This is an optimization exercise on Yosys and OpenROAD, whose aim is small area, not a production implementation.
Function was checked by simulation only, so behaviour that the tests miss may differ from the original.
Some runs may be left out. An edit can pass the tests and still lose a function that they never use.
The clock cells of runs 5 to 9 come from the design's own scripts or RTL, not from TritonCTS.
No driver is modelled on the clock port, so clock power and skew are understated where the tree is cut down; a real chip needs a root buffer or a tree.
No activity file was given, so power comes from the tool's default toggle rates.

**Run 1: sequential cells colored by netlist name**

(4 px per µm)
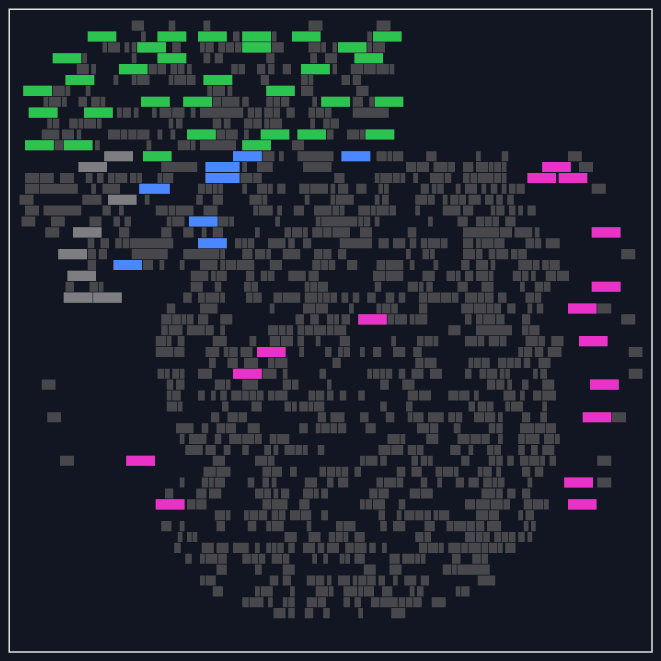
**Run 1: clock distribution**

(3 px per µm)
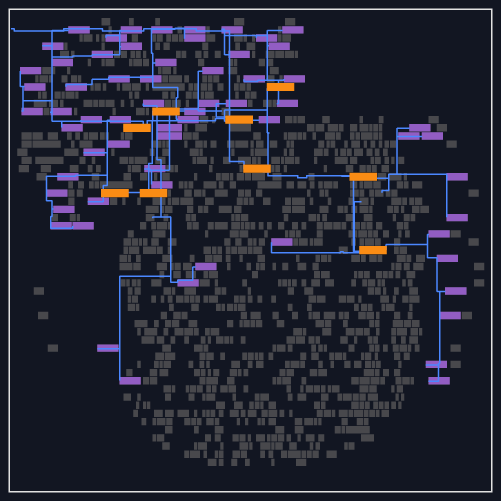
**Run 1: logic cells by family**

(4 px per µm)
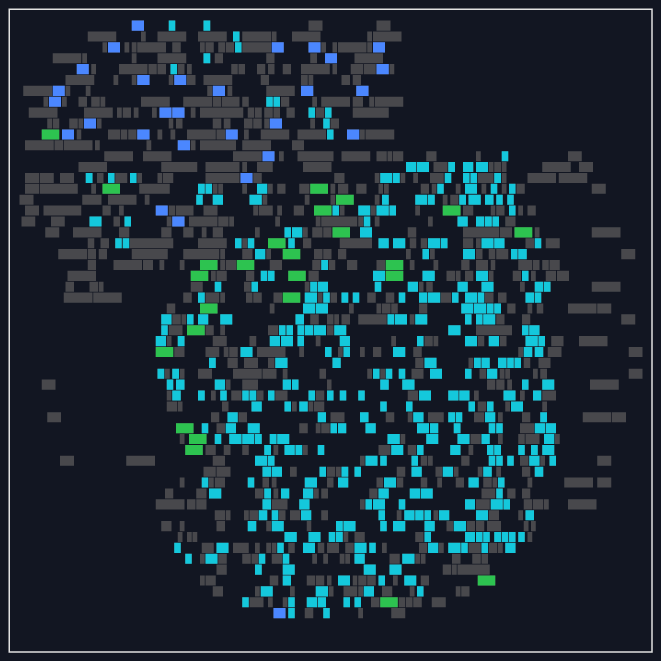
<file path="flow/run.sh">
#!/bin/bash
# synth_recipe.tcl (not shown) runs the flow's synth.tcl, then flattens the netlist and writes it again
# the make line also repeats each setting of config.mk as NAME=value (left out here)
make -C /OpenROAD-flow-scripts/flow DESIGN_CONFIG=/design/flow/config.mk WORK_HOME=/design/flow/orfs CLKGATE_MAP_FILE= SYNTH_SCRIPT=/design/flow/synth_recipe.tcl finish
</file>
<file path="flow/config.mk">
export PLATFORM = sky130hd
export DESIGN_NAME = Signal_generator
export DESIGN_NICKNAME = Signal_generator
export VERILOG_FILES = /design/flow/design.v
export SDC_FILE = /design/flow/constraint.sdc
export NUM_CORES = 8
export LEC_CHECK = 0
export CAP_MARGIN = 20
export CORE_MARGIN = 2
export CORE_UTILIZATION = 30
export PLACE_DENSITY = 0.5
export SLEW_MARGIN = 20
</file>
<file path="flow/constraint.sdc">
create_clock -name core_clock -period 5.0 [get_ports {CLOCK_50}]
set_input_delay 1.0000 -clock core_clock [delete_from_list [all_inputs] [get_ports {CLOCK_50}]]
set_output_delay 1.0000 -clock core_clock [all_outputs]
set_load 0.01 [all_outputs]
</file>
<file path="flow/design.v">
module  Signal_generator(
CLOCK_50,
rst,
data,
signal	);
input CLOCK_50;
input rst;
input [7:0] data;
output [15:0] signal;
reg[7:0] sinAddr;
reg[15:0] sine; 
parameter integer nb=256;
integer nb_count;
reg[7:0] bit_ctl;
reg [15:0] signal;  
always@(posedge CLOCK_50)
begin
if(rst)
	begin
	nb_count<=0;
	bit_ctl<=8'd0;
	sinAddr<=8'd0;
	signal<=16'd32768;
	end
else if(bit_ctl<8'd8)
	begin
	if(nb_count==nb-1)
		begin
		nb_count<=0;
		bit_ctl<=bit_ctl +1;
		end
	else
		begin
		nb_count=nb_count + 1;
		end
	if(data[bit_ctl]==1'b1)
		begin
		sinAddr <= sinAddr + 1;
		end
	if(data[bit_ctl]==1'b0)
		begin
		sinAddr <= sinAddr + 2;
		end
		signal<= sine;
	end
else
	begin
	signal<= 16'd32768;
	if(nb_count==nb-1)
		begin
		nb_count<=0;
		bit_ctl<=0;
		end
	else
		begin
		nb_count<= nb_count +1;
		end
	end
end
always@(sinAddr)
	begin
		case(sinAddr)
			8'd0: sine = 16'd32768 ;
			8'd1: sine = 16'd33572 ;
			8'd2: sine = 16'd34376 ;
			8'd3: sine = 16'd35179 ;
			8'd4: sine = 16'd35980 ;
			8'd5: sine = 16'd36779 ;
			8'd6: sine = 16'd37576 ;
			8'd7: sine = 16'd38370 ;
			8'd8: sine = 16'd39161;
			8'd9: sine = 16'd39948 ;
			8'd10: sine = 16'd40730 ;
			8'd11: sine = 16'd41508 ;
			8'd12: sine = 16'd42280 ;
			8'd13: sine = 16'd43047 ;
			8'd14: sine = 16'd43807 ;
			8'd15: sine = 16'd44561 ;
			8'd16: sine = 16'd45308 ;
			8'd17: sine = 16'd46047 ;
			8'd18: sine = 16'd46778 ;
			8'd19: sine = 16'd47501;
			8'd20: sine = 16'd48215;
			8'd21: sine = 16'd48919 ;
			8'd22: sine = 16'd49614 ;
			8'd23: sine = 16'd50299 ;	
			8'd24: sine = 16'd50973 ;
			8'd25: sine = 16'd51636 ;
			8'd26: sine = 16'd52288 ;
			8'd27: sine = 16'd52928 ;
			8'd28: sine = 16'd53556 ;
			8'd29: sine = 16'd54171 ;
			8'd30: sine = 16'd54774 ;
			8'd31: sine = 16'd55363 ;			
			8'd32: sine = 16'd55938;
			8'd33: sine = 16'd56500 ;
			8'd34: sine = 16'd57047 ;
			8'd35: sine = 16'd57580 ;
			8'd36: sine = 16'd58098 ;
			8'd37: sine = 16'd58601 ;
			8'd38: sine = 16'd59088 ;
			8'd39: sine = 16'd59559 ;		
			8'd40: sine = 16'd60014;
			8'd41: sine = 16'd60452 ;
			8'd42: sine = 16'd60874 ;
			8'd43: sine = 16'd61279;
			8'd44: sine = 16'd61667;
			8'd45: sine = 16'd62037 ;
			8'd46: sine = 16'd62390 ;
			8'd47: sine = 16'd62725 ;	
			8'd48: sine = 16'd63042 ;
			8'd49: sine = 16'd63340 ;
			8'd50: sine = 16'd63621 ;
			8'd51: sine = 16'd63882 ;
			8'd52: sine = 16'd64125 ;
			8'd53: sine = 16'd64349 ;
			8'd54: sine = 16'd64554 ;
			8'd55: sine = 16'd64740 ;
			8'd56: sine = 16'd64906;
			8'd57: sine = 16'd65054 ;
			8'd58: sine = 16'd65181 ;
			8'd59: sine = 16'd65290 ;
			8'd60: sine = 16'd65378 ;
			8'd61: sine = 16'd65447 ;
			8'd62: sine = 16'd65497 ;
			8'd63: sine = 16'd65526 ;
			8'd64: sine = 16'd65535 ;
			8'd65: sine = 16'd65526 ;
			8'd66: sine = 16'd65497 ;
			8'd67: sine = 16'd65447;
			8'd68: sine = 16'd65378;
			8'd69: sine = 16'd65290 ;
			8'd70: sine = 16'd65181 ;
			8'd71: sine = 16'd65054 ;
			8'd72: sine = 16'd64906 ;
			8'd73: sine = 16'd64740 ;
			8'd74: sine = 16'd64554 ;
			8'd75: sine = 16'd64349 ;
			8'd76: sine = 16'd64125 ;
			8'd77: sine = 16'd63882 ;
			8'd78: sine = 16'd63621 ;
			8'd79: sine = 16'd63340 ;
			8'd80: sine = 16'd63042;
			8'd81: sine = 16'd62725;
			8'd82: sine = 16'd62390 ;
			8'd83: sine = 16'd62037 ;
			8'd84: sine = 16'd61667 ;
			8'd85: sine = 16'd61279 ;
			8'd86: sine = 16'd60874 ;
			8'd87: sine = 16'd60452 ;
			8'd88: sine = 16'd60014;
			8'd89: sine = 16'd59559 ;
			8'd90: sine = 16'd59088 ;		
			8'd91: sine = 16'd58601;
			8'd92: sine = 16'd58098;
			8'd93: sine = 16'd57580;
			8'd94: sine = 16'd57047 ;
			8'd95: sine = 16'd56500 ;
			8'd96: sine = 16'd55938 ;
			8'd97: sine = 16'd55363 ;
			8'd98: sine = 16'd54774 ;
			8'd99: sine = 16'd54171 ;
			8'd100: sine =16'd53556 ;
			8'd101: sine =16'd52928 ;
			8'd102: sine =16'd52288 ;
			8'd103: sine =16'd51636 ;
			8'd104: sine =16'd50973;
			8'd105: sine =16'd50299 ;
			8'd106: sine =16'd49614 ;
			8'd107: sine = 16'd48919 ;	
			8'd108: sine = 16'd48215 ;
			8'd109: sine = 16'd47501 ;
			8'd110: sine = 16'd46778 ;
			8'd111: sine = 16'd46047 ;
			8'd112: sine = 16'd45308 ;
			8'd113: sine = 16'd44561 ;
			8'd114: sine = 16'd43807 ;
			8'd115: sine = 16'd43047;
			8'd116: sine = 16'd42280;
			8'd117: sine = 16'd41508 ;
			8'd118: sine = 16'd40730 ;
			8'd119: sine = 16'd39948 ;
			8'd120: sine = 16'd39161 ;
			8'd121: sine = 16'd38370 ;
			8'd122: sine = 16'd37576 ;
			8'd123: sine = 16'd36779 ;
			8'd124: sine = 16'd35980 ;
			8'd125: sine = 16'd35179 ;
			8'd126: sine = 16'd34376 ;
			8'd127: sine = 16'd33572 ;
			8'd128: sine = 16'd32768;
			8'd129: sine = 16'd31964 ;
			8'd130: sine = 16'd31160 ;
			8'd131: sine = 16'd30357 ;
			8'd132: sine = 16'd29556 ;
			8'd133: sine = 16'd28757 ;
			8'd134: sine = 16'd27960 ;
			8'd135: sine = 16'd27166 ;
			8'd136: sine = 16'd26375;
			8'd137: sine = 16'd25588 ;
			8'd138: sine = 16'd24806 ;
			8'd139: sine = 16'd24028;
			8'd140: sine = 16'd23256;
			8'd141: sine = 16'd22489 ;
			8'd142: sine = 16'd21729 ;
			8'd143: sine = 16'd20975 ;
			8'd144: sine = 16'd20228 ;
			8'd145: sine = 16'd19489 ;
			8'd146: sine = 16'd18758 ;
			8'd147: sine = 16'd18035 ;
			8'd148: sine = 16'd17321 ;
			8'd149: sine = 16'd16617 ;
			8'd150: sine = 16'd15922 ;
			8'd151: sine = 16'd15237 ;	
			8'd152: sine = 16'd14563;
			8'd153: sine = 16'd13900 ;
			8'd154: sine = 16'd13248 ;
			8'd155: sine = 16'd12608 ;
			8'd156: sine = 16'd11980 ;
			8'd157: sine = 16'd11365 ;
			8'd158: sine = 16'd10762 ;
			8'd159: sine = 16'd10173 ;
			8'd160: sine = 16'd9598 ;
			8'd161: sine = 16'd9036 ;
			8'd162: sine = 16'd8489 ;
			8'd163: sine = 16'd7956;
			8'd164: sine = 16'd7438;
			8'd165: sine = 16'd6935 ;
			8'd166: sine = 16'd6448 ;
			8'd167: sine = 16'd5977 ;
			8'd168: sine = 16'd5522 ;
			8'd169: sine = 16'd5084 ;
			8'd170: sine = 16'd4662 ;
			8'd171: sine = 16'd4257 ;
			8'd172: sine = 16'd3869 ;
			8'd173: sine = 16'd3499 ;
			8'd174: sine = 16'd3146 ;
			8'd175: sine = 16'd2811 ;
			8'd176: sine = 16'd2494;
			8'd177: sine = 16'd2196;
			8'd178: sine = 16'd1915 ;
			8'd179: sine = 16'd1654 ;
			8'd180: sine = 16'd1411 ;
			8'd181: sine = 16'd1187 ;
			8'd182: sine = 16'd982 ;
			8'd183: sine = 16'd796 ;	
			8'd184: sine = 16'd630;
			8'd185: sine = 16'd482 ;
			8'd186: sine = 16'd355 ;		
			8'd187: sine = 16'd246;
			8'd188: sine = 16'd158;
			8'd189: sine = 16'd89;
			8'd190: sine = 16'd39 ;
			8'd191: sine = 16'd10 ;	
			8'd192: sine = 16'd0 ;
			8'd193: sine = 16'd10 ;
			8'd194: sine = 16'd39 ;
			8'd195: sine = 16'd89 ;
			8'd196: sine = 16'd158 ;
			8'd197: sine = 16'd246 ;
			8'd198: sine = 16'd355 ;
			8'd199: sine = 16'd482 ;
			8'd200: sine = 16'd630;
			8'd201: sine = 16'd796 ;
			8'd202: sine = 16'd982 ;
			8'd203: sine = 16'd1187 ;
			8'd204: sine = 16'd1411 ;
			8'd205: sine = 16'd1654 ;
			8'd206: sine = 16'd1915 ;
			8'd207: sine = 16'd2196 ;
			8'd208: sine = 16'd2494 ;
			8'd209: sine = 16'd2811 ;
			8'd210: sine = 16'd3146 ;
			8'd211: sine = 16'd3499;
			8'd212: sine = 16'd3869;
			8'd213: sine = 16'd4257 ;
			8'd214: sine = 16'd4662 ;
			8'd215: sine = 16'd5084 ;
			8'd216: sine = 16'd5522 ;
			8'd217: sine = 16'd5977 ;
			8'd218: sine = 16'd6448 ;
			8'd219: sine = 16'd6935;
			8'd220: sine = 16'd7438 ;
			8'd221: sine = 16'd7956 ;
			8'd222: sine = 16'd8489 ;
			8'd223: sine = 16'd9036 ;	
			8'd224: sine = 16'd9598;
			8'd225: sine = 16'd10173 ;
			8'd226: sine = 16'd10762;
			8'd227: sine = 16'd11365 ;
			8'd228: sine = 16'd11980 ;
			8'd229: sine = 16'd12608 ;
			8'd230: sine = 16'd13248 ;
			8'd231: sine = 16'd13900 ;
			8'd232: sine = 16'd14563;
			8'd233: sine = 16'd15237 ;
			8'd234: sine = 16'd15922 ;
			8'd235: sine = 16'd16617;
			8'd236: sine = 16'd17321;
			8'd237: sine = 16'd18035 ;
			8'd238: sine = 16'd18758 ;
			8'd239: sine = 16'd19489 ;	
			8'd240: sine = 16'd20228 ;
			8'd241: sine = 16'd20975 ;
			8'd242: sine = 16'd21729 ;
			8'd243: sine = 16'd22489 ;
			8'd244: sine = 16'd23256 ;
			8'd245: sine = 16'd24028 ;
			8'd246: sine = 16'd24806 ;
			8'd247: sine = 16'd25588 ;
			8'd248: sine = 16'd26375;
			8'd249: sine = 16'd27166 ;
			8'd250: sine = 16'd27960 ;
			8'd251: sine = 16'd28757 ;
			8'd252: sine = 16'd29556 ;
			8'd253: sine = 16'd30357 ;
			8'd254: sine = 16'd31160 ;
			8'd255: sine = 16'd31964 ;
			default: sine = 16'd0;
		endcase
	end	
endmodule
</file>
==> impl_metrics.json, run 1 <==
{
  "status": "finished clean",
  "path_delay_family": "compound AO/OA/AOI/OAI gates",
  "dr_wl_met3_um": 5450,
  "largest_register_ffs": 32,
  "die_h_um": 160,
  "die_x_um": 160,
  "routedLengthMet1_um": 14300,
  "synth-simple-area-share_pct": 28.2,
  "fin_crit_ns": 3.51,
  "root_buffer": "clkbuf_16",
  "num_vias": 9184,
  "regMostFlops": "nb_count",
  "startpoint": "sinAddr[1]",
  "synth_fa_ha_area_share_pct": 4.27,
  "seq_area_frac_synth_pct": 17.5,
  "syn_nets": 1112,
  "die-area_mm2": 0.0257,
  "worst_slack_ns": 1.49,
  "htreeDepth": 3,
  "required_ns": 5.28,
  "gp_congestion": 1.04,
  "netlist_instances": 1077,
  "numPortBuffers": 25,
  "core_area_mm2": 0.0242,
  "antenna_found_initial": 1,
  "drive_gt1_share_pct": 7.50,
  "yosys-top-cells-count": "nor2_1 (107), nand2_1 (100), o21ai_0 (100)",
  "power.share.switching_pct": 40.6,
  "finalHoldViolCount": 0,
  "comb-power_mw": 0.801,
  "yosys-mux-area-fraction_pct": 2.65,
  "r2r-start": "sinAddr[1]",
  "worstHoldPathCells": 1,
  "path_common_cell": "nor3_1",
  "clock_buffers": 9,
  "drt-pass1-iter-count": 7,
  "synth_area_mm2": 0.00733,
  "p_sw_mw": 0.841,
  "final_cell_mix": "nor2_1 (106), nand2_1 (100), o21ai_0 (100), a21oi_1 (79), dfxtp_1 (61)",
  "start_kind": "register",
  "synth-compound-area-share_pct": 36.0,
  "fillCellCount": 2630,
  "met3_usage_pct": 9.43,
  "regToRegEndpoint": "signal[11]",
  "crit_fanout": 20
}
About 'sequential cells colored by netlist name':
Key: `nb_count` = green [placed flops 32]; `sinAddr` = blue [placed flops 8]; `signal` = magenta [placed flops 16]

About 'clock distribution':
Key: cells driving clock nets = orange [count 9]; flip-flops = purple [count 64]; clock wires = blue [length 1,160 µm]
There are 10 routed clock nets.

About 'logic cells by family':
Key: XOR/XNOR gates = blue [cells 29, most used xnor2_1]; inverting AOI/OAI gates = cyan [cells 353, most used o21ai_0]; adder and majority cells = green [cells 25, most used ha_1]

**Run 1: met1 routing**

(4 px per µm) Supply wires on this layer in gray. Cells faint in the background.
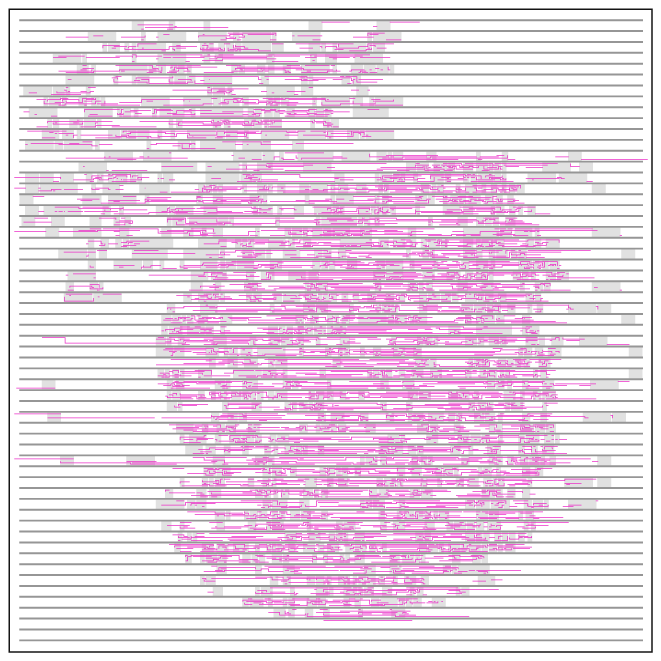

==> run 2: changes to the inputs <==
==> flow/design.v (replaced) <==
module Signal_generator(
CLOCK_50,
rst,
data,
signal	);
input CLOCK_50;
input rst;
input [7:0] data;
output [15:0] signal;
reg [15:0] signal;
reg [7:0] nb_count;    
reg [3:0] bit_ctl;     
reg [7:0] sinAddr;
wire idle = bit_ctl[3];
wire bit_val = data[bit_ctl[2:0]];
wire half = sinAddr[7];
wire [6:0] q = sinAddr[6:0];
wire [6:0] k = q[6] ? (7'd0 - q) : q;
reg [14:0] s;
always @(*)
	begin
	case (k)
		7'd0: s = 15'd0;
		7'd1: s = 15'd804;
		7'd2: s = 15'd1608;
		7'd3: s = 15'd2411;
		7'd4: s = 15'd3212;
		7'd5: s = 15'd4011;
		7'd6: s = 15'd4808;
		7'd7: s = 15'd5602;
		7'd8: s = 15'd6393;
		7'd9: s = 15'd7180;
		7'd10: s = 15'd7962;
		7'd11: s = 15'd8740;
		7'd12: s = 15'd9512;
		7'd13: s = 15'd10279;
		7'd14: s = 15'd11039;
		7'd15: s = 15'd11793;
		7'd16: s = 15'd12540;
		7'd17: s = 15'd13279;
		7'd18: s = 15'd14010;
		7'd19: s = 15'd14733;
		7'd20: s = 15'd15447;
		7'd21: s = 15'd16151;
		7'd22: s = 15'd16846;
		7'd23: s = 15'd17531;
		7'd24: s = 15'd18205;
		7'd25: s = 15'd18868;
		7'd26: s = 15'd19520;
		7'd27: s = 15'd20160;
		7'd28: s = 15'd20788;
		7'd29: s = 15'd21403;
		7'd30: s = 15'd22006;
		7'd31: s = 15'd22595;
		7'd32: s = 15'd23170;
		7'd33: s = 15'd23732;
		7'd34: s = 15'd24279;
		7'd35: s = 15'd24812;
		7'd36: s = 15'd25330;
		7'd37: s = 15'd25833;
		7'd38: s = 15'd26320;
		7'd39: s = 15'd26791;
		7'd40: s = 15'd27246;
		7'd41: s = 15'd27684;
		7'd42: s = 15'd28106;
		7'd43: s = 15'd28511;
		7'd44: s = 15'd28899;
		7'd45: s = 15'd29269;
		7'd46: s = 15'd29622;
		7'd47: s = 15'd29957;
		7'd48: s = 15'd30274;
		7'd49: s = 15'd30572;
		7'd50: s = 15'd30853;
		7'd51: s = 15'd31114;
		7'd52: s = 15'd31357;
		7'd53: s = 15'd31581;
		7'd54: s = 15'd31786;
		7'd55: s = 15'd31972;
		7'd56: s = 15'd32138;
		7'd57: s = 15'd32286;
		7'd58: s = 15'd32413;
		7'd59: s = 15'd32522;
		7'd60: s = 15'd32610;
		7'd61: s = 15'd32679;
		7'd62: s = 15'd32729;
		7'd63: s = 15'd32758;
		7'd64: s = 15'd32767;
		default: s = 15'bx;
	endcase
	end
wire [15:0] sine = half ? ((k == 7'd64) ? 16'd0 : (16'd32768 - {1'b0, s})) : {1'b1, s};
always @(posedge CLOCK_50)
begin
if (rst)
	begin
	nb_count <= 8'd0;
	bit_ctl <= 4'd0;
	sinAddr <= 8'd0;
	signal <= 16'd32768;
	end
else
	begin
	nb_count <= nb_count + 8'd1;
	if (&nb_count)
		bit_ctl <= idle ? 4'd0 : bit_ctl + 4'd1;
	if (idle)
		signal <= 16'd32768;
	else
		begin
		signal <= sine;
		sinAddr <= sinAddr + (bit_val ? 8'd1 : 8'd2);
		end
	end
end
endmodule
--- a/flow/config.mk
+++ b/flow/config.mk
@@ -6,7 +6,8 @@
 export NUM_CORES = 8
 export LEC_CHECK = 0
+export ABC_AREA = 1
 export CAP_MARGIN = 20
 export CORE_MARGIN = 2
-export CORE_UTILIZATION = 30
-export PLACE_DENSITY = 0.5
+export CORE_UTILIZATION = 60
+export PLACE_DENSITY = 0.7
 export SLEW_MARGIN = 20
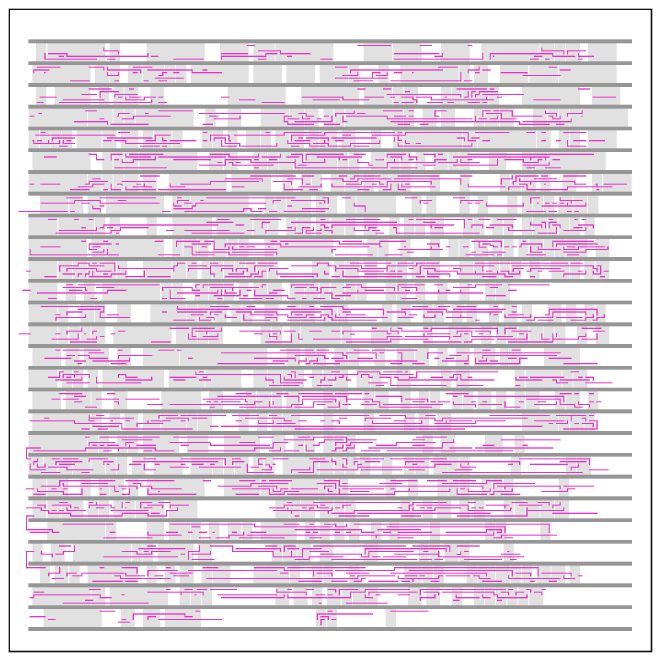
**Above:** run 2 (met1 routing).
(8 px per µm) Supply wires on this layer in gray. Cells faint in the background.
The layer carries 4,320 µm of wire. The wires run mostly horizontal. The layer holds 40% of the routed length. The longest straight run is 40.0 µm. 597 nets have wire on it.
Post-Route WL: 10,800 µm
GRT met1 Usage: 40.4%
Vias: 4,214

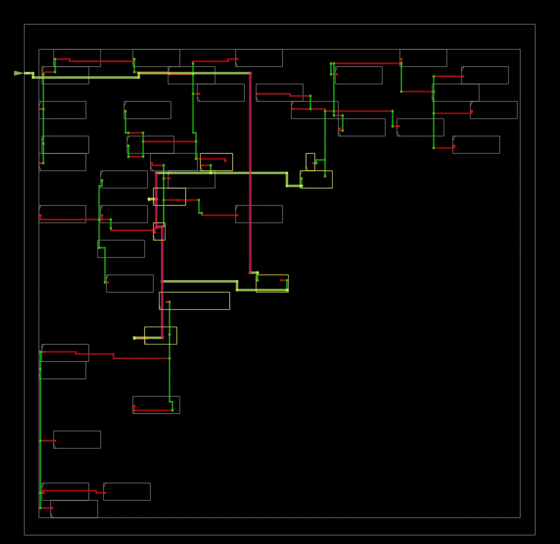
**Above:** run 2 (clock wiring as the flow saved it).
cts bufs inserted: 5
later-pin clock latency in the skew report: 0.30 ns
CLK BUF: 6

==> run 2 against run 1 <==
Fmax fell by 15%; clock skew fell by 0.0015 ns; power down 49%; non-clock buffer count decreased by 34; still clean; combinational power decreased by about 40%; die area fell by 75%; worst setup slack worse by 0.62 ns; via count is 54% lower; utilization increased by 35 points; sequential share of layout area up 3.0 points; wire length is 70% lower; flip-flop and latch count fell by 28.
==> impl_metrics.json, run 2 <==
{
  "status": "finished clean",
  "synth_area_mm2": 0.00347,
  "fillCellCount": 532,
  "die_x_um": 80.1,
  "finalHoldViolCount": 0,
  "routedLengthMet1_um": 4320,
  "drive_gt1_share_pct": 6.06,
  "core_area_mm2": 0.00554,
  "yosys-mux-area-fraction_pct": 0,
  "largest_register_ffs": 16,
  "final_cell_mix": "nand2_1 (203), nand3_1 (93), nor2_1 (72), inv_1 (47), dfxtp_1 (36)",
  "drt-pass1-iter-count": 5,
  "antenna_found_initial": 0,
  "netlist_instances": 614,
  "die-area_mm2": 0.00641,
  "die_h_um": 80.1,
  "regMostFlops": "signal",
  "root_buffer": "clkbuf_8",
  "required_ns": 5.20,
  "numPortBuffers": 25,
  "comb-power_mw": 0.478,
  "r2r-start": "sinAddr[0]",
  "p_sw_mw": 0.443,
  "dr_wl_met3_um": 812,
  "worstHoldPathCells": 1,
  "htreeDepth": 2,
  "worst_slack_ns": 0.878,
  "met3_usage_pct": 7.08,
  "crit_fanout": 24,
  "path_common_cell": "nand2_1",
  "yosys-top-cells-count": "nand2_1 (203), nand3_1 (93), nor2_1 (72)",
  "start_kind": "register",
  "syn_nets": 645,
  "regToRegEndpoint": "signal[14]"
}
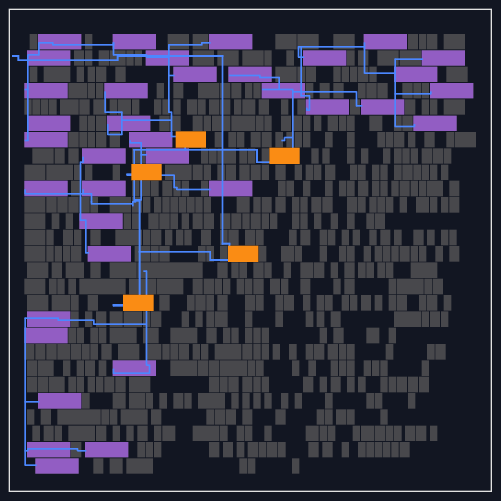
**Above:** run 2 (clock distribution).
(6 px per µm)
Key: flip-flops = purple [count 36]; clock wires = blue [length 510 µm]; cells driving clock nets = orange [count 5]
There are 6 routed clock nets.
part of the power in the clock network: 24.7%
clock skew: 0.00839 ns

**Run 2: logic cells by family**

(10 px per µm)
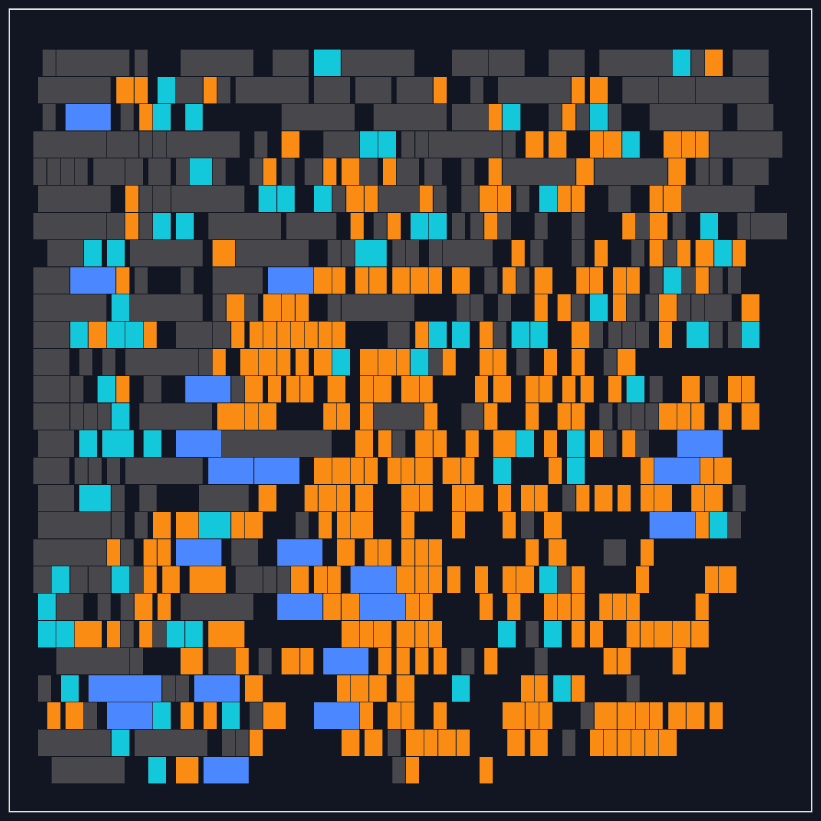

==> run 3: changes to the inputs <==
==> flow/flow/run.sh (new file) <==
#!/bin/bash
# Own flow: the standard flow, with a stronger ABC script in synthesis (no
# adder extraction) and single-strength port buffers. Each tool's output goes to
# a log file of its own in this folder.
set -euo pipefail
W=$PWD
rm -rf "$W/scripts_mod"
cp -r "$FLOW_HOME/scripts" "$W/scripts_mod"
cp "$W/flow/abc.script" "$W/scripts_mod/abc_area.script"
bash standard.sh SCRIPTS_DIR="$W/scripts_mod" ADDER_MAP_FILE= synth > "$W/synth.log" 2>&1
bash standard.sh BUFFER_PORTS_ARGS="-buffer_cell sky130_fd_sc_hd__buf_1" > "$W/layout.log" 2>&1
==> flow/flow/abc.script (new file) <==
strash
&get -n
&deepsyn -T 60
&dch
&nf -p
&put
print_stats
==> flow/standard.sh (new file) <==
#!/bin/bash
# synth_recipe.tcl (not shown) runs the flow's synth.tcl, then flattens the netlist and writes it again
# the make line also repeats each setting of config.mk as NAME=value (left out here)
make -C /OpenROAD-flow-scripts/flow DESIGN_CONFIG=/design/flow/config.mk WORK_HOME=/design/flow/orfs CLKGATE_MAP_FILE= SYNTH_SCRIPT=/design/flow/synth_recipe.tcl "${@:-finish}"
--- a/flow/config.mk
+++ b/flow/config.mk
@@ -9,5 +9,6 @@
 export CAP_MARGIN = 20
 export CORE_MARGIN = 2
-export CORE_UTILIZATION = 60
-export PLACE_DENSITY = 0.7
+export CORE_UTILIZATION = 70
+export GPL_TIMING_DRIVEN = 0
+export PLACE_DENSITY = 0.8
 export SLEW_MARGIN = 20
removed: flow/run.sh
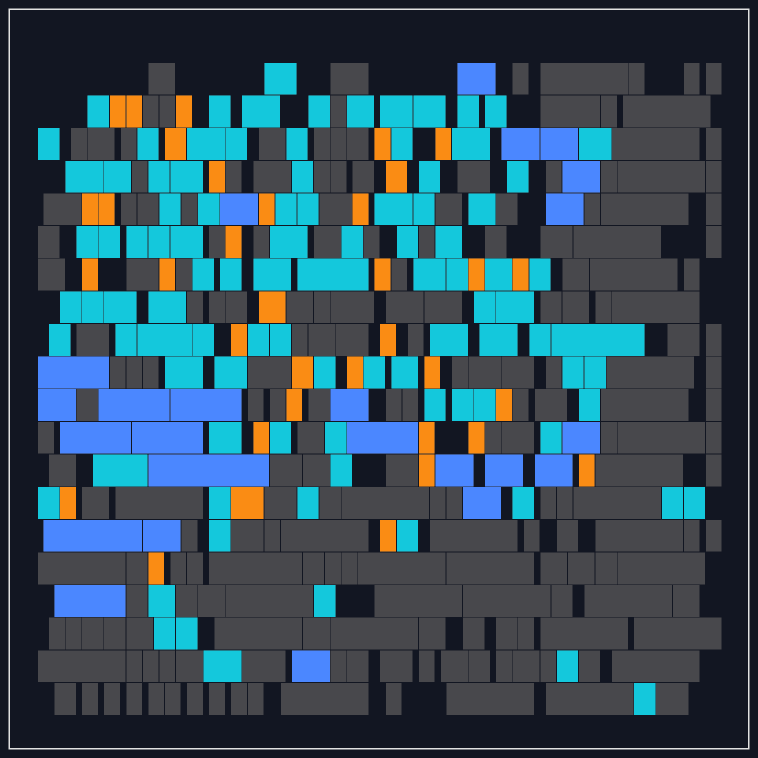
**Above:** run 3 (logic cells by family).
(12 px per µm)
commonest non-fill, non-tap cell in the layout: nor2_1
fraction of area in multi-input gates: 63.6%

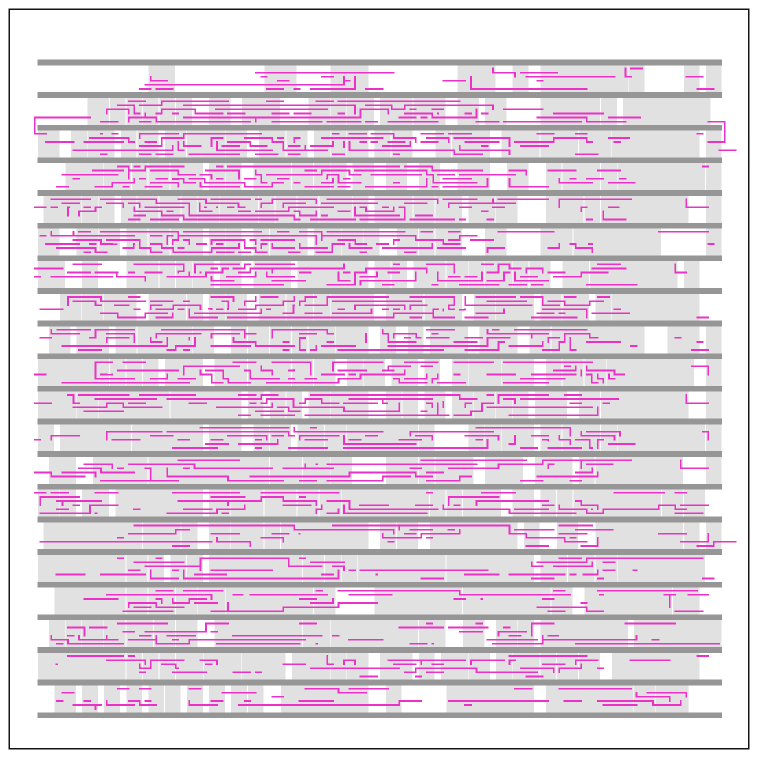
**Above:** run 3 (met1 routing).
(12 px per µm) Supply wires on this layer in gray. Cells faint in the background.
The longest straight run is 16.6 µm. The layer holds 37% of the routed length. 340 nets have wire on it.

==> run 3 against run 2 <==
Wire length is 37% lower; register-to-register slack worse by 0.63 ns; final cell count shrank 43%; critical path depth down 7; first-iteration DRC count down 1.2%; clock power fell by 36%; sequential power grew 1%; worst setup slack got worse by 0.63 ns; via count down 34%; global-route usage is 2.5 points higher; highest routed layer unchanged.
==> impl_metrics.json, run 3 <==
{
  "final_cell_mix": "nor2_1 (58), dfxtp_1 (35), a21oi_1 (33), nand2_1 (30), o21ai_0 (29)",
  "drt-pass1-iter-count": 12,
  "cts_made_buffers": 5,
  "p_clk_share_pct": 23.7,
  "p_sw_mw": 0.253,
  "htreeDepth": 2,
  "finalHoldViolCount": 0,
  "synth-compound-area-share_pct": 30.7,
  "crit_fanout": 19,
  "worstHoldPathCells": 2,
  "antenna_found_initial": 0,
  "comb-power_mw": 0.214,
  "core_area_mm2": 0.00310,
  "yosys-mux-area-fraction_pct": 0.433,
  "numPortBuffers": 25,
  "synth_area_mm2": 0.00231,
  "met3_usage_pct": 12.8,
  "globalRouteMet1Util_pct": 47.8,
  "status": "finished clean",
  "synth-simple-area-share_pct": 27.6,
  "syn_nets": 331,
  "r2r-start": "sinAddr[0]",
  "start_kind": "register",
  "regMostFlops": "signal",
  "netlist_instances": 321,
  "num_vias": 2763,
  "skew_ns": 0.00581,
  "synth_fa_ha_area_share_pct": 0,
  "dr_wl_met3_um": 920,
  "die-area_mm2": 0.00378,
  "clock_buffers": 7,
  "wirelength_um": 6830,
  "largest_register_ffs": 16,
  "power.share.switching_pct": 36.2,
  "seq_area_frac_synth_pct": 31.2,
  "gp_congestion": 1.12,
  "drive_gt1_share_pct": 6.16
}
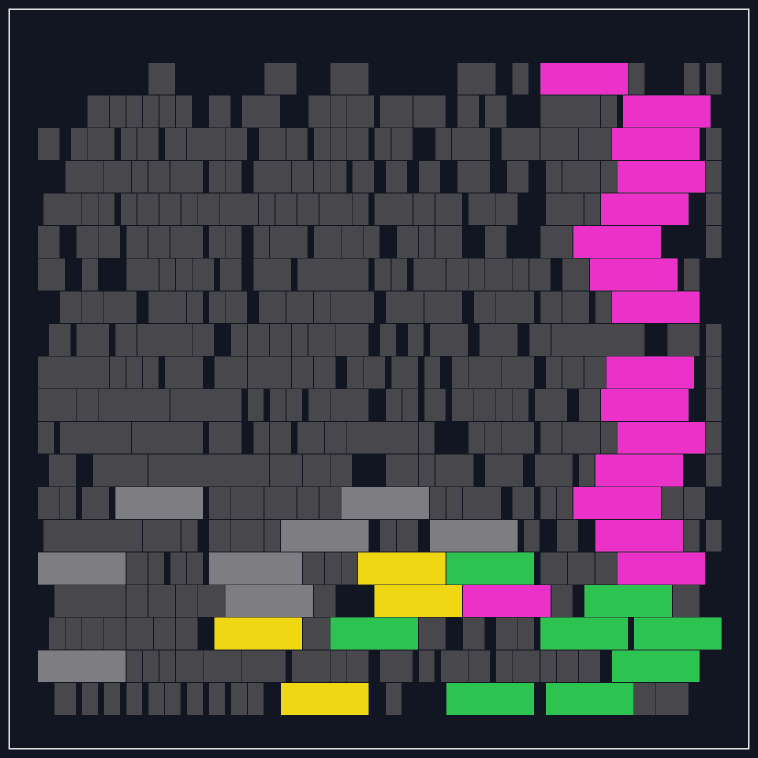
**Above:** run 3 (sequential cells colored by netlist name).
(12 px per µm)
Key: `nb_count` = green [placed flops 8, where south-east]; `signal` = magenta [placed flops 16]; `bit_ctl` = yellow [placed flops 4, where south]
Another 8 sequential cells are not colored.
Sequential Power: 0.320 mW
register area: 722 µm²
final core utilization: 85.5%
Seq area share: 27.2%

==> run 4: a larger rewrite; changed files in full <==
==> flow/design.v <==
module Signal_generator(
CLOCK_50,
rst,
data,
signal	);
input CLOCK_50;
input rst;
input [7:0] data;
output [15:0] signal;
reg [15:0] signal;
reg [7:0] nb_count;    
reg [3:0] bit_ctl;     
reg [7:0] sinAddr;
wire idle = bit_ctl[3];
wire bit_val = data[bit_ctl[2:0]];
wire slot_end = &nb_count;
wire [7:0] nb_next = nb_count + 8'd1;
wire z = rst | idle;
wire [6:0] q = sinAddr[6:0];
wire [6:0] below;      
assign below[0] = 1'b0;
genvar j;
generate for (j = 1; j < 7; j = j + 1) begin : g_below
	assign below[j] = below[j-1] | q[j-1];
end endgenerate
wire [6:0] kf = {q[6] & ~below[6], q[5:0] ^ ({6{q[6]}} & below[5:0])};
wire [6:0] k = kf & {7{~z}};
wire h = sinAddr[7] & ~z;
reg [14:0] s;
always @(*)
	begin
	case (k)
		7'd0: s = 15'd0;
		7'd1: s = 15'd804;
		7'd2: s = 15'd1608;
		7'd3: s = 15'd2411;
		7'd4: s = 15'd3212;
		7'd5: s = 15'd4011;
		7'd6: s = 15'd4808;
		7'd7: s = 15'd5602;
		7'd8: s = 15'd6393;
		7'd9: s = 15'd7180;
		7'd10: s = 15'd7962;
		7'd11: s = 15'd8740;
		7'd12: s = 15'd9512;
		7'd13: s = 15'd10279;
		7'd14: s = 15'd11039;
		7'd15: s = 15'd11793;
		7'd16: s = 15'd12540;
		7'd17: s = 15'd13279;
		7'd18: s = 15'd14010;
		7'd19: s = 15'd14733;
		7'd20: s = 15'd15447;
		7'd21: s = 15'd16151;
		7'd22: s = 15'd16846;
		7'd23: s = 15'd17531;
		7'd24: s = 15'd18205;
		7'd25: s = 15'd18868;
		7'd26: s = 15'd19520;
		7'd27: s = 15'd20160;
		7'd28: s = 15'd20788;
		7'd29: s = 15'd21403;
		7'd30: s = 15'd22006;
		7'd31: s = 15'd22595;
		7'd32: s = 15'd23170;
		7'd33: s = 15'd23732;
		7'd34: s = 15'd24279;
		7'd35: s = 15'd24812;
		7'd36: s = 15'd25330;
		7'd37: s = 15'd25833;
		7'd38: s = 15'd26320;
		7'd39: s = 15'd26791;
		7'd40: s = 15'd27246;
		7'd41: s = 15'd27684;
		7'd42: s = 15'd28106;
		7'd43: s = 15'd28511;
		7'd44: s = 15'd28899;
		7'd45: s = 15'd29269;
		7'd46: s = 15'd29622;
		7'd47: s = 15'd29957;
		7'd48: s = 15'd30274;
		7'd49: s = 15'd30572;
		7'd50: s = 15'd30853;
		7'd51: s = 15'd31114;
		7'd52: s = 15'd31357;
		7'd53: s = 15'd31581;
		7'd54: s = 15'd31786;
		7'd55: s = 15'd31972;
		7'd56: s = 15'd32138;
		7'd57: s = 15'd32286;
		7'd58: s = 15'd32413;
		7'd59: s = 15'd32522;
		7'd60: s = 15'd32610;
		7'd61: s = 15'd32679;
		7'd62: s = 15'd32729;
		7'd63: s = 15'd32758;
		7'd64: s = 15'd32767;
		default: s = 15'bx;
	endcase
	end
wire k26_27 = (k[6:1] == 6'd13);
wire c7 = |k;
wire c5 = c7 & ~k26_27;
wire c4 = c5 & (k != 7'd38);
wire c3 = c4 & (k != 7'd2) & (k != 7'd6) & (k != 7'd12);
wire c2 = s[0] | s[1];
wire [14:0] flip = {{8{h & c7}}, h & c5, h & c5, h & c4, h & c3, h & c2, h & s[0], 1'b0};
wire [15:0] sine = {~(h & c7), (s ^ flip) & {14'h3fff, ~(h & k[6])}};
always @(posedge CLOCK_50)
begin
signal <= sine;
if (rst)
	begin
	nb_count <= 8'd0;
	bit_ctl <= 4'd0;
	sinAddr <= 8'd0;
	end
else
	begin
	nb_count <= nb_next;
	if (slot_end)
		bit_ctl <= idle ? 4'd0 : bit_ctl + 4'd1;
	if (!idle)
		sinAddr <= sinAddr + (bit_val ? 8'd1 : 8'd2);
	end
end
endmodule
==> flow/flow/run.sh <==
#!/bin/bash
# Own flow: the standard flow (standard.sh), with two changes:
#  - synthesis uses flow/abc.script (a deepsyn-based ABC script) instead of
#    ORFS's area script, with no adder extraction; it is run for several
#    deepsyn seeds and the smallest netlist with enough setup slack is kept;
#  - the port buffers are sky130_fd_sc_hd__buf_1.
# Each tool's output goes to a log file of its own in this folder.
set -euo pipefail
W=$PWD
export PLATFORM_DIR="$FLOW_HOME/platforms/sky130hd"
SEEDS="1 2 3 4 5 6 7 8"
MIN_WNS=1.0e-9

mkdir -p "$W/cand"
for s in $SEEDS; do
  (
    C="$W/cand/s$s"
    rm -rf "$C"; mkdir -p "$C"
    cp -r "$FLOW_HOME/scripts" "$C/scripts_mod"
    sed "s/@SEED@/$s/" "$W/flow/abc.script" > "$C/scripts_mod/abc_area.script"
    bash standard.sh WORK_HOME="$C/orfs" SCRIPTS_DIR="$C/scripts_mod" ADDER_MAP_FILE= NUM_CORES=1 synth > "$W/synth_s$s.log" 2>&1 || true
  ) &
done
wait

best=""; best_area=""
for s in $SEEDS; do
  NET="$W/cand/s$s/orfs/results/sky130hd/Signal_generator/base/1_2_yosys.v"
  [[ -f "$NET" ]] || continue
  area=$(grep -A3 "Chip area" "$W/cand/s$s/orfs/reports/sky130hd/Signal_generator/base/synth_stat.txt" | grep -o "Chip area for module[^:]*: [0-9.]*" | awk '{print $NF}' | head -1)
  CAND_NETLIST="$NET" openroad -no_init -exit "$W/flow/sta.tcl" > "$W/sta_s$s.log" 2>&1 || true
  wns=$(grep "^CAND_WNS" "$W/sta_s$s.log" | awk '{print $2}')
  echo "seed $s area $area wns $wns" >> "$W/candidates.log"
  [[ -n "$area" && -n "$wns" ]] || continue
  if python3 -c "import sys; sys.exit(0 if float('$wns') >= $MIN_WNS else 1)"; then
    if [[ -z "$best" ]] || python3 -c "import sys; sys.exit(0 if float('$area') < float('$best_area') else 1)"; then
      best=$s; best_area=$area
    fi
  fi
done
[[ -n "$best" ]] || best=1
echo "chosen seed $best area $best_area" >> "$W/candidates.log"

rm -rf "$W/scripts_mod"
cp -r "$FLOW_HOME/scripts" "$W/scripts_mod"
sed "s/@SEED@/$best/" "$W/flow/abc.script" > "$W/scripts_mod/abc_area.script"
bash standard.sh SCRIPTS_DIR="$W/scripts_mod" ADDER_MAP_FILE= synth > "$W/synth.log" 2>&1
rm -rf "$W/cand"
bash standard.sh BUFFER_PORTS_ARGS="-buffer_cell sky130_fd_sc_hd__buf_1" > "$W/layout.log" 2>&1
==> flow/flow/abc.script <==
strash
&get -n
&deepsyn -J 100 -S @SEED@
&nf -p -R 100
&put
==> flow/flow/sta.tcl <==
# Pre-layout setup slack of a synthesized netlist (no wires), for choosing among candidates.
read_lef $::env(PLATFORM_DIR)/lef/sky130_fd_sc_hd.tlef
read_lef $::env(PLATFORM_DIR)/lef/sky130_fd_sc_hd_merged.lef
read_liberty $::env(PLATFORM_DIR)/lib/sky130_fd_sc_hd__tt_025C_1v80.lib
read_verilog $::env(CAND_NETLIST)
link_design $::env(FLOW_TOP)
read_sdc $::env(FLOW_SDC)
puts "CAND_WNS [sta::worst_slack_cmd max]"
==> flow/config.mk <==
export PLATFORM = sky130hd
export DESIGN_NAME = Signal_generator
export DESIGN_NICKNAME = Signal_generator
export VERILOG_FILES = /design/flow/design.v
export SDC_FILE = /design/flow/constraint.sdc
export NUM_CORES = 8
export LEC_CHECK = 0
export ABC_AREA = 1
export CAP_MARGIN = 20
export CORE_MARGIN = 2
export CORE_UTILIZATION = 60
export GPL_TIMING_DRIVEN = 0
export PLACE_DENSITY = 0.7
export SLEW_MARGIN = 20
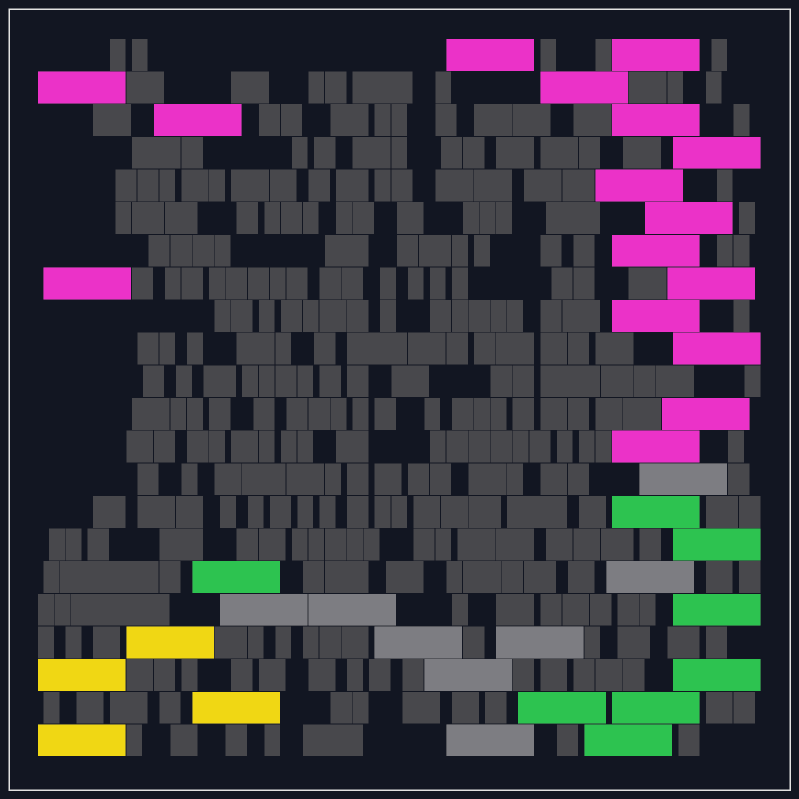
**Above:** run 4 (sequential cells colored by netlist name).
(12 px per µm)
Key: `nb_count` = green [placed flops 8, where south-east]; `bit_ctl` = yellow [placed flops 4, where south-west]; `signal` = magenta [placed flops 16]

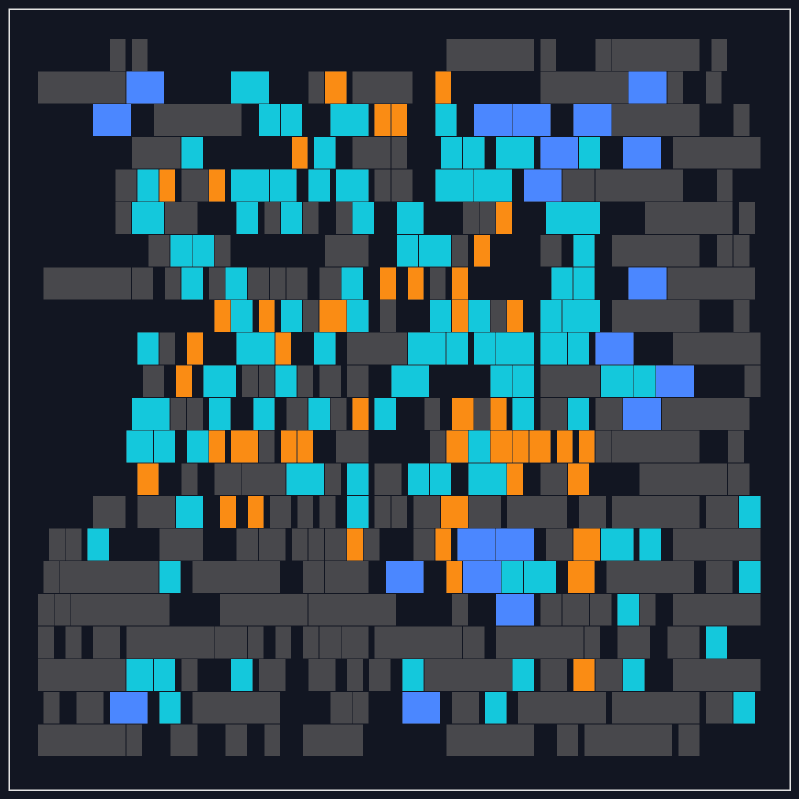
**Above:** run 4 (logic cells by family).
(12 px per µm)
Key: inverting AOI/OAI gates = cyan [cells 94, most used a21oi_1]; XOR/XNOR gates = blue [cells 20, most used xor2_1, where spread over the die]; NAND gates = orange [cells 45, most used nand2_1]

==> run 4 against run 3 <==
Still clean on timing, DRC and antenna; synthesized area shrank 3.7%; worst hold slack lost 0.0013 ns; largest power group unchanged; wire length grew 1.8%; clock skew is essentially flat; cell area shrank 5.8%; global-route usage shrank 1.6 points; via count shrank 3.4%; combinational power shrank 45%; utilization shrank 16 points.
==> impl_metrics.json, run 4 <==
{
  "status": "finished clean",
  "yosys-mux-area-fraction_pct": 2.98,
  "seq_area_um2": 721,
  "synth_area_mm2": 0.00223,
  "r2r-start": "sinAddr[0]",
  "finalHoldViolCount": 0,
  "dr_wl_met3_um": 908,
  "synth_fa_ha_area_share_pct": 0,
  "synth-simple-area-share_pct": 29.4,
  "netlist_instances": 305,
  "fin_crit_ns": 4.56,
  "power.share.switching_pct": 31.7,
  "clock_latency_ns": 0.30,
  "path_common_cell": "nor2_1",
  "syn_nets": 315,
  "gp_congestion": 1.11,
  "p_clk_share_pct": 32.9,
  "comb-power_mw": 0.118,
  "largest_register_ffs": 16,
  "path_delay_family": "simple AND/OR/NAND/NOR gates",
  "cts_made_buffers": 5,
  "start_kind": "input pin",
  "layout_commonest_cell": "nor2_1",
  "routedLengthMet1_um": 2690,
  "p_sw_mw": 0.203,
  "die_h_um": 64.9,
  "wirelength_um": 6950,
  "numPortBuffers": 25,
  "drt-pass1-iter-count": 7,
  "crit_fanout": 22,
  "final_cell_mix": "nor2_1 (47), dfxtp_1 (36), a21oi_1 (35), nand2_1 (32), o21ai_0 (31)",
  "powerSeq_mw": 0.312,
  "synth-compound-area-share_pct": 27.2,
  "fillCellCount": 318,
  "seq_share_pct": 28.8
}
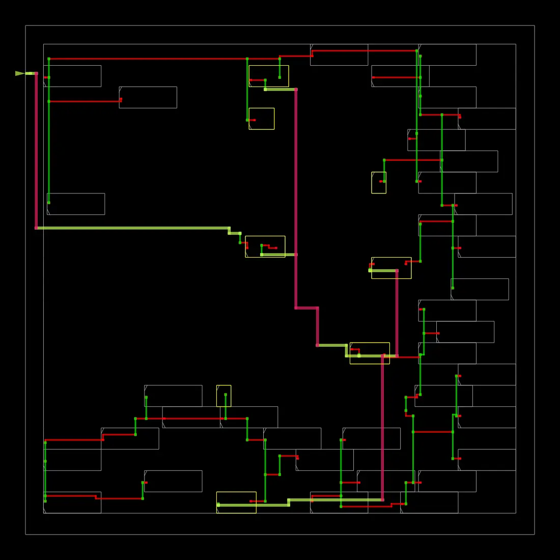
**Above:** run 4 (clock wiring as the flow saved it).
CLK BUF: 5
clock skew: 0.00591 ns
clk sinks: 36
clock-net power: 0.211 mW

==> run 5: changes to the inputs <==
--- a/flow/flow/run.sh
+++ b/flow/flow/run.sh
@@ -4,5 +4,7 @@
 #    ORFS's area script, with no adder extraction; it is run for several
 #    deepsyn seeds and the smallest netlist with enough setup slack is kept;
-#  - the port buffers are sky130_fd_sc_hd__buf_1.
+#  - the port buffers are sky130_fd_sc_hd__buf_1;
+#  - clock distribution is one clock buffer driving all registers
+#    (flow/clock_buffer.tcl, run in place of TritonCTS in ORFS's cts step).
 # Each tool's output goes to a log file of its own in this folder.
 set -euo pipefail
@@ -47,3 +49,11 @@
 bash standard.sh SCRIPTS_DIR="$W/scripts_mod" ADDER_MAP_FILE= synth > "$W/synth.log" 2>&1
 rm -rf "$W/cand"
-bash standard.sh BUFFER_PORTS_ARGS="-buffer_cell sky130_fd_sc_hd__buf_1" > "$W/layout.log" 2>&1
+PORTBUF="-buffer_cell sky130_fd_sc_hd__buf_1"
+export CLOCK_BUFFER_CELL=${CLOCK_BUFFER_CELL:-sky130_fd_sc_hd__clkbuf_16} CLOCK_BUFFER_GROUPS=${CLOCK_BUFFER_GROUPS:-1}
+bash standard.sh BUFFER_PORTS_ARGS="$PORTBUF" place > "$W/place.log" 2>&1
+rm -rf "$W/scripts_cts"
+cp -r "$FLOW_HOME/scripts" "$W/scripts_cts"
+sed -i "s#^log_cmd clock_tree_synthesis .*#source $W/flow/clock_buffer.tcl#" "$W/scripts_cts/cts.tcl"
+grep -q "flow/clock_buffer.tcl" "$W/scripts_cts/cts.tcl"
+bash standard.sh BUFFER_PORTS_ARGS="$PORTBUF" SCRIPTS_DIR="$W/scripts_cts" cts > "$W/cts.log" 2>&1
+bash standard.sh BUFFER_PORTS_ARGS="$PORTBUF" > "$W/layout.log" 2>&1
==> flow/flow/clock_buffer.tcl (new file) <==
# Clock distribution in place of TritonCTS: the register clock pins are split
# into CLOCK_BUFFER_GROUPS groups by position (bisection along x, then y), and
# one clock buffer (CLOCK_BUFFER_CELL), placed at its group's centroid, drives
# each group. The clock port drives only these buffers.
set block [ord::get_db_block]
set db [ord::get_db]
set clk_port [lindex [get_property [lindex [all_clocks] 0] sources] 0]
set clk_net [$block findNet [get_full_name $clk_port]]
set cell sky130_fd_sc_hd__clkbuf_16
if {[info exists ::env(CLOCK_BUFFER_CELL)]} { set cell $::env(CLOCK_BUFFER_CELL) }
set ngroups 1
if {[info exists ::env(CLOCK_BUFFER_GROUPS)]} { set ngroups $::env(CLOCK_BUFFER_GROUPS) }
set master [$db findMaster $cell]

# sinks as {iterm x y}
set sinks {}
foreach it [$clk_net getITerms] {
  set box [[$it getInst] getBBox]
  lappend sinks [list $it [expr {([$box xMin] + [$box xMax]) / 2}] [expr {([$box yMin] + [$box yMax]) / 2}]]
}

# split a list of sinks into n groups: bisect along x at depth 0, y at depth 1, ...
proc split_sinks {sinks n depth} {
  if {$n <= 1} { return [list $sinks] }
  set idx [expr {$depth % 2 == 0 ? 1 : 2}]
  set sorted [lsort -integer -index $idx $sinks]
  set n1 [expr {$n / 2}]
  set cut [expr {[llength $sorted] * $n1 / $n}]
  set a [lrange $sorted 0 [expr {$cut - 1}]]
  set b [lrange $sorted $cut end]
  return [concat [split_sinks $a $n1 [expr {$depth + 1}]] [split_sinks $b [expr {$n - $n1}] [expr {$depth + 1}]]]
}

set g 0
foreach group [split_sinks $sinks $ngroups 0] {
  set n [llength $group]
  if {$n == 0} { continue }
  set sx 0
  set sy 0
  foreach s $group {
    set sx [expr {$sx + [lindex $s 1]}]
    set sy [expr {$sy + [lindex $s 2]}]
  }
  set name [$clk_net getName]
  set buf [odb::dbInst_create $block $master clkbuf_${g}_$name]
  set net [odb::dbNet_create $block clknet_${g}_$name]
  $net setSigType CLOCK
  foreach s $group {
    set it [lindex $s 0]
    $it disconnect
    $it connect $net
  }
  [$buf findITerm A] connect $clk_net
  [$buf findITerm X] connect $net
  $buf setLocation [expr {$sx / $n}] [expr {$sy / $n}]
  $buf setPlacementStatus PLACED
  puts "clock_buffer: $cell $g drives $n clock sinks"
  incr g
}
global_connect
set_propagated_clock [all_clocks]
--- a/flow/config.mk
+++ b/flow/config.mk
@@ -9,6 +9,6 @@
 export CAP_MARGIN = 20
 export CORE_MARGIN = 2
-export CORE_UTILIZATION = 60
+export CORE_UTILIZATION = 70
 export GPL_TIMING_DRIVEN = 0
-export PLACE_DENSITY = 0.7
+export PLACE_DENSITY = 0.8
 export SLEW_MARGIN = 20
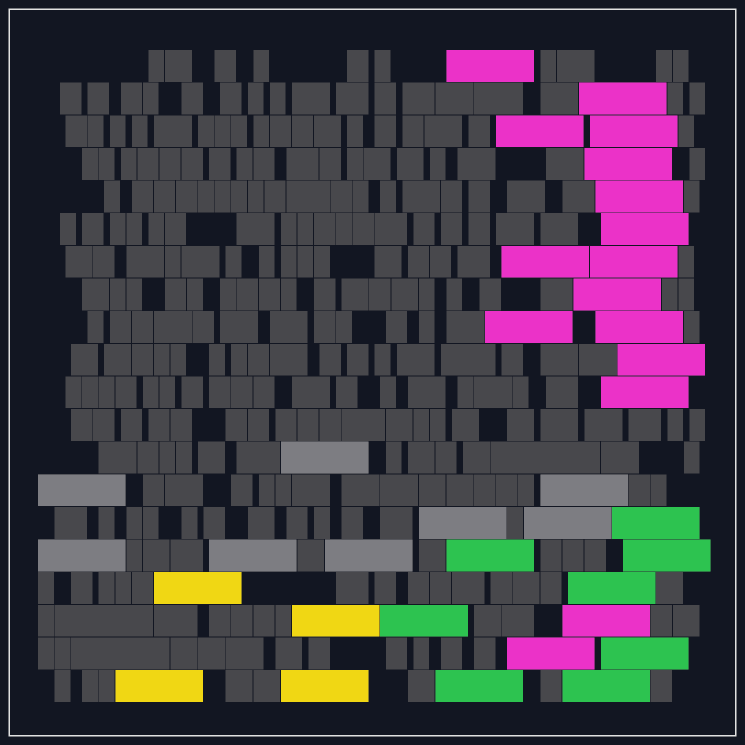
**Above:** run 5 (sequential cells colored by netlist name).
(12 px per µm)
Key: `bit_ctl` = yellow [placed flops 4]; `signal` = magenta [placed flops 16]; `nb_count` = green [placed flops 8, where south-east]
Sequential Power: 0.313 mW
Seq area share: 29.7%
final core utilization: 79.4%
register area: 721 µm²

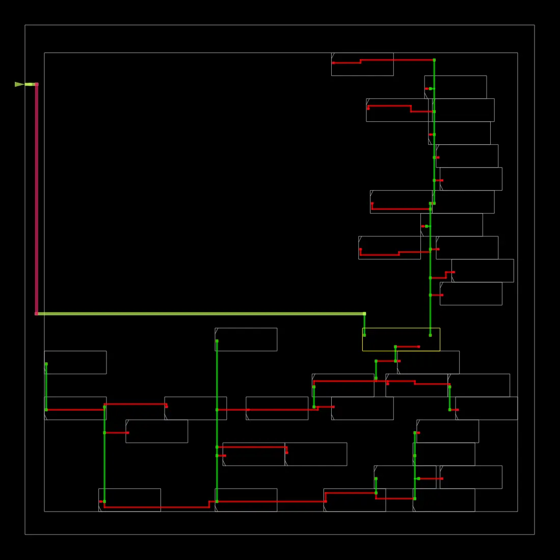
**Above:** run 5 (clock wiring as the flow saved it).
clock-net power: 0.106 mW
clock skew: 0.00528 ns
number of sequential cells: 36
later-pin clock latency in the skew report: 0.18 ns

==> run 5 against run 4 <==
Combinational power about the same; worst setup slack worse by 0.17 ns; largest cell class unchanged; sequential share of layout area up 0.89 points; critical path type unchanged; synthesized cell count unchanged; highest routed layer unchanged; flip-flop and latch count unchanged.
==> impl_metrics.json, run 5 <==
{
  "finalHoldViolCount": 0,
  "numPortBuffers": 25,
  "path_common_cell": "nor2_1",
  "crit_fanout": 22,
  "yosys-top-cells-count": "nor2_1 (47), dfxtp_1 (36), a21oi_1 (35)",
  "yosys-mux-area-fraction_pct": 2.98,
  "synth-compound-area-share_pct": 27.2,
  "globalRouteMet1Util_pct": 51.0,
  "syn_nets": 315,
  "p_clk_share_pct": 19.7,
  "regMostFlops": "signal",
  "fin_crit_ns": 4.73,
  "startpoint": "rst",
  "antenna_found_initial": 0,
  "fillCellCount": 248,
  "comb-power_mw": 0.120,
  "start_kind": "input pin",
  "seq_area_frac_synth_pct": 32.3,
  "worst_slack_ns": 0.272,
  "drt-pass1-iter-count": 8,
  "synth_fa_ha_area_share_pct": 0,
  "p_sw_mw": 0.160,
  "gp_congestion": 1.21,
  "routedLengthMet1_um": 2530,
  "synth_area_mm2": 0.00223,
  "status": "finished clean",
  "required_ns": 5.04,
  "netlist_instances": 305,
  "core_area_mm2": 0.00305,
  "met3_usage_pct": 7.46,
  "die_x_um": 60.4,
  "dr_wl_met3_um": 887,
  "largest_register_ffs": 16
}
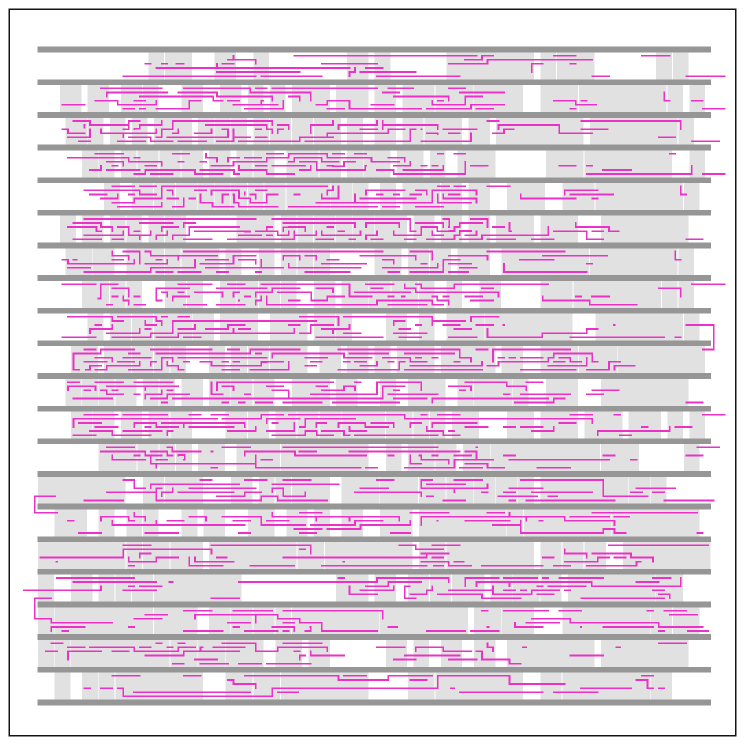
**Above:** run 5 (met1 routing).
(12 px per µm) Supply wires on this layer in gray. Cells faint in the background.
Post-Route WL: 6460 µm
Vias: 2,564

==> run 6: changes to the inputs <==
--- a/flow/config.mk
+++ b/flow/config.mk
@@ -9,6 +9,6 @@
 export CAP_MARGIN = 20
 export CORE_MARGIN = 2
-export CORE_UTILIZATION = 70
+export CORE_UTILIZATION = 65
 export GPL_TIMING_DRIVEN = 0
-export PLACE_DENSITY = 0.8
+export PLACE_DENSITY = 0.75
 export SLEW_MARGIN = 20
==> run 6 against run 5 <==
Still clean; worst hold slack worse by 0.0012 ns; flip-flop and latch count is the same; register-to-register slack got worse by 0.16 ns; clock skew barely moved; synthesized cell count is the same; die area up 7.2%; highest routed layer unchanged.
==> impl_metrics.json, run 6 <==
{
  "status": "finished clean",
  "synth-simple-area-share_pct": 29.4,
  "met3_usage_pct": 6.49,
  "netlist_instances": 305,
  "regToRegEndpoint": "signal[2]",
  "power.share.switching_pct": 29.5,
  "powerSeq_mw": 0.312,
  "p_clk_mw": 0.104,
  "die-area_mm2": 0.00391,
  "path_delay_family": "simple AND/OR/NAND/NOR gates",
  "routedLengthMet1_um": 2510,
  "die_h_um": 62.6,
  "largest_register_ffs": 16,
  "required_ns": 5.04,
  "synth_fa_ha_area_share_pct": 0,
  "die_x_um": 62.6,
  "yosys-mux-area-fraction_pct": 2.98,
  "worstHoldPathCells": 1,
  "final_cell_mix": "nor2_1 (46), dfxtp_1 (36), a21oi_1 (35), nand2_1 (32), o21ai_0 (31)",
  "comb-power_mw": 0.121,
  "finalHoldViolCount": 0,
  "drt-pass1-iter-count": 7,
  "multi_input_area_share_pct": 62.5,
  "skew_ns": 0.00547,
  "core_area_mm2": 0.00331,
  "worst_slack_ns": 0.237,
  "seq_area_frac_synth_pct": 32.3,
  "p_clk_share_pct": 19.4,
  "seq_area_um2": 721,
  "antenna_found_initial": 0,
  "fillCellCount": 267,
  "p_sw_mw": 0.158,
  "startpoint": "rst"
}
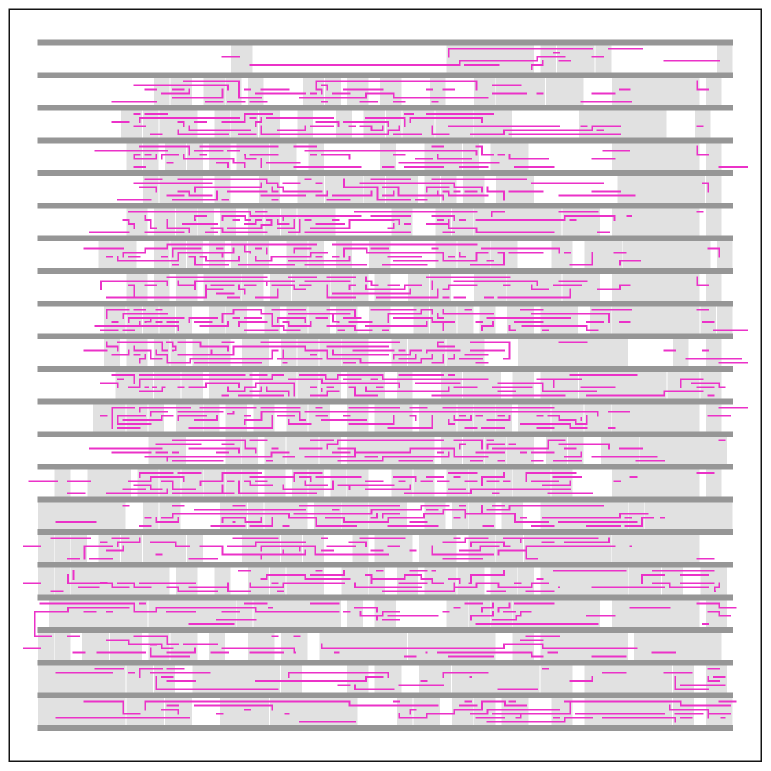
**Above:** run 6 (met1 routing).
(12 px per µm) Supply wires on this layer in gray. Cells faint in the background.
Post-Route WL: 6730 µm
GRT met1 Usage: 45.2%
Vias: 2,580

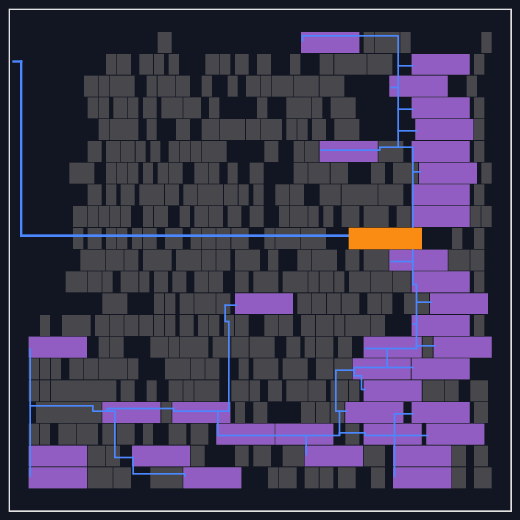
**Above:** run 6 (clock distribution).
(8 px per µm)
Key: cells driving clock nets = orange [count 1]; flip-flops = purple [count 36]; clock wires = blue [length 293 µm]
There are 2 routed clock nets.

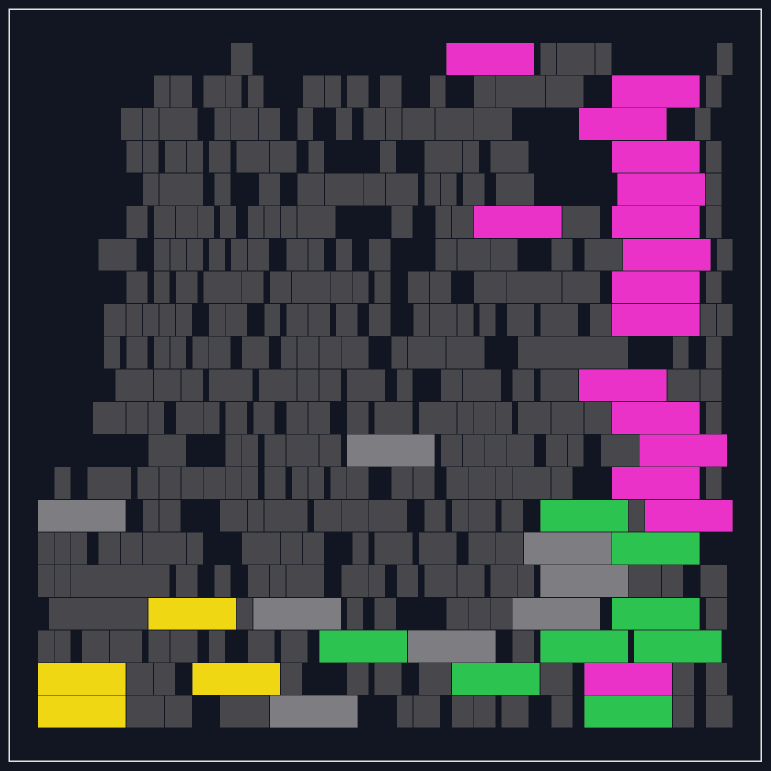
**Above:** run 6 (sequential cells colored by netlist name).
(12 px per µm)
Key: `nb_count` = green [placed flops 8, where south-east]; `signal` = magenta [placed flops 16]; `bit_ctl` = yellow [placed flops 4, where south-west]
Another 8 sequential cells are not colored.

==> run 7: changes to the inputs <==
--- a/flow/flow/run.sh
+++ b/flow/flow/run.sh
@@ -1,7 +1,8 @@
 #!/bin/bash
-# Own flow: the standard flow (standard.sh), with two changes:
+# Own flow: the standard flow (standard.sh), with these changes:
 #  - synthesis uses flow/abc.script (a deepsyn-based ABC script) instead of
 #    ORFS's area script, with no adder extraction; it is run for several
-#    deepsyn seeds and the smallest netlist with enough setup slack is kept;
+#    deepsyn seeds and the smallest netlist whose pre-layout setup slack is
+#    at least MIN_WNS is kept;
 #  - the port buffers are sky130_fd_sc_hd__buf_1;
 #  - clock distribution is one clock buffer driving all registers
@@ -11,9 +12,12 @@
 W=$PWD
 export PLATFORM_DIR="$FLOW_HOME/platforms/sky130hd"
-SEEDS="1 2 3 4 5 6 7 8"
+SEEDS="$(seq 1 16)"
 MIN_WNS=1.0e-9
 
 mkdir -p "$W/cand"
+running=0
 for s in $SEEDS; do
+  if (( running >= ${NUM_CORES:-8} )); then wait -n || true; running=$((running - 1)); fi
+  running=$((running + 1))
   (
     C="$W/cand/s$s"
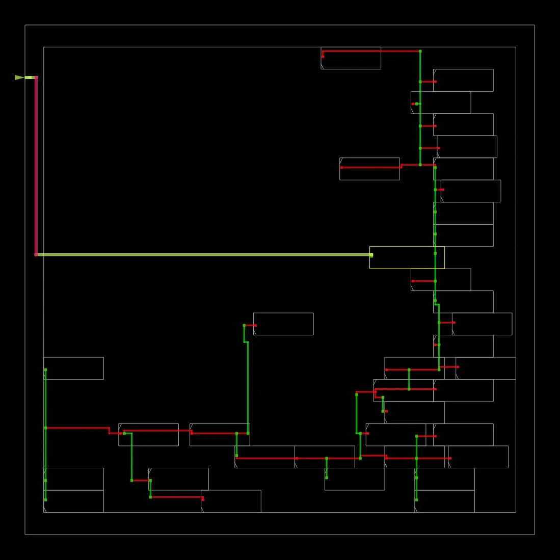
**Above:** run 7 (clock wiring as the flow saved it).
clock-net power: 0.104 mW
clock skew: 0.00547 ns

==> run 7 against run 6 <==
Die area did not move; power did not move; first-iteration DRC count did not move.
==> impl_metrics.json, run 7 <==
{
  "layout_commonest_cell": "nor2_1",
  "globalRouteMet1Util_pct": 45.2,
  "seq_area_frac_synth_pct": 32.3,
  "startpoint": "rst",
  "powerSeq_mw": 0.312,
  "crit_fanout": 22,
  "wirelength_um": 6730,
  "start_kind": "input pin",
  "final_cell_mix": "nor2_1 (46), dfxtp_1 (36), a21oi_1 (35), nand2_1 (32), o21ai_0 (31)",
  "p_clk_share_pct": 19.4,
  "netlist_instances": 305,
  "comb-power_mw": 0.121,
  "drt-pass1-iter-count": 7,
  "worstHoldPathCells": 1,
  "syn_nets": 315,
  "status": "finished clean",
  "gp_congestion": 1.07,
  "required_ns": 5.04,
  "clock_latency_ns": 0.18,
  "fillCellCount": 267,
  "drive_gt1_share_pct": 2.41,
  "seq_area_um2": 721,
  "numPortBuffers": 25,
  "yosys-mux-area-fraction_pct": 2.98,
  "synth_fa_ha_area_share_pct": 0,
  "dr_wl_met3_um": 948,
  "path_common_cell": "nor2_1",
  "die_x_um": 62.6,
  "power.share.switching_pct": 29.5,
  "seq_share_pct": 29.5,
  "synth-compound-area-share_pct": 27.2,
  "final_util_pct": 73.7,
  "synth-simple-area-share_pct": 29.4,
  "largest_register_ffs": 16,
  "synth_area_mm2": 0.00223,
  "r2r-start": "sinAddr[0]"
}
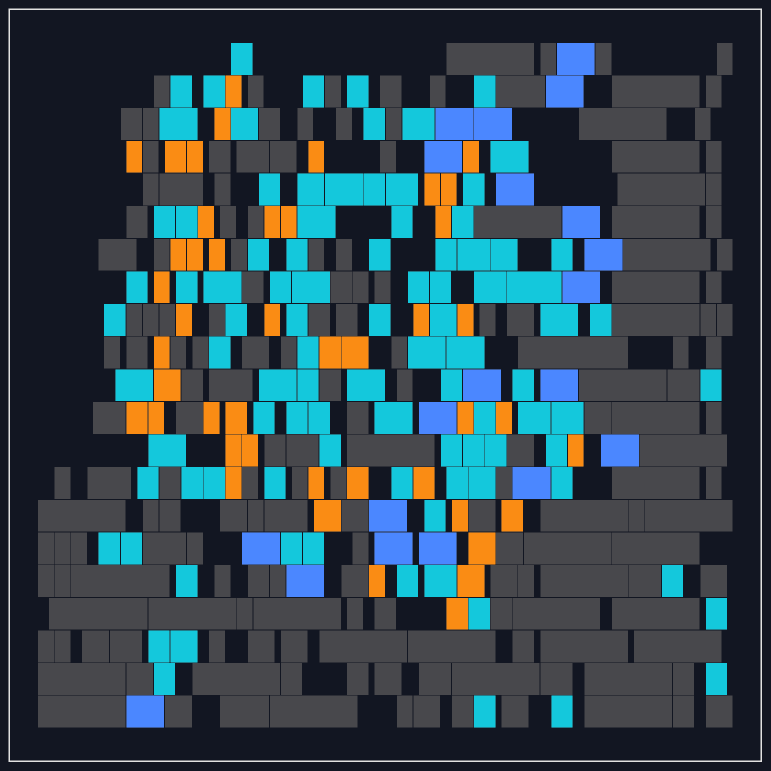
**Above:** run 7 (logic cells by family).
(12 px per µm)
Key: XOR/XNOR gates = blue [cells 20, most used xor2_1]; NAND gates = orange [cells 45, most used nand2_1]; inverting AOI/OAI gates = cyan [cells 94, most used a21oi_1]

--- run 8 (changed files replaced; the others as in run 7) ---
removed: flow/flow/abc.script
==> flow/design.v <==
module Signal_generator(CLOCK_50, rst, data, signal);
input CLOCK_50;
input rst;
input [7:0] data;
output [15:0] signal;
reg [3:0] bit_ctl;
reg [7:0] nb_count;
reg [15:0] signal;
reg [7:0] sinAddr;
wire n0;
wire n1;
wire n2;
wire n3;
wire n4;
wire n5;
wire n6;
wire n7;
wire n8;
wire n9;
wire n10;
wire n11;
wire n12;
wire n13;
wire n14;
wire n15;
wire n16;
wire n17;
wire n18;
wire n19;
wire n20;
wire n21;
wire n22;
wire n23;
wire n24;
wire n25;
wire n26;
wire n27;
wire n28;
wire n29;
wire n30;
wire n31;
wire n32;
wire n33;
wire n34;
wire n35;
wire n36;
wire n37;
wire n38;
wire n39;
wire n40;
wire n41;
wire n42;
wire n43;
wire n44;
wire n45;
wire n46;
wire n47;
wire n48;
wire n49;
wire n50;
wire n51;
wire n52;
wire n53;
wire n54;
wire n55;
wire n56;
wire n57;
wire n58;
wire n59;
wire n60;
wire n61;
wire n62;
wire n63;
wire n64;
wire n65;
wire n66;
wire n67;
wire n68;
wire n69;
wire n70;
wire n71;
wire n72;
wire n73;
wire n74;
wire n75;
wire n76;
wire n77;
wire n78;
wire n79;
wire n80;
wire n81;
wire n82;
wire n83;
wire n84;
wire n85;
wire n86;
wire n87;
wire n88;
wire n89;
wire n90;
wire n91;
wire n92;
wire n93;
wire n94;
wire n95;
wire n96;
wire n97;
wire n98;
wire n99;
wire n100;
wire n101;
wire n102;
wire n103;
wire n104;
wire n105;
wire n106;
wire n107;
wire n108;
wire n109;
wire n110;
wire n111;
wire n112;
wire n113;
wire n114;
wire n115;
wire n116;
wire n117;
wire n118;
wire n119;
wire n120;
wire n121;
wire n122;
wire n123;
wire n124;
wire n125;
wire n126;
wire n127;
wire n128;
wire n129;
wire n130;
wire n131;
wire n132;
wire n133;
wire n134;
wire n135;
wire n136;
wire n137;
wire n138;
wire n139;
wire n140;
wire n141;
wire n142;
wire n143;
wire n144;
wire n145;
wire n146;
wire n147;
wire n148;
wire n149;
wire n150;
wire n151;
wire n152;
wire n153;
wire n154;
wire n155;
wire n156;
wire n157;
wire n158;
wire n159;
wire n160;
wire n161;
wire n162;
wire n163;
wire n164;
wire n165;
wire n166;
wire n167;
wire n168;
wire n169;
wire n170;
wire n171;
wire n172;
wire n173;
wire n174;
wire n175;
wire n176;
wire n177;
wire n178;
wire n179;
wire n180;
wire n181;
wire n182;
wire n183;
wire n184;
wire n185;
wire n186;
wire n187;
wire n188;
wire n189;
wire n190;
wire n191;
wire n192;
wire n193;
wire n194;
wire n195;
wire n196;
wire n197;
wire n198;
wire n199;
wire n200;
wire n201;
wire n202;
wire n203;
wire n204;
wire n205;
wire n206;
wire n207;
wire n208;
wire n209;
wire n210;
wire n211;
wire n212;
wire n213;
wire n214;
wire n215;
wire n216;
wire n217;
wire n218;
wire n219;
wire n220;
wire n221;
wire n222;
wire n223;
wire n224;
wire n225;
wire n226;
wire n227;
wire n228;
wire n229;
wire n230;
wire n231;
wire n232;
wire n233;
wire n234;
wire n235;
wire n236;
wire n237;
wire n238;
wire n239;
wire n240;
wire n241;
wire n242;
wire n243;
wire n244;
wire n245;
wire n246;
wire n247;
wire n248;
wire n249;
wire n250;
wire n251;
wire n252;
wire n253;
wire n254;
wire n255;
wire n256;
wire n257;
wire n258;
wire n259;
wire n260;
wire n261;
wire n262;
assign n0 = (~sinAddr[0]);
assign n1 = (~data[6]);
assign n2 = (~data[3]);
assign n3 = (nb_count[0]&nb_count[1]&nb_count[2]);
assign n4 = (nb_count[3]&nb_count[4]&n3);
assign n5 = (nb_count[6]&nb_count[5]&n4);
assign n6 = (~nb_count[5]&~nb_count[6]) | (~n4&~nb_count[6]);
assign n7 = (~rst&~n5&~n6);
assign n8 = (nb_count[7]&n5);
assign n9 = (~bit_ctl[1]) | (~bit_ctl[0]) | (~n8);
assign n10 = (~n9&bit_ctl[2]);
assign n11 = (~bit_ctl[3]&~n10);
assign n12 = (~rst&~n8);
assign n13 = (~bit_ctl[3]&~rst);
assign n14 = (~n12&~n13);
assign n15 = (~bit_ctl[3]&~rst) | (~n8&~rst);
assign n16 = (~n11&~n14);
assign n17 = (~nb_count[3]&~nb_count[4]) | (~n3&~nb_count[4]);
assign n18 = (~rst&~n4&~n17);
assign n19 = (~nb_count[0]&~nb_count[2]) | (~nb_count[1]&~nb_count[2]);
assign n20 = (~rst&~n3&~n19);
assign n21 = (~bit_ctl[0]&~bit_ctl[1]) | (~n8&~bit_ctl[1]);
assign n22 = (~n9) | (~n15);
assign n23 = (~n21&~n22);
assign n24 = (~bit_ctl[0]&~n8) | (bit_ctl[0]&n8);
assign n25 = (~n14&~n24);
assign n26 = (~bit_ctl[1]&~bit_ctl[0]) | (~n1&~bit_ctl[0]);
assign n27 = (~bit_ctl[1]&~data[4]) | (~n26);
assign n28 = (data[7]) | (~bit_ctl[1]);
assign n29 = (~bit_ctl[1]&~data[5]) | (~n28) | (~bit_ctl[0]);
assign n30 = (~bit_ctl[1]&~data[1]) | (~bit_ctl[0]);
assign n31 = (~bit_ctl[1]&~n30) | (~n2&~n30);
assign n32 = (~data[2]&bit_ctl[1]);
assign n33 = (~bit_ctl[1]&~data[0]);
assign n34 = (~bit_ctl[0]&~n32&~n33);
assign n35 = (~bit_ctl[2]&~n31&~n34);
assign n36 = (~bit_ctl[2]&~n35&~bit_ctl[3]) | (~n27&~n35&~bit_ctl[3]) | (~n29&~n35&~bit_ctl[3]);
assign n37 = (~n0&~bit_ctl[3]) | (~n36&~bit_ctl[3]);
assign n38 = (sinAddr[1]&n37);
assign n39 = (sinAddr[2]&sinAddr[1]&n37);
assign n40 = (sinAddr[3]&n39);
assign n41 = (sinAddr[5]&sinAddr[4]&n40);
assign n42 = (~sinAddr[6]&~n41);
assign n43 = (sinAddr[6]&n41);
assign n44 = (~rst&~n42&~n43);
assign n45 = (~sinAddr[4]&~sinAddr[5]) | (~n40&~sinAddr[5]);
assign n46 = (~rst&~n41&~n45);
assign n47 = (~sinAddr[2]&~n38);
assign n48 = (~rst&~n39&~n47);
assign n49 = (~sinAddr[1]&~n37);
assign n50 = (~rst&~n38&~n49);
assign n51 = (~bit_ctl[1]&~bit_ctl[2]) | (~bit_ctl[0]&~bit_ctl[2]) | (~n8&~bit_ctl[2]);
assign n52 = (~n10&~n14&~n51);
assign n53 = (~nb_count[7]&~n5);
assign n54 = (~rst&~n8&~n53);
assign n55 = (~sinAddr[0]&~n36) | (sinAddr[0]&n36);
assign n56 = (~rst&~n55);
assign n57 = (~sinAddr[4]&~rst) | (~n40&~rst);
assign n58 = (sinAddr[4]&n57) | (n40&n57);
assign n59 = (~sinAddr[3]&~n39);
assign n60 = (~rst&~n40&~n59);
assign n61 = (~sinAddr[1]&~sinAddr[0]);
assign n62 = (sinAddr[2]) | (sinAddr[1]) | (sinAddr[0]);
assign n63 = (~sinAddr[3]&~n62) | (~sinAddr[6]);
assign n64 = (~sinAddr[4]&~sinAddr[3]&~n62) | (~sinAddr[6]);
assign n65 = (sinAddr[5]) | (~n13) | (~n64) | (~sinAddr[6]);
assign n66 = (~n65);
assign n67 = (~sinAddr[5]&~n64) | (sinAddr[5]&n64);
assign n68 = (n13&n67);
assign n69 = (~n13) | (~n67);
assign n70 = (~n66&~n68);
assign n71 = (~n65) | (~n69);
assign n72 = (~sinAddr[6]) | (~n62);
assign n73 = (sinAddr[3]&~n72) | (~sinAddr[3]&n72);
assign n74 = (~sinAddr[3]&~n72) | (sinAddr[3]&n72);
assign n75 = (~bit_ctl[3]&~rst&~n73);
assign n76 = (~n13) | (~n74);
assign n77 = (~sinAddr[1]&~sinAddr[0]) | (~sinAddr[6]);
assign n78 = (sinAddr[2]&~n77) | (~sinAddr[2]&n77);
assign n79 = (~sinAddr[2]&~n77) | (sinAddr[2]&n77);
assign n80 = (~bit_ctl[3]&~rst&~n78);
assign n81 = (~n13) | (~n79);
assign n82 = (~sinAddr[1]) | (~n0);
assign n83 = (~bit_ctl[3]&~rst&~n82);
assign n84 = (~sinAddr[0]) | (~n13);
assign n85 = (~sinAddr[6]&~sinAddr[1]) | (sinAddr[6]&sinAddr[1]);
assign n86 = (~n84&~n85);
assign n87 = (~n83&~n86);
assign n88 = (n83) | (n86);
assign n89 = (~n81) | (~n87);
assign n90 = (~n76) | (~n81) | (~n87);
assign n91 = (sinAddr[4]&~n63) | (~sinAddr[4]&n63);
assign n92 = (~bit_ctl[3]&~rst&~n91);
assign n93 = (n91) | (~n13);
assign n94 = (~n74&~n84) | (~n93);
assign n95 = (~n71&~n90&~n94) | (~sinAddr[7]);
assign n96 = (~n95);
assign n97 = (~n79) | (~n88);
assign n98 = (~n74&~n97) | (~n92);
assign n99 = (~n79&~n75) | (~n88&~n75);
assign n100 = (~n76) | (~n97);
assign n101 = (~n89) | (~n99);
assign n102 = (~sinAddr[0]) | (~n73) | (~n79) | (~n88);
assign n103 = (n86&n102) | (n101&n102);
assign n104 = (~sinAddr[0]) | (~n13) | (~n85);
assign n105 = (n83) | (~n104);
assign n106 = (~sinAddr[0]) | (~n81);
assign n107 = (~n75) | (~n106);
assign n108 = (~n75) | (~n105) | (~n106);
assign n109 = (~n103&~n98) | (~n108&~n98);
assign n110 = (~n76&~n79);
assign n111 = (~n87) | (~n110);
assign n112 = (~n93) | (~n111);
assign n113 = (~n76) | (~n78);
assign n114 = (~n81) | (~n105);
assign n115 = (~n75) | (~n114);
assign n116 = (~n75) | (~n97) | (~n114);
assign n117 = (~n116);
assign n118 = (~n82&~n113) | (~n116);
assign n119 = (~sinAddr[0]&~n118) | (~n113&~n118);
assign n120 = (~n112&~n119) | (~n68);
assign n121 = (~sinAddr[0]) | (~n89) | (~n99);
assign n122 = (~n93) | (~n121);
assign n123 = (~sinAddr[1]&~sinAddr[0]) | (~n80);
assign n124 = (~n73&~n123);
assign n125 = (~n122&~n124);
assign n126 = (~n81&~n74) | (~n104&~n74);
assign n127 = (n123&n126);
assign n128 = (~sinAddr[0]&~n127) | (~n73&~n127);
assign n129 = (~n78&~n84);
assign n130 = (~n93&~n129);
assign n131 = (~n128&~n125) | (~n130&~n125);
assign n132 = (~n62&~n76);
assign n133 = (~n71&~n131&~n132) | (~n109&~n120);
assign n134 = (~sinAddr[7]&~n133) | (~n66&~n133);
assign n135 = (~nb_count[0]&~rst);
assign n136 = (~n133&sinAddr[7]);
assign n137 = (~n92) | (~n100);
assign n138 = (~n103) | (~n114) | (~n130);
assign n139 = (~n137) | (~n138);
assign n140 = (~n102) | (~n108);
assign n141 = (n122&~n139) | (n122&~n123) | (n140&~n139) | (n140&~n123);
assign n142 = (~n74&~n87);
assign n143 = (~n0) | (~n80);
assign n144 = (~n0) | (~n80) | (~n142);
assign n145 = (~n83&~n126) | (~n144) | (~n92);
assign n146 = (~n68) | (~n91);
assign n147 = (~n104&~n146) | (~n110&~n146);
assign n148 = (~n74&~n97) | (~n0);
assign n149 = (~n102) | (~n147) | (~n148);
assign n150 = (~n145&~n70) | (~n149&~n70);
assign n151 = (~n71&~n141) | (n150);
assign n152 = (~n136&~n151) | (n136&n151);
assign n153 = (~n84&~n85) | (~n81);
assign n154 = (~n75) | (~n153);
assign n155 = (~n93) | (~n154);
assign n156 = (~n67) | (~n75);
assign n157 = (~n65) | (~n156);
assign n158 = (~n68&~n155&~n157) | (~n68&~n137&~n157) | (~n153&~n155&~n157) | (~n153&~n137&~n157);
assign n159 = (~n96&~n158) | (n96&n158);
assign n160 = (~n76&~n110) | (~n153&~n110);
assign n161 = (~n155&~n99) | (~n98&~n110);
assign n162 = (~n161&~n71) | (~n146&~n160);
assign n163 = (~n96&~n162) | (n96&n162);
assign n164 = (~n125&~n146) | (~n125&~n90) | (~n143&~n146) | (~n143&~n90);
assign n165 = (~n80&~n107) | (~n87&~n107);
assign n166 = (~n61&~n76);
assign n167 = (~n81&~n86) | (~n166);
assign n168 = (~n92) | (~n167);
assign n169 = (n112&n168) | (n124&n168) | (n165&n168);
assign n170 = (~n99&~n169&~n71) | (~n153&~n169&~n71);
assign n171 = (~n164&~n170);
assign n172 = (~n95&~n171) | (n95&n171);
assign n173 = (~n86&~n123);
assign n174 = (n107&n111) | (n173);
assign n175 = (~n174&n62);
assign n176 = (~n93) | (~n175);
assign n177 = (~n74) | (~n88);
assign n178 = (~n107) | (~n177);
assign n179 = (~n79) | (~n82);
assign n180 = (~n92&~n71) | (~n178&~n71) | (~n179&~n71);
assign n181 = (~n67) | (~n92);
assign n182 = (~n73) | (~n105);
assign n183 = (~n167) | (~n182);
assign n184 = (~n183&~n146) | (~n101&~n181);
assign n185 = (~n103&~n184) | (~n176&~n184) | (~n180&~n184);
assign n186 = (~n95&~n185) | (n95&n185);
assign n187 = (~n76&~n124&~n175) | (~n114&~n124&~n175);
assign n188 = (~n85&~n187&~n91) | (~n129&~n187&~n91);
assign n189 = (~n93&~n188) | (~n177&~n188) | (~n182&~n188);
assign n190 = (~n132&~n142);
assign n191 = (n91) | (n132) | (n142);
assign n192 = (~n68) | (~n191);
assign n193 = (~n94&~n175);
assign n194 = (~n192&~n193) | (~n71&~n189);
assign n195 = (~n96&~n194) | (n96&n194);
assign n196 = (~sinAddr[0]&~n76);
assign n197 = (~n89&~n94) | (~n196&~n94);
assign n198 = (~sinAddr[0]&~n93) | (~n99&~n93);
assign n199 = (~n75&~n173) | (~n87&~n173);
assign n200 = (~n198&~n197) | (~n199&~n197);
assign n201 = (~n93&~n198) | (~n93&~n115) | (~n177&~n198) | (~n177&~n115);
assign n202 = (~n201&~n69) | (~n71&~n200);
assign n203 = (~n96&~n202) | (n96&n202);
assign n204 = (~n81&~n86) | (~n106);
assign n205 = (~n166) | (~n204);
assign n206 = (~n92) | (~n113) | (~n144) | (~n205);
assign n207 = (~n81&~n74) | (~n62&~n76) | (~n93);
assign n208 = (~n206&~n71) | (~n207&~n71);
assign n209 = (~n142&~n165&~n181&~n124) | (~n143&~n165&~n181&~n124);
assign n210 = (~n67&~n208&~n209) | (~n75&~n208&~n209) | (~n197&~n208&~n209);
assign n211 = (~n95&~n210) | (n95&n210);
assign n212 = (~n92) | (~n97);
assign n213 = (~n190&~n212) | (~n199&~n212);
assign n214 = (~n93&~n213) | (~n190&~n213);
assign n215 = (~n101) | (~n144);
assign n216 = (n97&n178) | (n215) | (n146);
assign n217 = (~n79&~n76) | (~n104&~n76);
assign n218 = (~n142&~n217) | (~n102);
assign n219 = (~n218&~n181) | (~n71&~n214) | (~n216);
assign n220 = (~n71&~n177&~n212) | (~n96);
assign n221 = (n219&~n220) | (~n219&n220);
assign n222 = (~n76) | (~n204);
assign n223 = (~n143&n222) | (~n178&n222);
assign n224 = (~n223&~n93) | (~n94&~n117) | (~n69);
assign n225 = (~n89&~n73) | (~n143&~n73);
assign n226 = (~n225&n128);
assign n227 = (~n75) | (~n179);
assign n228 = (~n75&~n181) | (~n179&~n181);
assign n229 = (~n100&~n127) | (~n228);
assign n230 = (~n146&~n226) | (~n229) | (~n224) | (~n65);
assign n231 = (~n220&~n230) | (n220&n230);
assign n232 = (~n144&~n146) | (n220);
assign n233 = (~n87&~n223) | (~n92);
assign n234 = (~n91&~n71) | (~n165&~n71);
assign n235 = (~n206) | (~n227);
assign n236 = (~n116&~n181) | (~n235&~n181);
assign n237 = (~n76) | (~n114) | (~n143);
assign n238 = (~n174&~n192) | (~n237&~n192);
assign n239 = (~n233&~n236&~n238) | (~n234&~n236&~n238);
assign n240 = (~n232&~n239) | (n232&n239);
assign n241 = (n191) | (~n235);
assign n242 = (~n112&~n196&~n215) | (~n241);
assign n243 = (~n121&~n222&~n242) | (~n121&~n222&~n70) | (~n121&~n228&~n242) | (~n147&~n222&~n242) | (~n121&~n228&~n70) | (~n147&~n222&~n70) | (~n147&~n228&~n242) | (~n147&~n228&~n70);
assign n244 = (~n93&~n232) | (~n170&~n232);
assign n245 = (~n232&~n243) | (~n244&n243);
assign n246 = (~n133&sinAddr[7]) | (~n151&sinAddr[7]);
assign n247 = (~n93) | (~n205);
assign n248 = (~n86&~n187&~n247) | (~n138) | (~n68);
assign n249 = (~n89) | (~n143) | (~n198);
assign n250 = (~n127&~n247) | (~n249) | (~n69);
assign n251 = (~n65) | (~n248) | (~n250);
assign n252 = (n246&~n251) | (~n246&n251);
assign n253 = (~n70) | (~n137);
assign n254 = (~n95&~n253) | (n95&n253);
assign n255 = (~sinAddr[7]&~n43) | (rst);
assign n256 = (~sinAddr[7]&~n255) | (~n43&~n255);
assign n257 = (~nb_count[5]&~rst) | (~n4&~rst);
assign n258 = (nb_count[5]&n257) | (n4&n257);
assign n259 = (~nb_count[3]&~rst) | (~n3&~rst);
assign n260 = (nb_count[3]&n259) | (n3&n259);
assign n261 = (~nb_count[0]&~rst) | (~nb_count[1]&~rst);
assign n262 = (nb_count[0]&n261) | (nb_count[1]&n261);
always @(posedge CLOCK_50)
begin
	bit_ctl[0] <= n25;
	bit_ctl[1] <= n23;
	bit_ctl[2] <= n52;
	bit_ctl[3] <= n16;
	nb_count[0] <= n135;
	nb_count[1] <= n262;
	nb_count[2] <= n20;
	nb_count[3] <= n260;
	nb_count[4] <= n18;
	nb_count[5] <= n258;
	nb_count[6] <= n7;
	nb_count[7] <= n54;
	signal[0] <= n134;
	signal[10] <= n186;
	signal[11] <= n172;
	signal[12] <= n163;
	signal[13] <= n159;
	signal[14] <= n254;
	signal[15] <= n95;
	signal[1] <= n152;
	signal[2] <= n252;
	signal[3] <= n245;
	signal[4] <= n240;
	signal[5] <= n231;
	signal[6] <= n221;
	signal[7] <= n211;
	signal[8] <= n203;
	signal[9] <= n195;
	sinAddr[0] <= n56;
	sinAddr[1] <= n50;
	sinAddr[2] <= n48;
	sinAddr[3] <= n60;
	sinAddr[4] <= n58;
	sinAddr[5] <= n46;
	sinAddr[6] <= n44;
	sinAddr[7] <= n256;
end
endmodule
==> flow/flow/run.sh <==
#!/bin/bash
# Own flow: the standard flow (standard.sh), with these changes:
#  - synthesis is ORFS's synthesis (synth_recipe.tcl) with a deepsyn-based ABC
#    script (flow/abc_nf.script or flow/abc_amap.script) in place of ORFS's
#    area script, and no adder extraction. It is run for several deepsyn seeds
#    with each script, and the smallest netlist whose pre-layout setup slack
#    is at least MIN_WNS is kept;
#  - the port buffers are sky130_fd_sc_hd__buf_1;
#  - clock distribution is one level of clock buffers, each driving a group
#    of registers (flow/clock_buffer.tcl, run in place of TritonCTS in ORFS's
#    cts step).
# Each tool's output goes to a log file of its own in this folder.
set -euo pipefail
W=$PWD
export PLATFORM_DIR="$FLOW_HOME/platforms/sky130hd"
SEEDS="$(seq 1 16)"
SCRIPTS="nf amap"
MIN_WNS=1.0e-9
JOBS=${NUM_CORES:-8}

synth_candidate() {  # $1 = script, $2 = seed
  local C="$W/cand/$1_s$2"
  rm -rf "$C"; mkdir -p "$C"
  cp -r "$FLOW_HOME/scripts" "$C/scripts_mod"
  sed "s/@SEED@/$2/" "$W/flow/abc_$1.script" > "$C/scripts_mod/abc_area.script"
  bash standard.sh WORK_HOME="$C/orfs" SCRIPTS_DIR="$C/scripts_mod" ADDER_MAP_FILE= NUM_CORES=1 synth > "$W/synth_$1_s$2.log" 2>&1 || true
}

mkdir -p "$W/cand"
running=0
for sc in $SCRIPTS; do
  for s in $SEEDS; do
    if (( running >= JOBS )); then wait -n || true; running=$((running - 1)); fi
    running=$((running + 1))
    synth_candidate "$sc" "$s" &
  done
done
wait

best=""; best_area=""
for sc in $SCRIPTS; do
  for s in $SEEDS; do
    C="$W/cand/${sc}_s$s"
    NET="$C/orfs/results/sky130hd/Signal_generator/base/1_2_yosys.v"
    [[ -f "$NET" ]] || continue
    area=$(grep -o "Chip area for module[^:]*: [0-9.]*" "$C/orfs/reports/sky130hd/Signal_generator/base/synth_stat.txt" | awk '{print $NF}' | head -1)
    CAND_NETLIST="$NET" openroad -no_init -exit "$W/flow/sta.tcl" > "$W/sta_${sc}_s$s.log" 2>&1 || true
    wns=$(grep "^CAND_WNS" "$W/sta_${sc}_s$s.log" | awk '{print $2}')
    echo "$sc seed $s area $area wns $wns" >> "$W/candidates.log"
    [[ -n "$area" && -n "$wns" ]] || continue
    if python3 -c "import sys; sys.exit(0 if float('$wns') >= $MIN_WNS else 1)"; then
      if [[ -z "$best" ]] || python3 -c "import sys; sys.exit(0 if float('$area') < float('$best_area') else 1)"; then
        best="$sc $s"; best_area=$area
      fi
    fi
  done
done
[[ -n "$best" ]] || best="nf 1"
set -- $best
echo "chosen $1 seed $2 area $best_area" >> "$W/candidates.log"
for d in "$W"/cand/*; do rm -rf "$d/scripts_mod" "$d/orfs/results" "$d/orfs/objects"; done

rm -rf "$W/scripts_mod"
cp -r "$FLOW_HOME/scripts" "$W/scripts_mod"
sed "s/@SEED@/$2/" "$W/flow/abc_$1.script" > "$W/scripts_mod/abc_area.script"
bash standard.sh SCRIPTS_DIR="$W/scripts_mod" ADDER_MAP_FILE= synth > "$W/synth.log" 2>&1

PORTBUF="-buffer_cell sky130_fd_sc_hd__buf_1"
export CLOCK_SLEW_TARGET_PS=105
bash standard.sh BUFFER_PORTS_ARGS="$PORTBUF" place > "$W/place.log" 2>&1
rm -rf "$W/scripts_cts"
cp -r "$FLOW_HOME/scripts" "$W/scripts_cts"
sed -i "s#^log_cmd clock_tree_synthesis .*#source $W/flow/clock_buffer.tcl#" "$W/scripts_cts/cts.tcl"
grep -q "flow/clock_buffer.tcl" "$W/scripts_cts/cts.tcl"
bash standard.sh BUFFER_PORTS_ARGS="$PORTBUF" SCRIPTS_DIR="$W/scripts_cts" cts > "$W/cts.log" 2>&1
bash standard.sh BUFFER_PORTS_ARGS="$PORTBUF" > "$W/layout.log" 2>&1
==> flow/flow/abc_amap.script <==
strash
&get -n
&deepsyn -J 100 -S @SEED@
&put
dch -f
amap
topo
==> flow/flow/abc_nf.script <==
strash
&get -n
&deepsyn -J 100 -S @SEED@
&nf -p -R 100
&put
==> flow/flow/clock_buffer.tcl <==
# Clock distribution in place of TritonCTS. The register clock pins are split
# into groups by position (bisection along x, then y); one clock buffer, placed
# at its group's centroid, drives each group, and the clock port drives only
# these buffers. The configurations in CLOCK_BUFFER_CONFIGS ({cell groups}
# pairs, smallest area first) are tried in turn, and the first one whose
# clock-pin slews, estimated from the placement, are all at most
# CLOCK_SLEW_TARGET_PS is kept (else the last one).
set block [ord::get_db_block]
set db [ord::get_db]
set clk_port [lindex [get_property [lindex [all_clocks] 0] sources] 0]
set clk_net [$block findNet [get_full_name $clk_port]]
set configs {{sky130_fd_sc_hd__clkbuf_16 1} {sky130_fd_sc_hd__clkbuf_8 3} {sky130_fd_sc_hd__clkbuf_16 2} {sky130_fd_sc_hd__clkbuf_16 3}}
if {[info exists ::env(CLOCK_BUFFER_CONFIGS)]} { set configs $::env(CLOCK_BUFFER_CONFIGS) }
set slew_target 105
if {[info exists ::env(CLOCK_SLEW_TARGET_PS)]} { set slew_target $::env(CLOCK_SLEW_TARGET_PS) }

# sinks as {iterm x y}
set sinks {}
foreach it [$clk_net getITerms] {
  set box [[$it getInst] getBBox]
  lappend sinks [list $it [expr {([$box xMin] + [$box xMax]) / 2}] [expr {([$box yMin] + [$box yMax]) / 2}]]
}
set sink_pins {}
foreach s $sinks {
  set it [lindex $s 0]
  lappend sink_pins "[[$it getInst] getName]/[[$it getMTerm] getName]"
}

# split a list of sinks into n groups: bisect along x at depth 0, y at depth 1, ...
proc split_sinks {sinks n depth} {
  if {$n <= 1} { return [list $sinks] }
  set idx [expr {$depth % 2 == 0 ? 1 : 2}]
  set sorted [lsort -integer -index $idx $sinks]
  set n1 [expr {$n / 2}]
  set cut [expr {[llength $sorted] * $n1 / $n}]
  set a [lrange $sorted 0 [expr {$cut - 1}]]
  set b [lrange $sorted $cut end]
  return [concat [split_sinks $a $n1 [expr {$depth + 1}]] [split_sinks $b [expr {$n - $n1}] [expr {$depth + 1}]]]
}

proc insert_clock_buffers {cell ngroups} {
  global block db clk_net sinks
  set master [$db findMaster $cell]
  set made {}
  set g 0
  foreach group [split_sinks $sinks $ngroups 0] {
    set n [llength $group]
    if {$n == 0} { continue }
    set sx 0
    set sy 0
    foreach s $group {
      set sx [expr {$sx + [lindex $s 1]}]
      set sy [expr {$sy + [lindex $s 2]}]
    }
    set name [$clk_net getName]
    set buf [odb::dbInst_create $block $master clkbuf_${g}_$name]
    set net [odb::dbNet_create $block clknet_${g}_$name]
    $net setSigType CLOCK
    foreach s $group {
      set it [lindex $s 0]
      $it disconnect
      $it connect $net
    }
    [$buf findITerm A] connect $clk_net
    [$buf findITerm X] connect $net
    $buf setLocation [expr {$sx / $n}] [expr {$sy / $n}]
    $buf setPlacementStatus PLACED
    lappend made [list $buf $net]
    incr g
  }
  return $made
}

proc remove_clock_buffers {made} {
  global clk_net sinks
  foreach s $sinks {
    set it [lindex $s 0]
    $it disconnect
    $it connect $clk_net
  }
  foreach m $made {
    odb::dbInst_destroy [lindex $m 0]
    odb::dbNet_destroy [lindex $m 1]
  }
}

set_propagated_clock [all_clocks]
set last [lindex $configs end]
foreach cfg $configs {
  lassign $cfg cell ngroups
  set made [insert_clock_buffers $cell $ngroups]
  global_connect
  estimate_parasitics -placement
  set worst 0
  foreach p $sink_pins {
    foreach edge {rise fall} {
      set s [expr {[sta::time_ui_sta [get_property [get_pins $p] slew_max_$edge]] * 1e12}]
      set worst [expr {max($worst, $s)}]
    }
  }
  puts "clock_buffer: $ngroups x $cell, estimated worst clock-pin slew [format %.1f $worst] ps"
  if {$worst <= $slew_target || $cfg eq $last} { break }
  remove_clock_buffers $made
}
puts "clock_buffer: kept $ngroups x $cell"
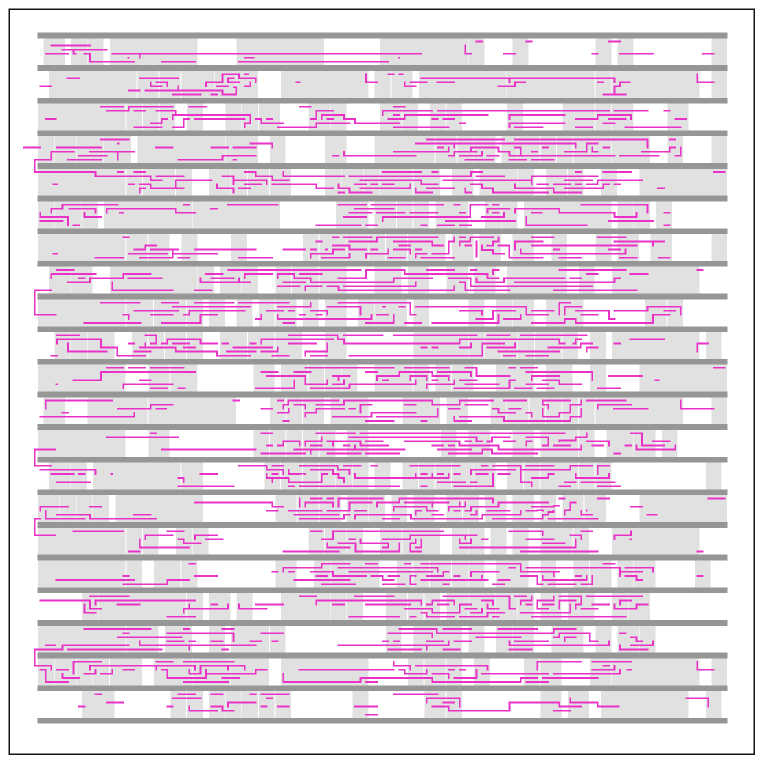
**Above:** run 8 (met1 routing).
(12 px per µm) Supply wires on this layer in gray. Cells faint in the background.
362 nets have wire on it. The longest straight run is 25.8 µm.
Vias: 2,674
GRT met1 Usage: 45.3%

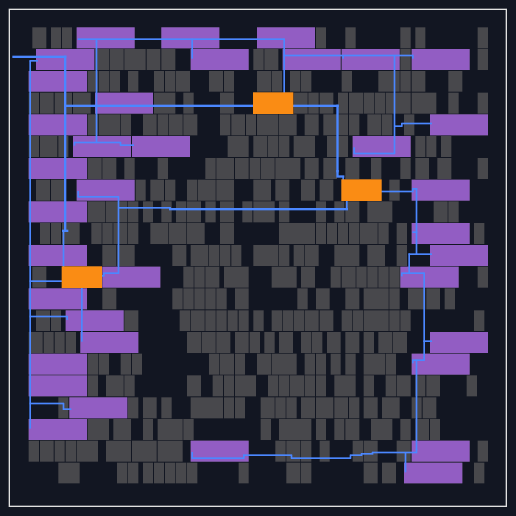
**Above:** run 8 (clock distribution).
(8 px per µm)
part of the power in the clock network: 23.6%
clock skew: 0.0231 ns
clock-net power: 0.130 mW
later-pin clock latency in the skew report: 0.15 ns

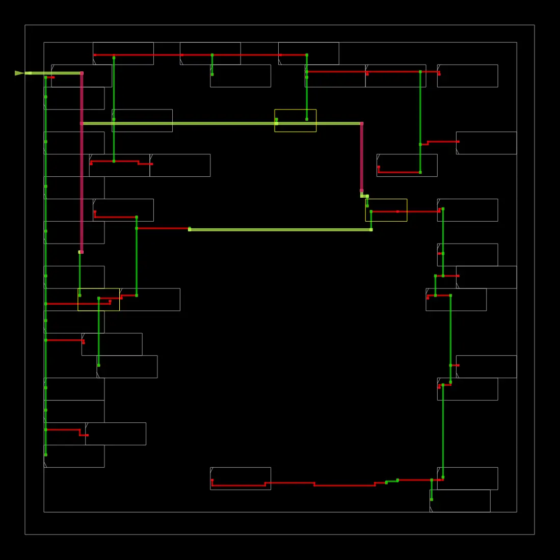
**Above:** run 8 (clock wiring as the flow saved it).

==> run 8 against run 7 <==
Flip-flop and latch count stayed put; via count is 3.6% higher; cell area is 1.8% lower; power is 2.4% higher; wire length is 5.1% lower; critical path depth is 5 higher; fmax is 0.37% lower; final cell count is 10% higher; utilization is 0.78 points lower; sequential share of layout area is 0.55 points higher; die area is 1.9% lower; combinational power is 7% lower; critical path type unchanged.
==> impl_metrics.json, run 8 <==
{
  "netlist_instances": 342,
  "power.share.switching_pct": 29.0,
  "fmax_mhz": 209,
  "multi_input_area_share_pct": 56.4,
  "final_antenna_net_count": 0,
  "seq_area_frac_synth_pct": 33.0,
  "finalHoldViolCount": 0,
  "yosys-top-cells-count": "nor2_1 (99), o21ai_0 (44), dfxtp_1 (36)",
  "die_x_um": 62.0,
  "use_met2_pct": 58.0,
  "fillCellCount": 278,
  "crit_fanout": 15,
  "final_cell_mix": "nor2_1 (97), o21ai_0 (44), dfxtp_1 (36), clkinv_1 (31), nand2_1 (27)",
  "start_kind": "input pin",
  "fin_crit_ns": 4.78,
  "numPortBuffers": 25,
  "worstHoldPathCells": 1,
  "powerSeq_mw": 0.308,
  "required_ns": 5.03,
  "yosys-mux-area-fraction_pct": 0,
  "design.seq.count": 36,
  "largest_register_ffs": 16,
  "path_common_cell": "nor2_1",
  "synth_fa_ha_area_share_pct": 0,
  "syn_to_final_growth_pct": 9.74,
  "met3_usage_pct": 6.21,
  "dr_wl_met3_um": 760,
  "routedLengthMet1_um": 2380,
  "p_sw_mw": 0.160,
  "startpoint": "rst",
  "r2r-start": "sinAddr[0]",
  "drt-pass1-iter-count": 11,
  "seq_share_pct": 30.1,
  "synth-simple-area-share_pct": 31.2,
  "regToRegEndpoint": "signal[2]",
  "drive_gt1_share_pct": 2.43,
  "final_util_pct": 73.0,
  "status": "finished clean",
  "clk_pin_slew_worst_paths_ns": 0.08,
  "comb-power_mw": 0.112,
  "layout_commonest_cell": "nor2_1",
  "inv_count": 34,
  "wirelength_um": 6390,
  "gp_congestion": 1.14,
  "core_area_mm2": 0.00328,
  "path_delay_family": "simple AND/OR/NAND/NOR gates",
  "ys_async_sr_fraction_pct": 0,
  "die_h_um": 62.0,
  "synth_area_mm2": 0.00218,
  "worst_slack_ns": 0.219,
  "nWellTaps": 46,
  "antenna_found_initial": 0,
  "syn_nets": 352
}
==> run 9: changes to the inputs <==
--- a/flow/flow/run.sh
+++ b/flow/flow/run.sh
@@ -14,5 +14,5 @@
 W=$PWD
 export PLATFORM_DIR="$FLOW_HOME/platforms/sky130hd"
-SEEDS="$(seq 1 16)"
+SEEDS="$(seq 1 24)"
 SCRIPTS="nf amap"
 MIN_WNS=1.0e-9
--- a/flow/flow/clock_buffer.tcl
+++ b/flow/flow/clock_buffer.tcl
@@ -10,5 +10,5 @@
 set clk_port [lindex [get_property [lindex [all_clocks] 0] sources] 0]
 set clk_net [$block findNet [get_full_name $clk_port]]
-set configs {{sky130_fd_sc_hd__clkbuf_16 1} {sky130_fd_sc_hd__clkbuf_8 3} {sky130_fd_sc_hd__clkbuf_16 2} {sky130_fd_sc_hd__clkbuf_16 3}}
+set configs {{sky130_fd_sc_hd__clkbuf_16 1} {sky130_fd_sc_hd__clkbuf_8 2} {sky130_fd_sc_hd__clkbuf_8 3} {sky130_fd_sc_hd__clkbuf_16 2} {sky130_fd_sc_hd__clkbuf_16 3}}
 if {[info exists ::env(CLOCK_BUFFER_CONFIGS)]} { set configs $::env(CLOCK_BUFFER_CONFIGS) }
 set slew_target 105
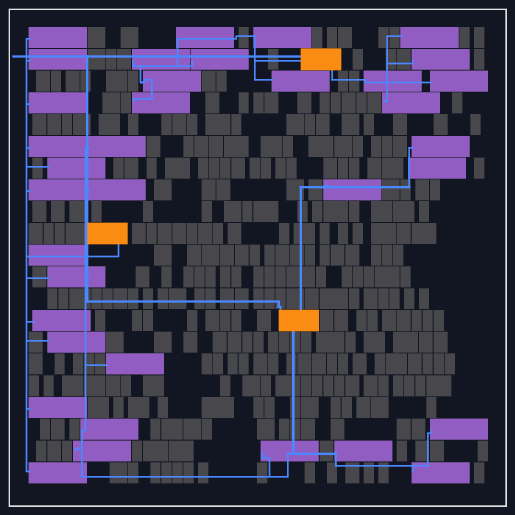
**Above:** run 9 (clock distribution).
(8 px per µm)
Key: clock wires = blue [length 411 µm]; cells driving clock nets = orange [count 3]; flip-flops = purple [count 36]
There are 4 routed clock nets.

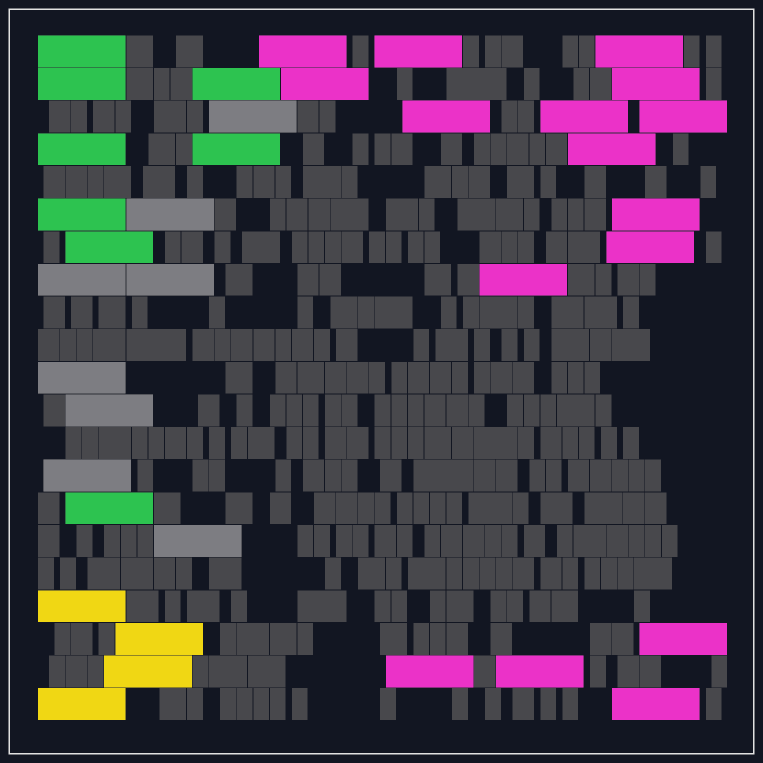
**Above:** run 9 (sequential cells colored by netlist name).
(12 px per µm)
Seq area share: 30.2%
Sequential Power: 0.308 mW
final core utilization: 72.6%

==> run 9 against run 8 <==
Still clean on timing, DRC and antenna; die area is essentially flat; power grew 0.49%; final cell count is the same; synthesized area shrank 0.11%; utilization shrank 0.30 points; clock skew shrank 0.0019 ns; first-iteration DRC count shrank 0.80%; sequential power is essentially flat; worst setup slack gained 0.016 ns; global-route usage shrank 1.6 points; worst hold slack gained 0.0030 ns; critical path type is now register to register; largest power group unchanged; highest routed layer unchanged.
==> impl_metrics.json, run 9 <==
{
  "status": "finished clean",
  "layout_commonest_cell": "nor2_1",
  "worst_slack_ns": 0.235,
  "multi_input_area_share_pct": 56.0,
  "skew_ns": 0.0212,
  "final_cell_mix": "nor2_1 (106), o21ai_0 (37), dfxtp_1 (36), clkinv_1 (34), a21oi_1 (25)",
  "design.seq.count": 36,
  "numPortBuffers": 25,
  "clk_pin_slew_worst_paths_ns": 0.10,
  "finalHoldViolCount": 0,
  "required_ns": 5.07,
  "gp_congestion": 1.16,
  "met3_usage_pct": 7.66,
  "power.share.switching_pct": 29.3,
  "start_kind": "register",
  "wirelength_um": 6380,
  "synth_fa_ha_area_share_pct": 0,
  "p_sw_mw": 0.162,
  "path_common_cell": "nor2_1",
  "num_vias": 2631,
  "crit_fanout": 12,
  "syn_to_final_growth_pct": 9.41,
  "inv_count": 35,
  "regToRegEndpoint": "signal[2]",
  "p_clk_mw": 0.130,
  "globalRouteMet1Util_pct": 43.1,
  "clock_latency_ns": 0.15,
  "seq_area_frac_synth_pct": 33.0,
  "die_x_um": 61.9,
  "final_antenna_net_count": 0,
  "drive_gt1_share_pct": 1.62,
  "netlist_instances": 342,
  "die_h_um": 61.9
}
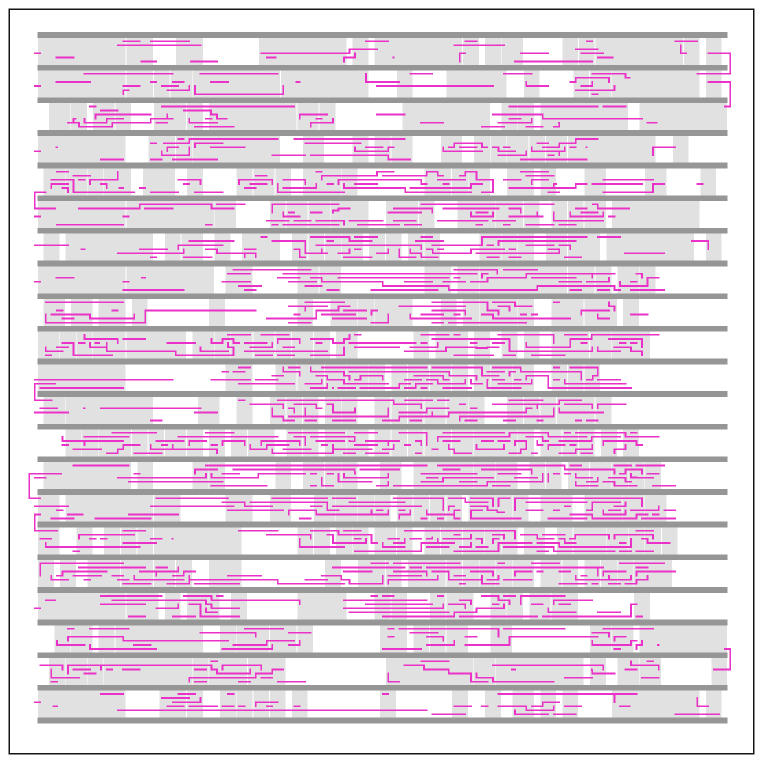
**Above:** run 9 (met1 routing).
(12 px per µm) Supply wires on this layer in gray. Cells faint in the background.
The layer holds 38% of the routed length. 355 nets have wire on it. The layer carries 2,450 µm of wire. The longest straight run is 25.8 µm. The wires run mostly horizontal.

[port drivers added, routing unchanged]
How much do the figures lean on ideal ports? The routed layouts below were timed once more, with nothing changed but the port constraints. Step 1 assumes that a clkbuf_16 drives the clock port and a buf_2 every other input. Step 2 moves the port delays by t, midway between the first and last clock arrival at a register: inputs arrive t later, outputs are due t later. That takes back most of the time a late clock gives input paths. a / b / c = ideal / step 1 / step 2; a / b = the first two.
run	shift t [ns]	slack for setup (ns)	worst register clock-pin slew, ns	pins driven straight from the clock port
run 1	0.378	1.493 / 1.493 / 1.493	0.07 / 0.07	1
run 2	0.325	0.878 / 0.878 / 0.878	0.08 / 0.08	1
run 3	0.364	0.247 / 0.247 / 0.247	0.11 / 0.11	1
run 4	0.326	0.443 / 0.449 / 0.123	0.08 / 0.08	1
run 5	0.211	0.272 / 0.278 / 0.067	0.12 / 0.12	1
run 6	0.210	0.237 / 0.237 / 0.027	0.12 / 0.12	1
run 7	0.210	0.237 / 0.237 / 0.027	0.12 / 0.12	1
run 8	0.184	0.219 / 0.237 / 0.053	0.10 / 0.10	3
run 9	0.191	0.235 / 0.235 / 0.109	0.10 / 0.10	3
After both steps every run listed still meets setup and hold. For run 4, which loses most, drivers alone change the setup slack by +0.006 ns; drivers and shift together by -0.320 ns.
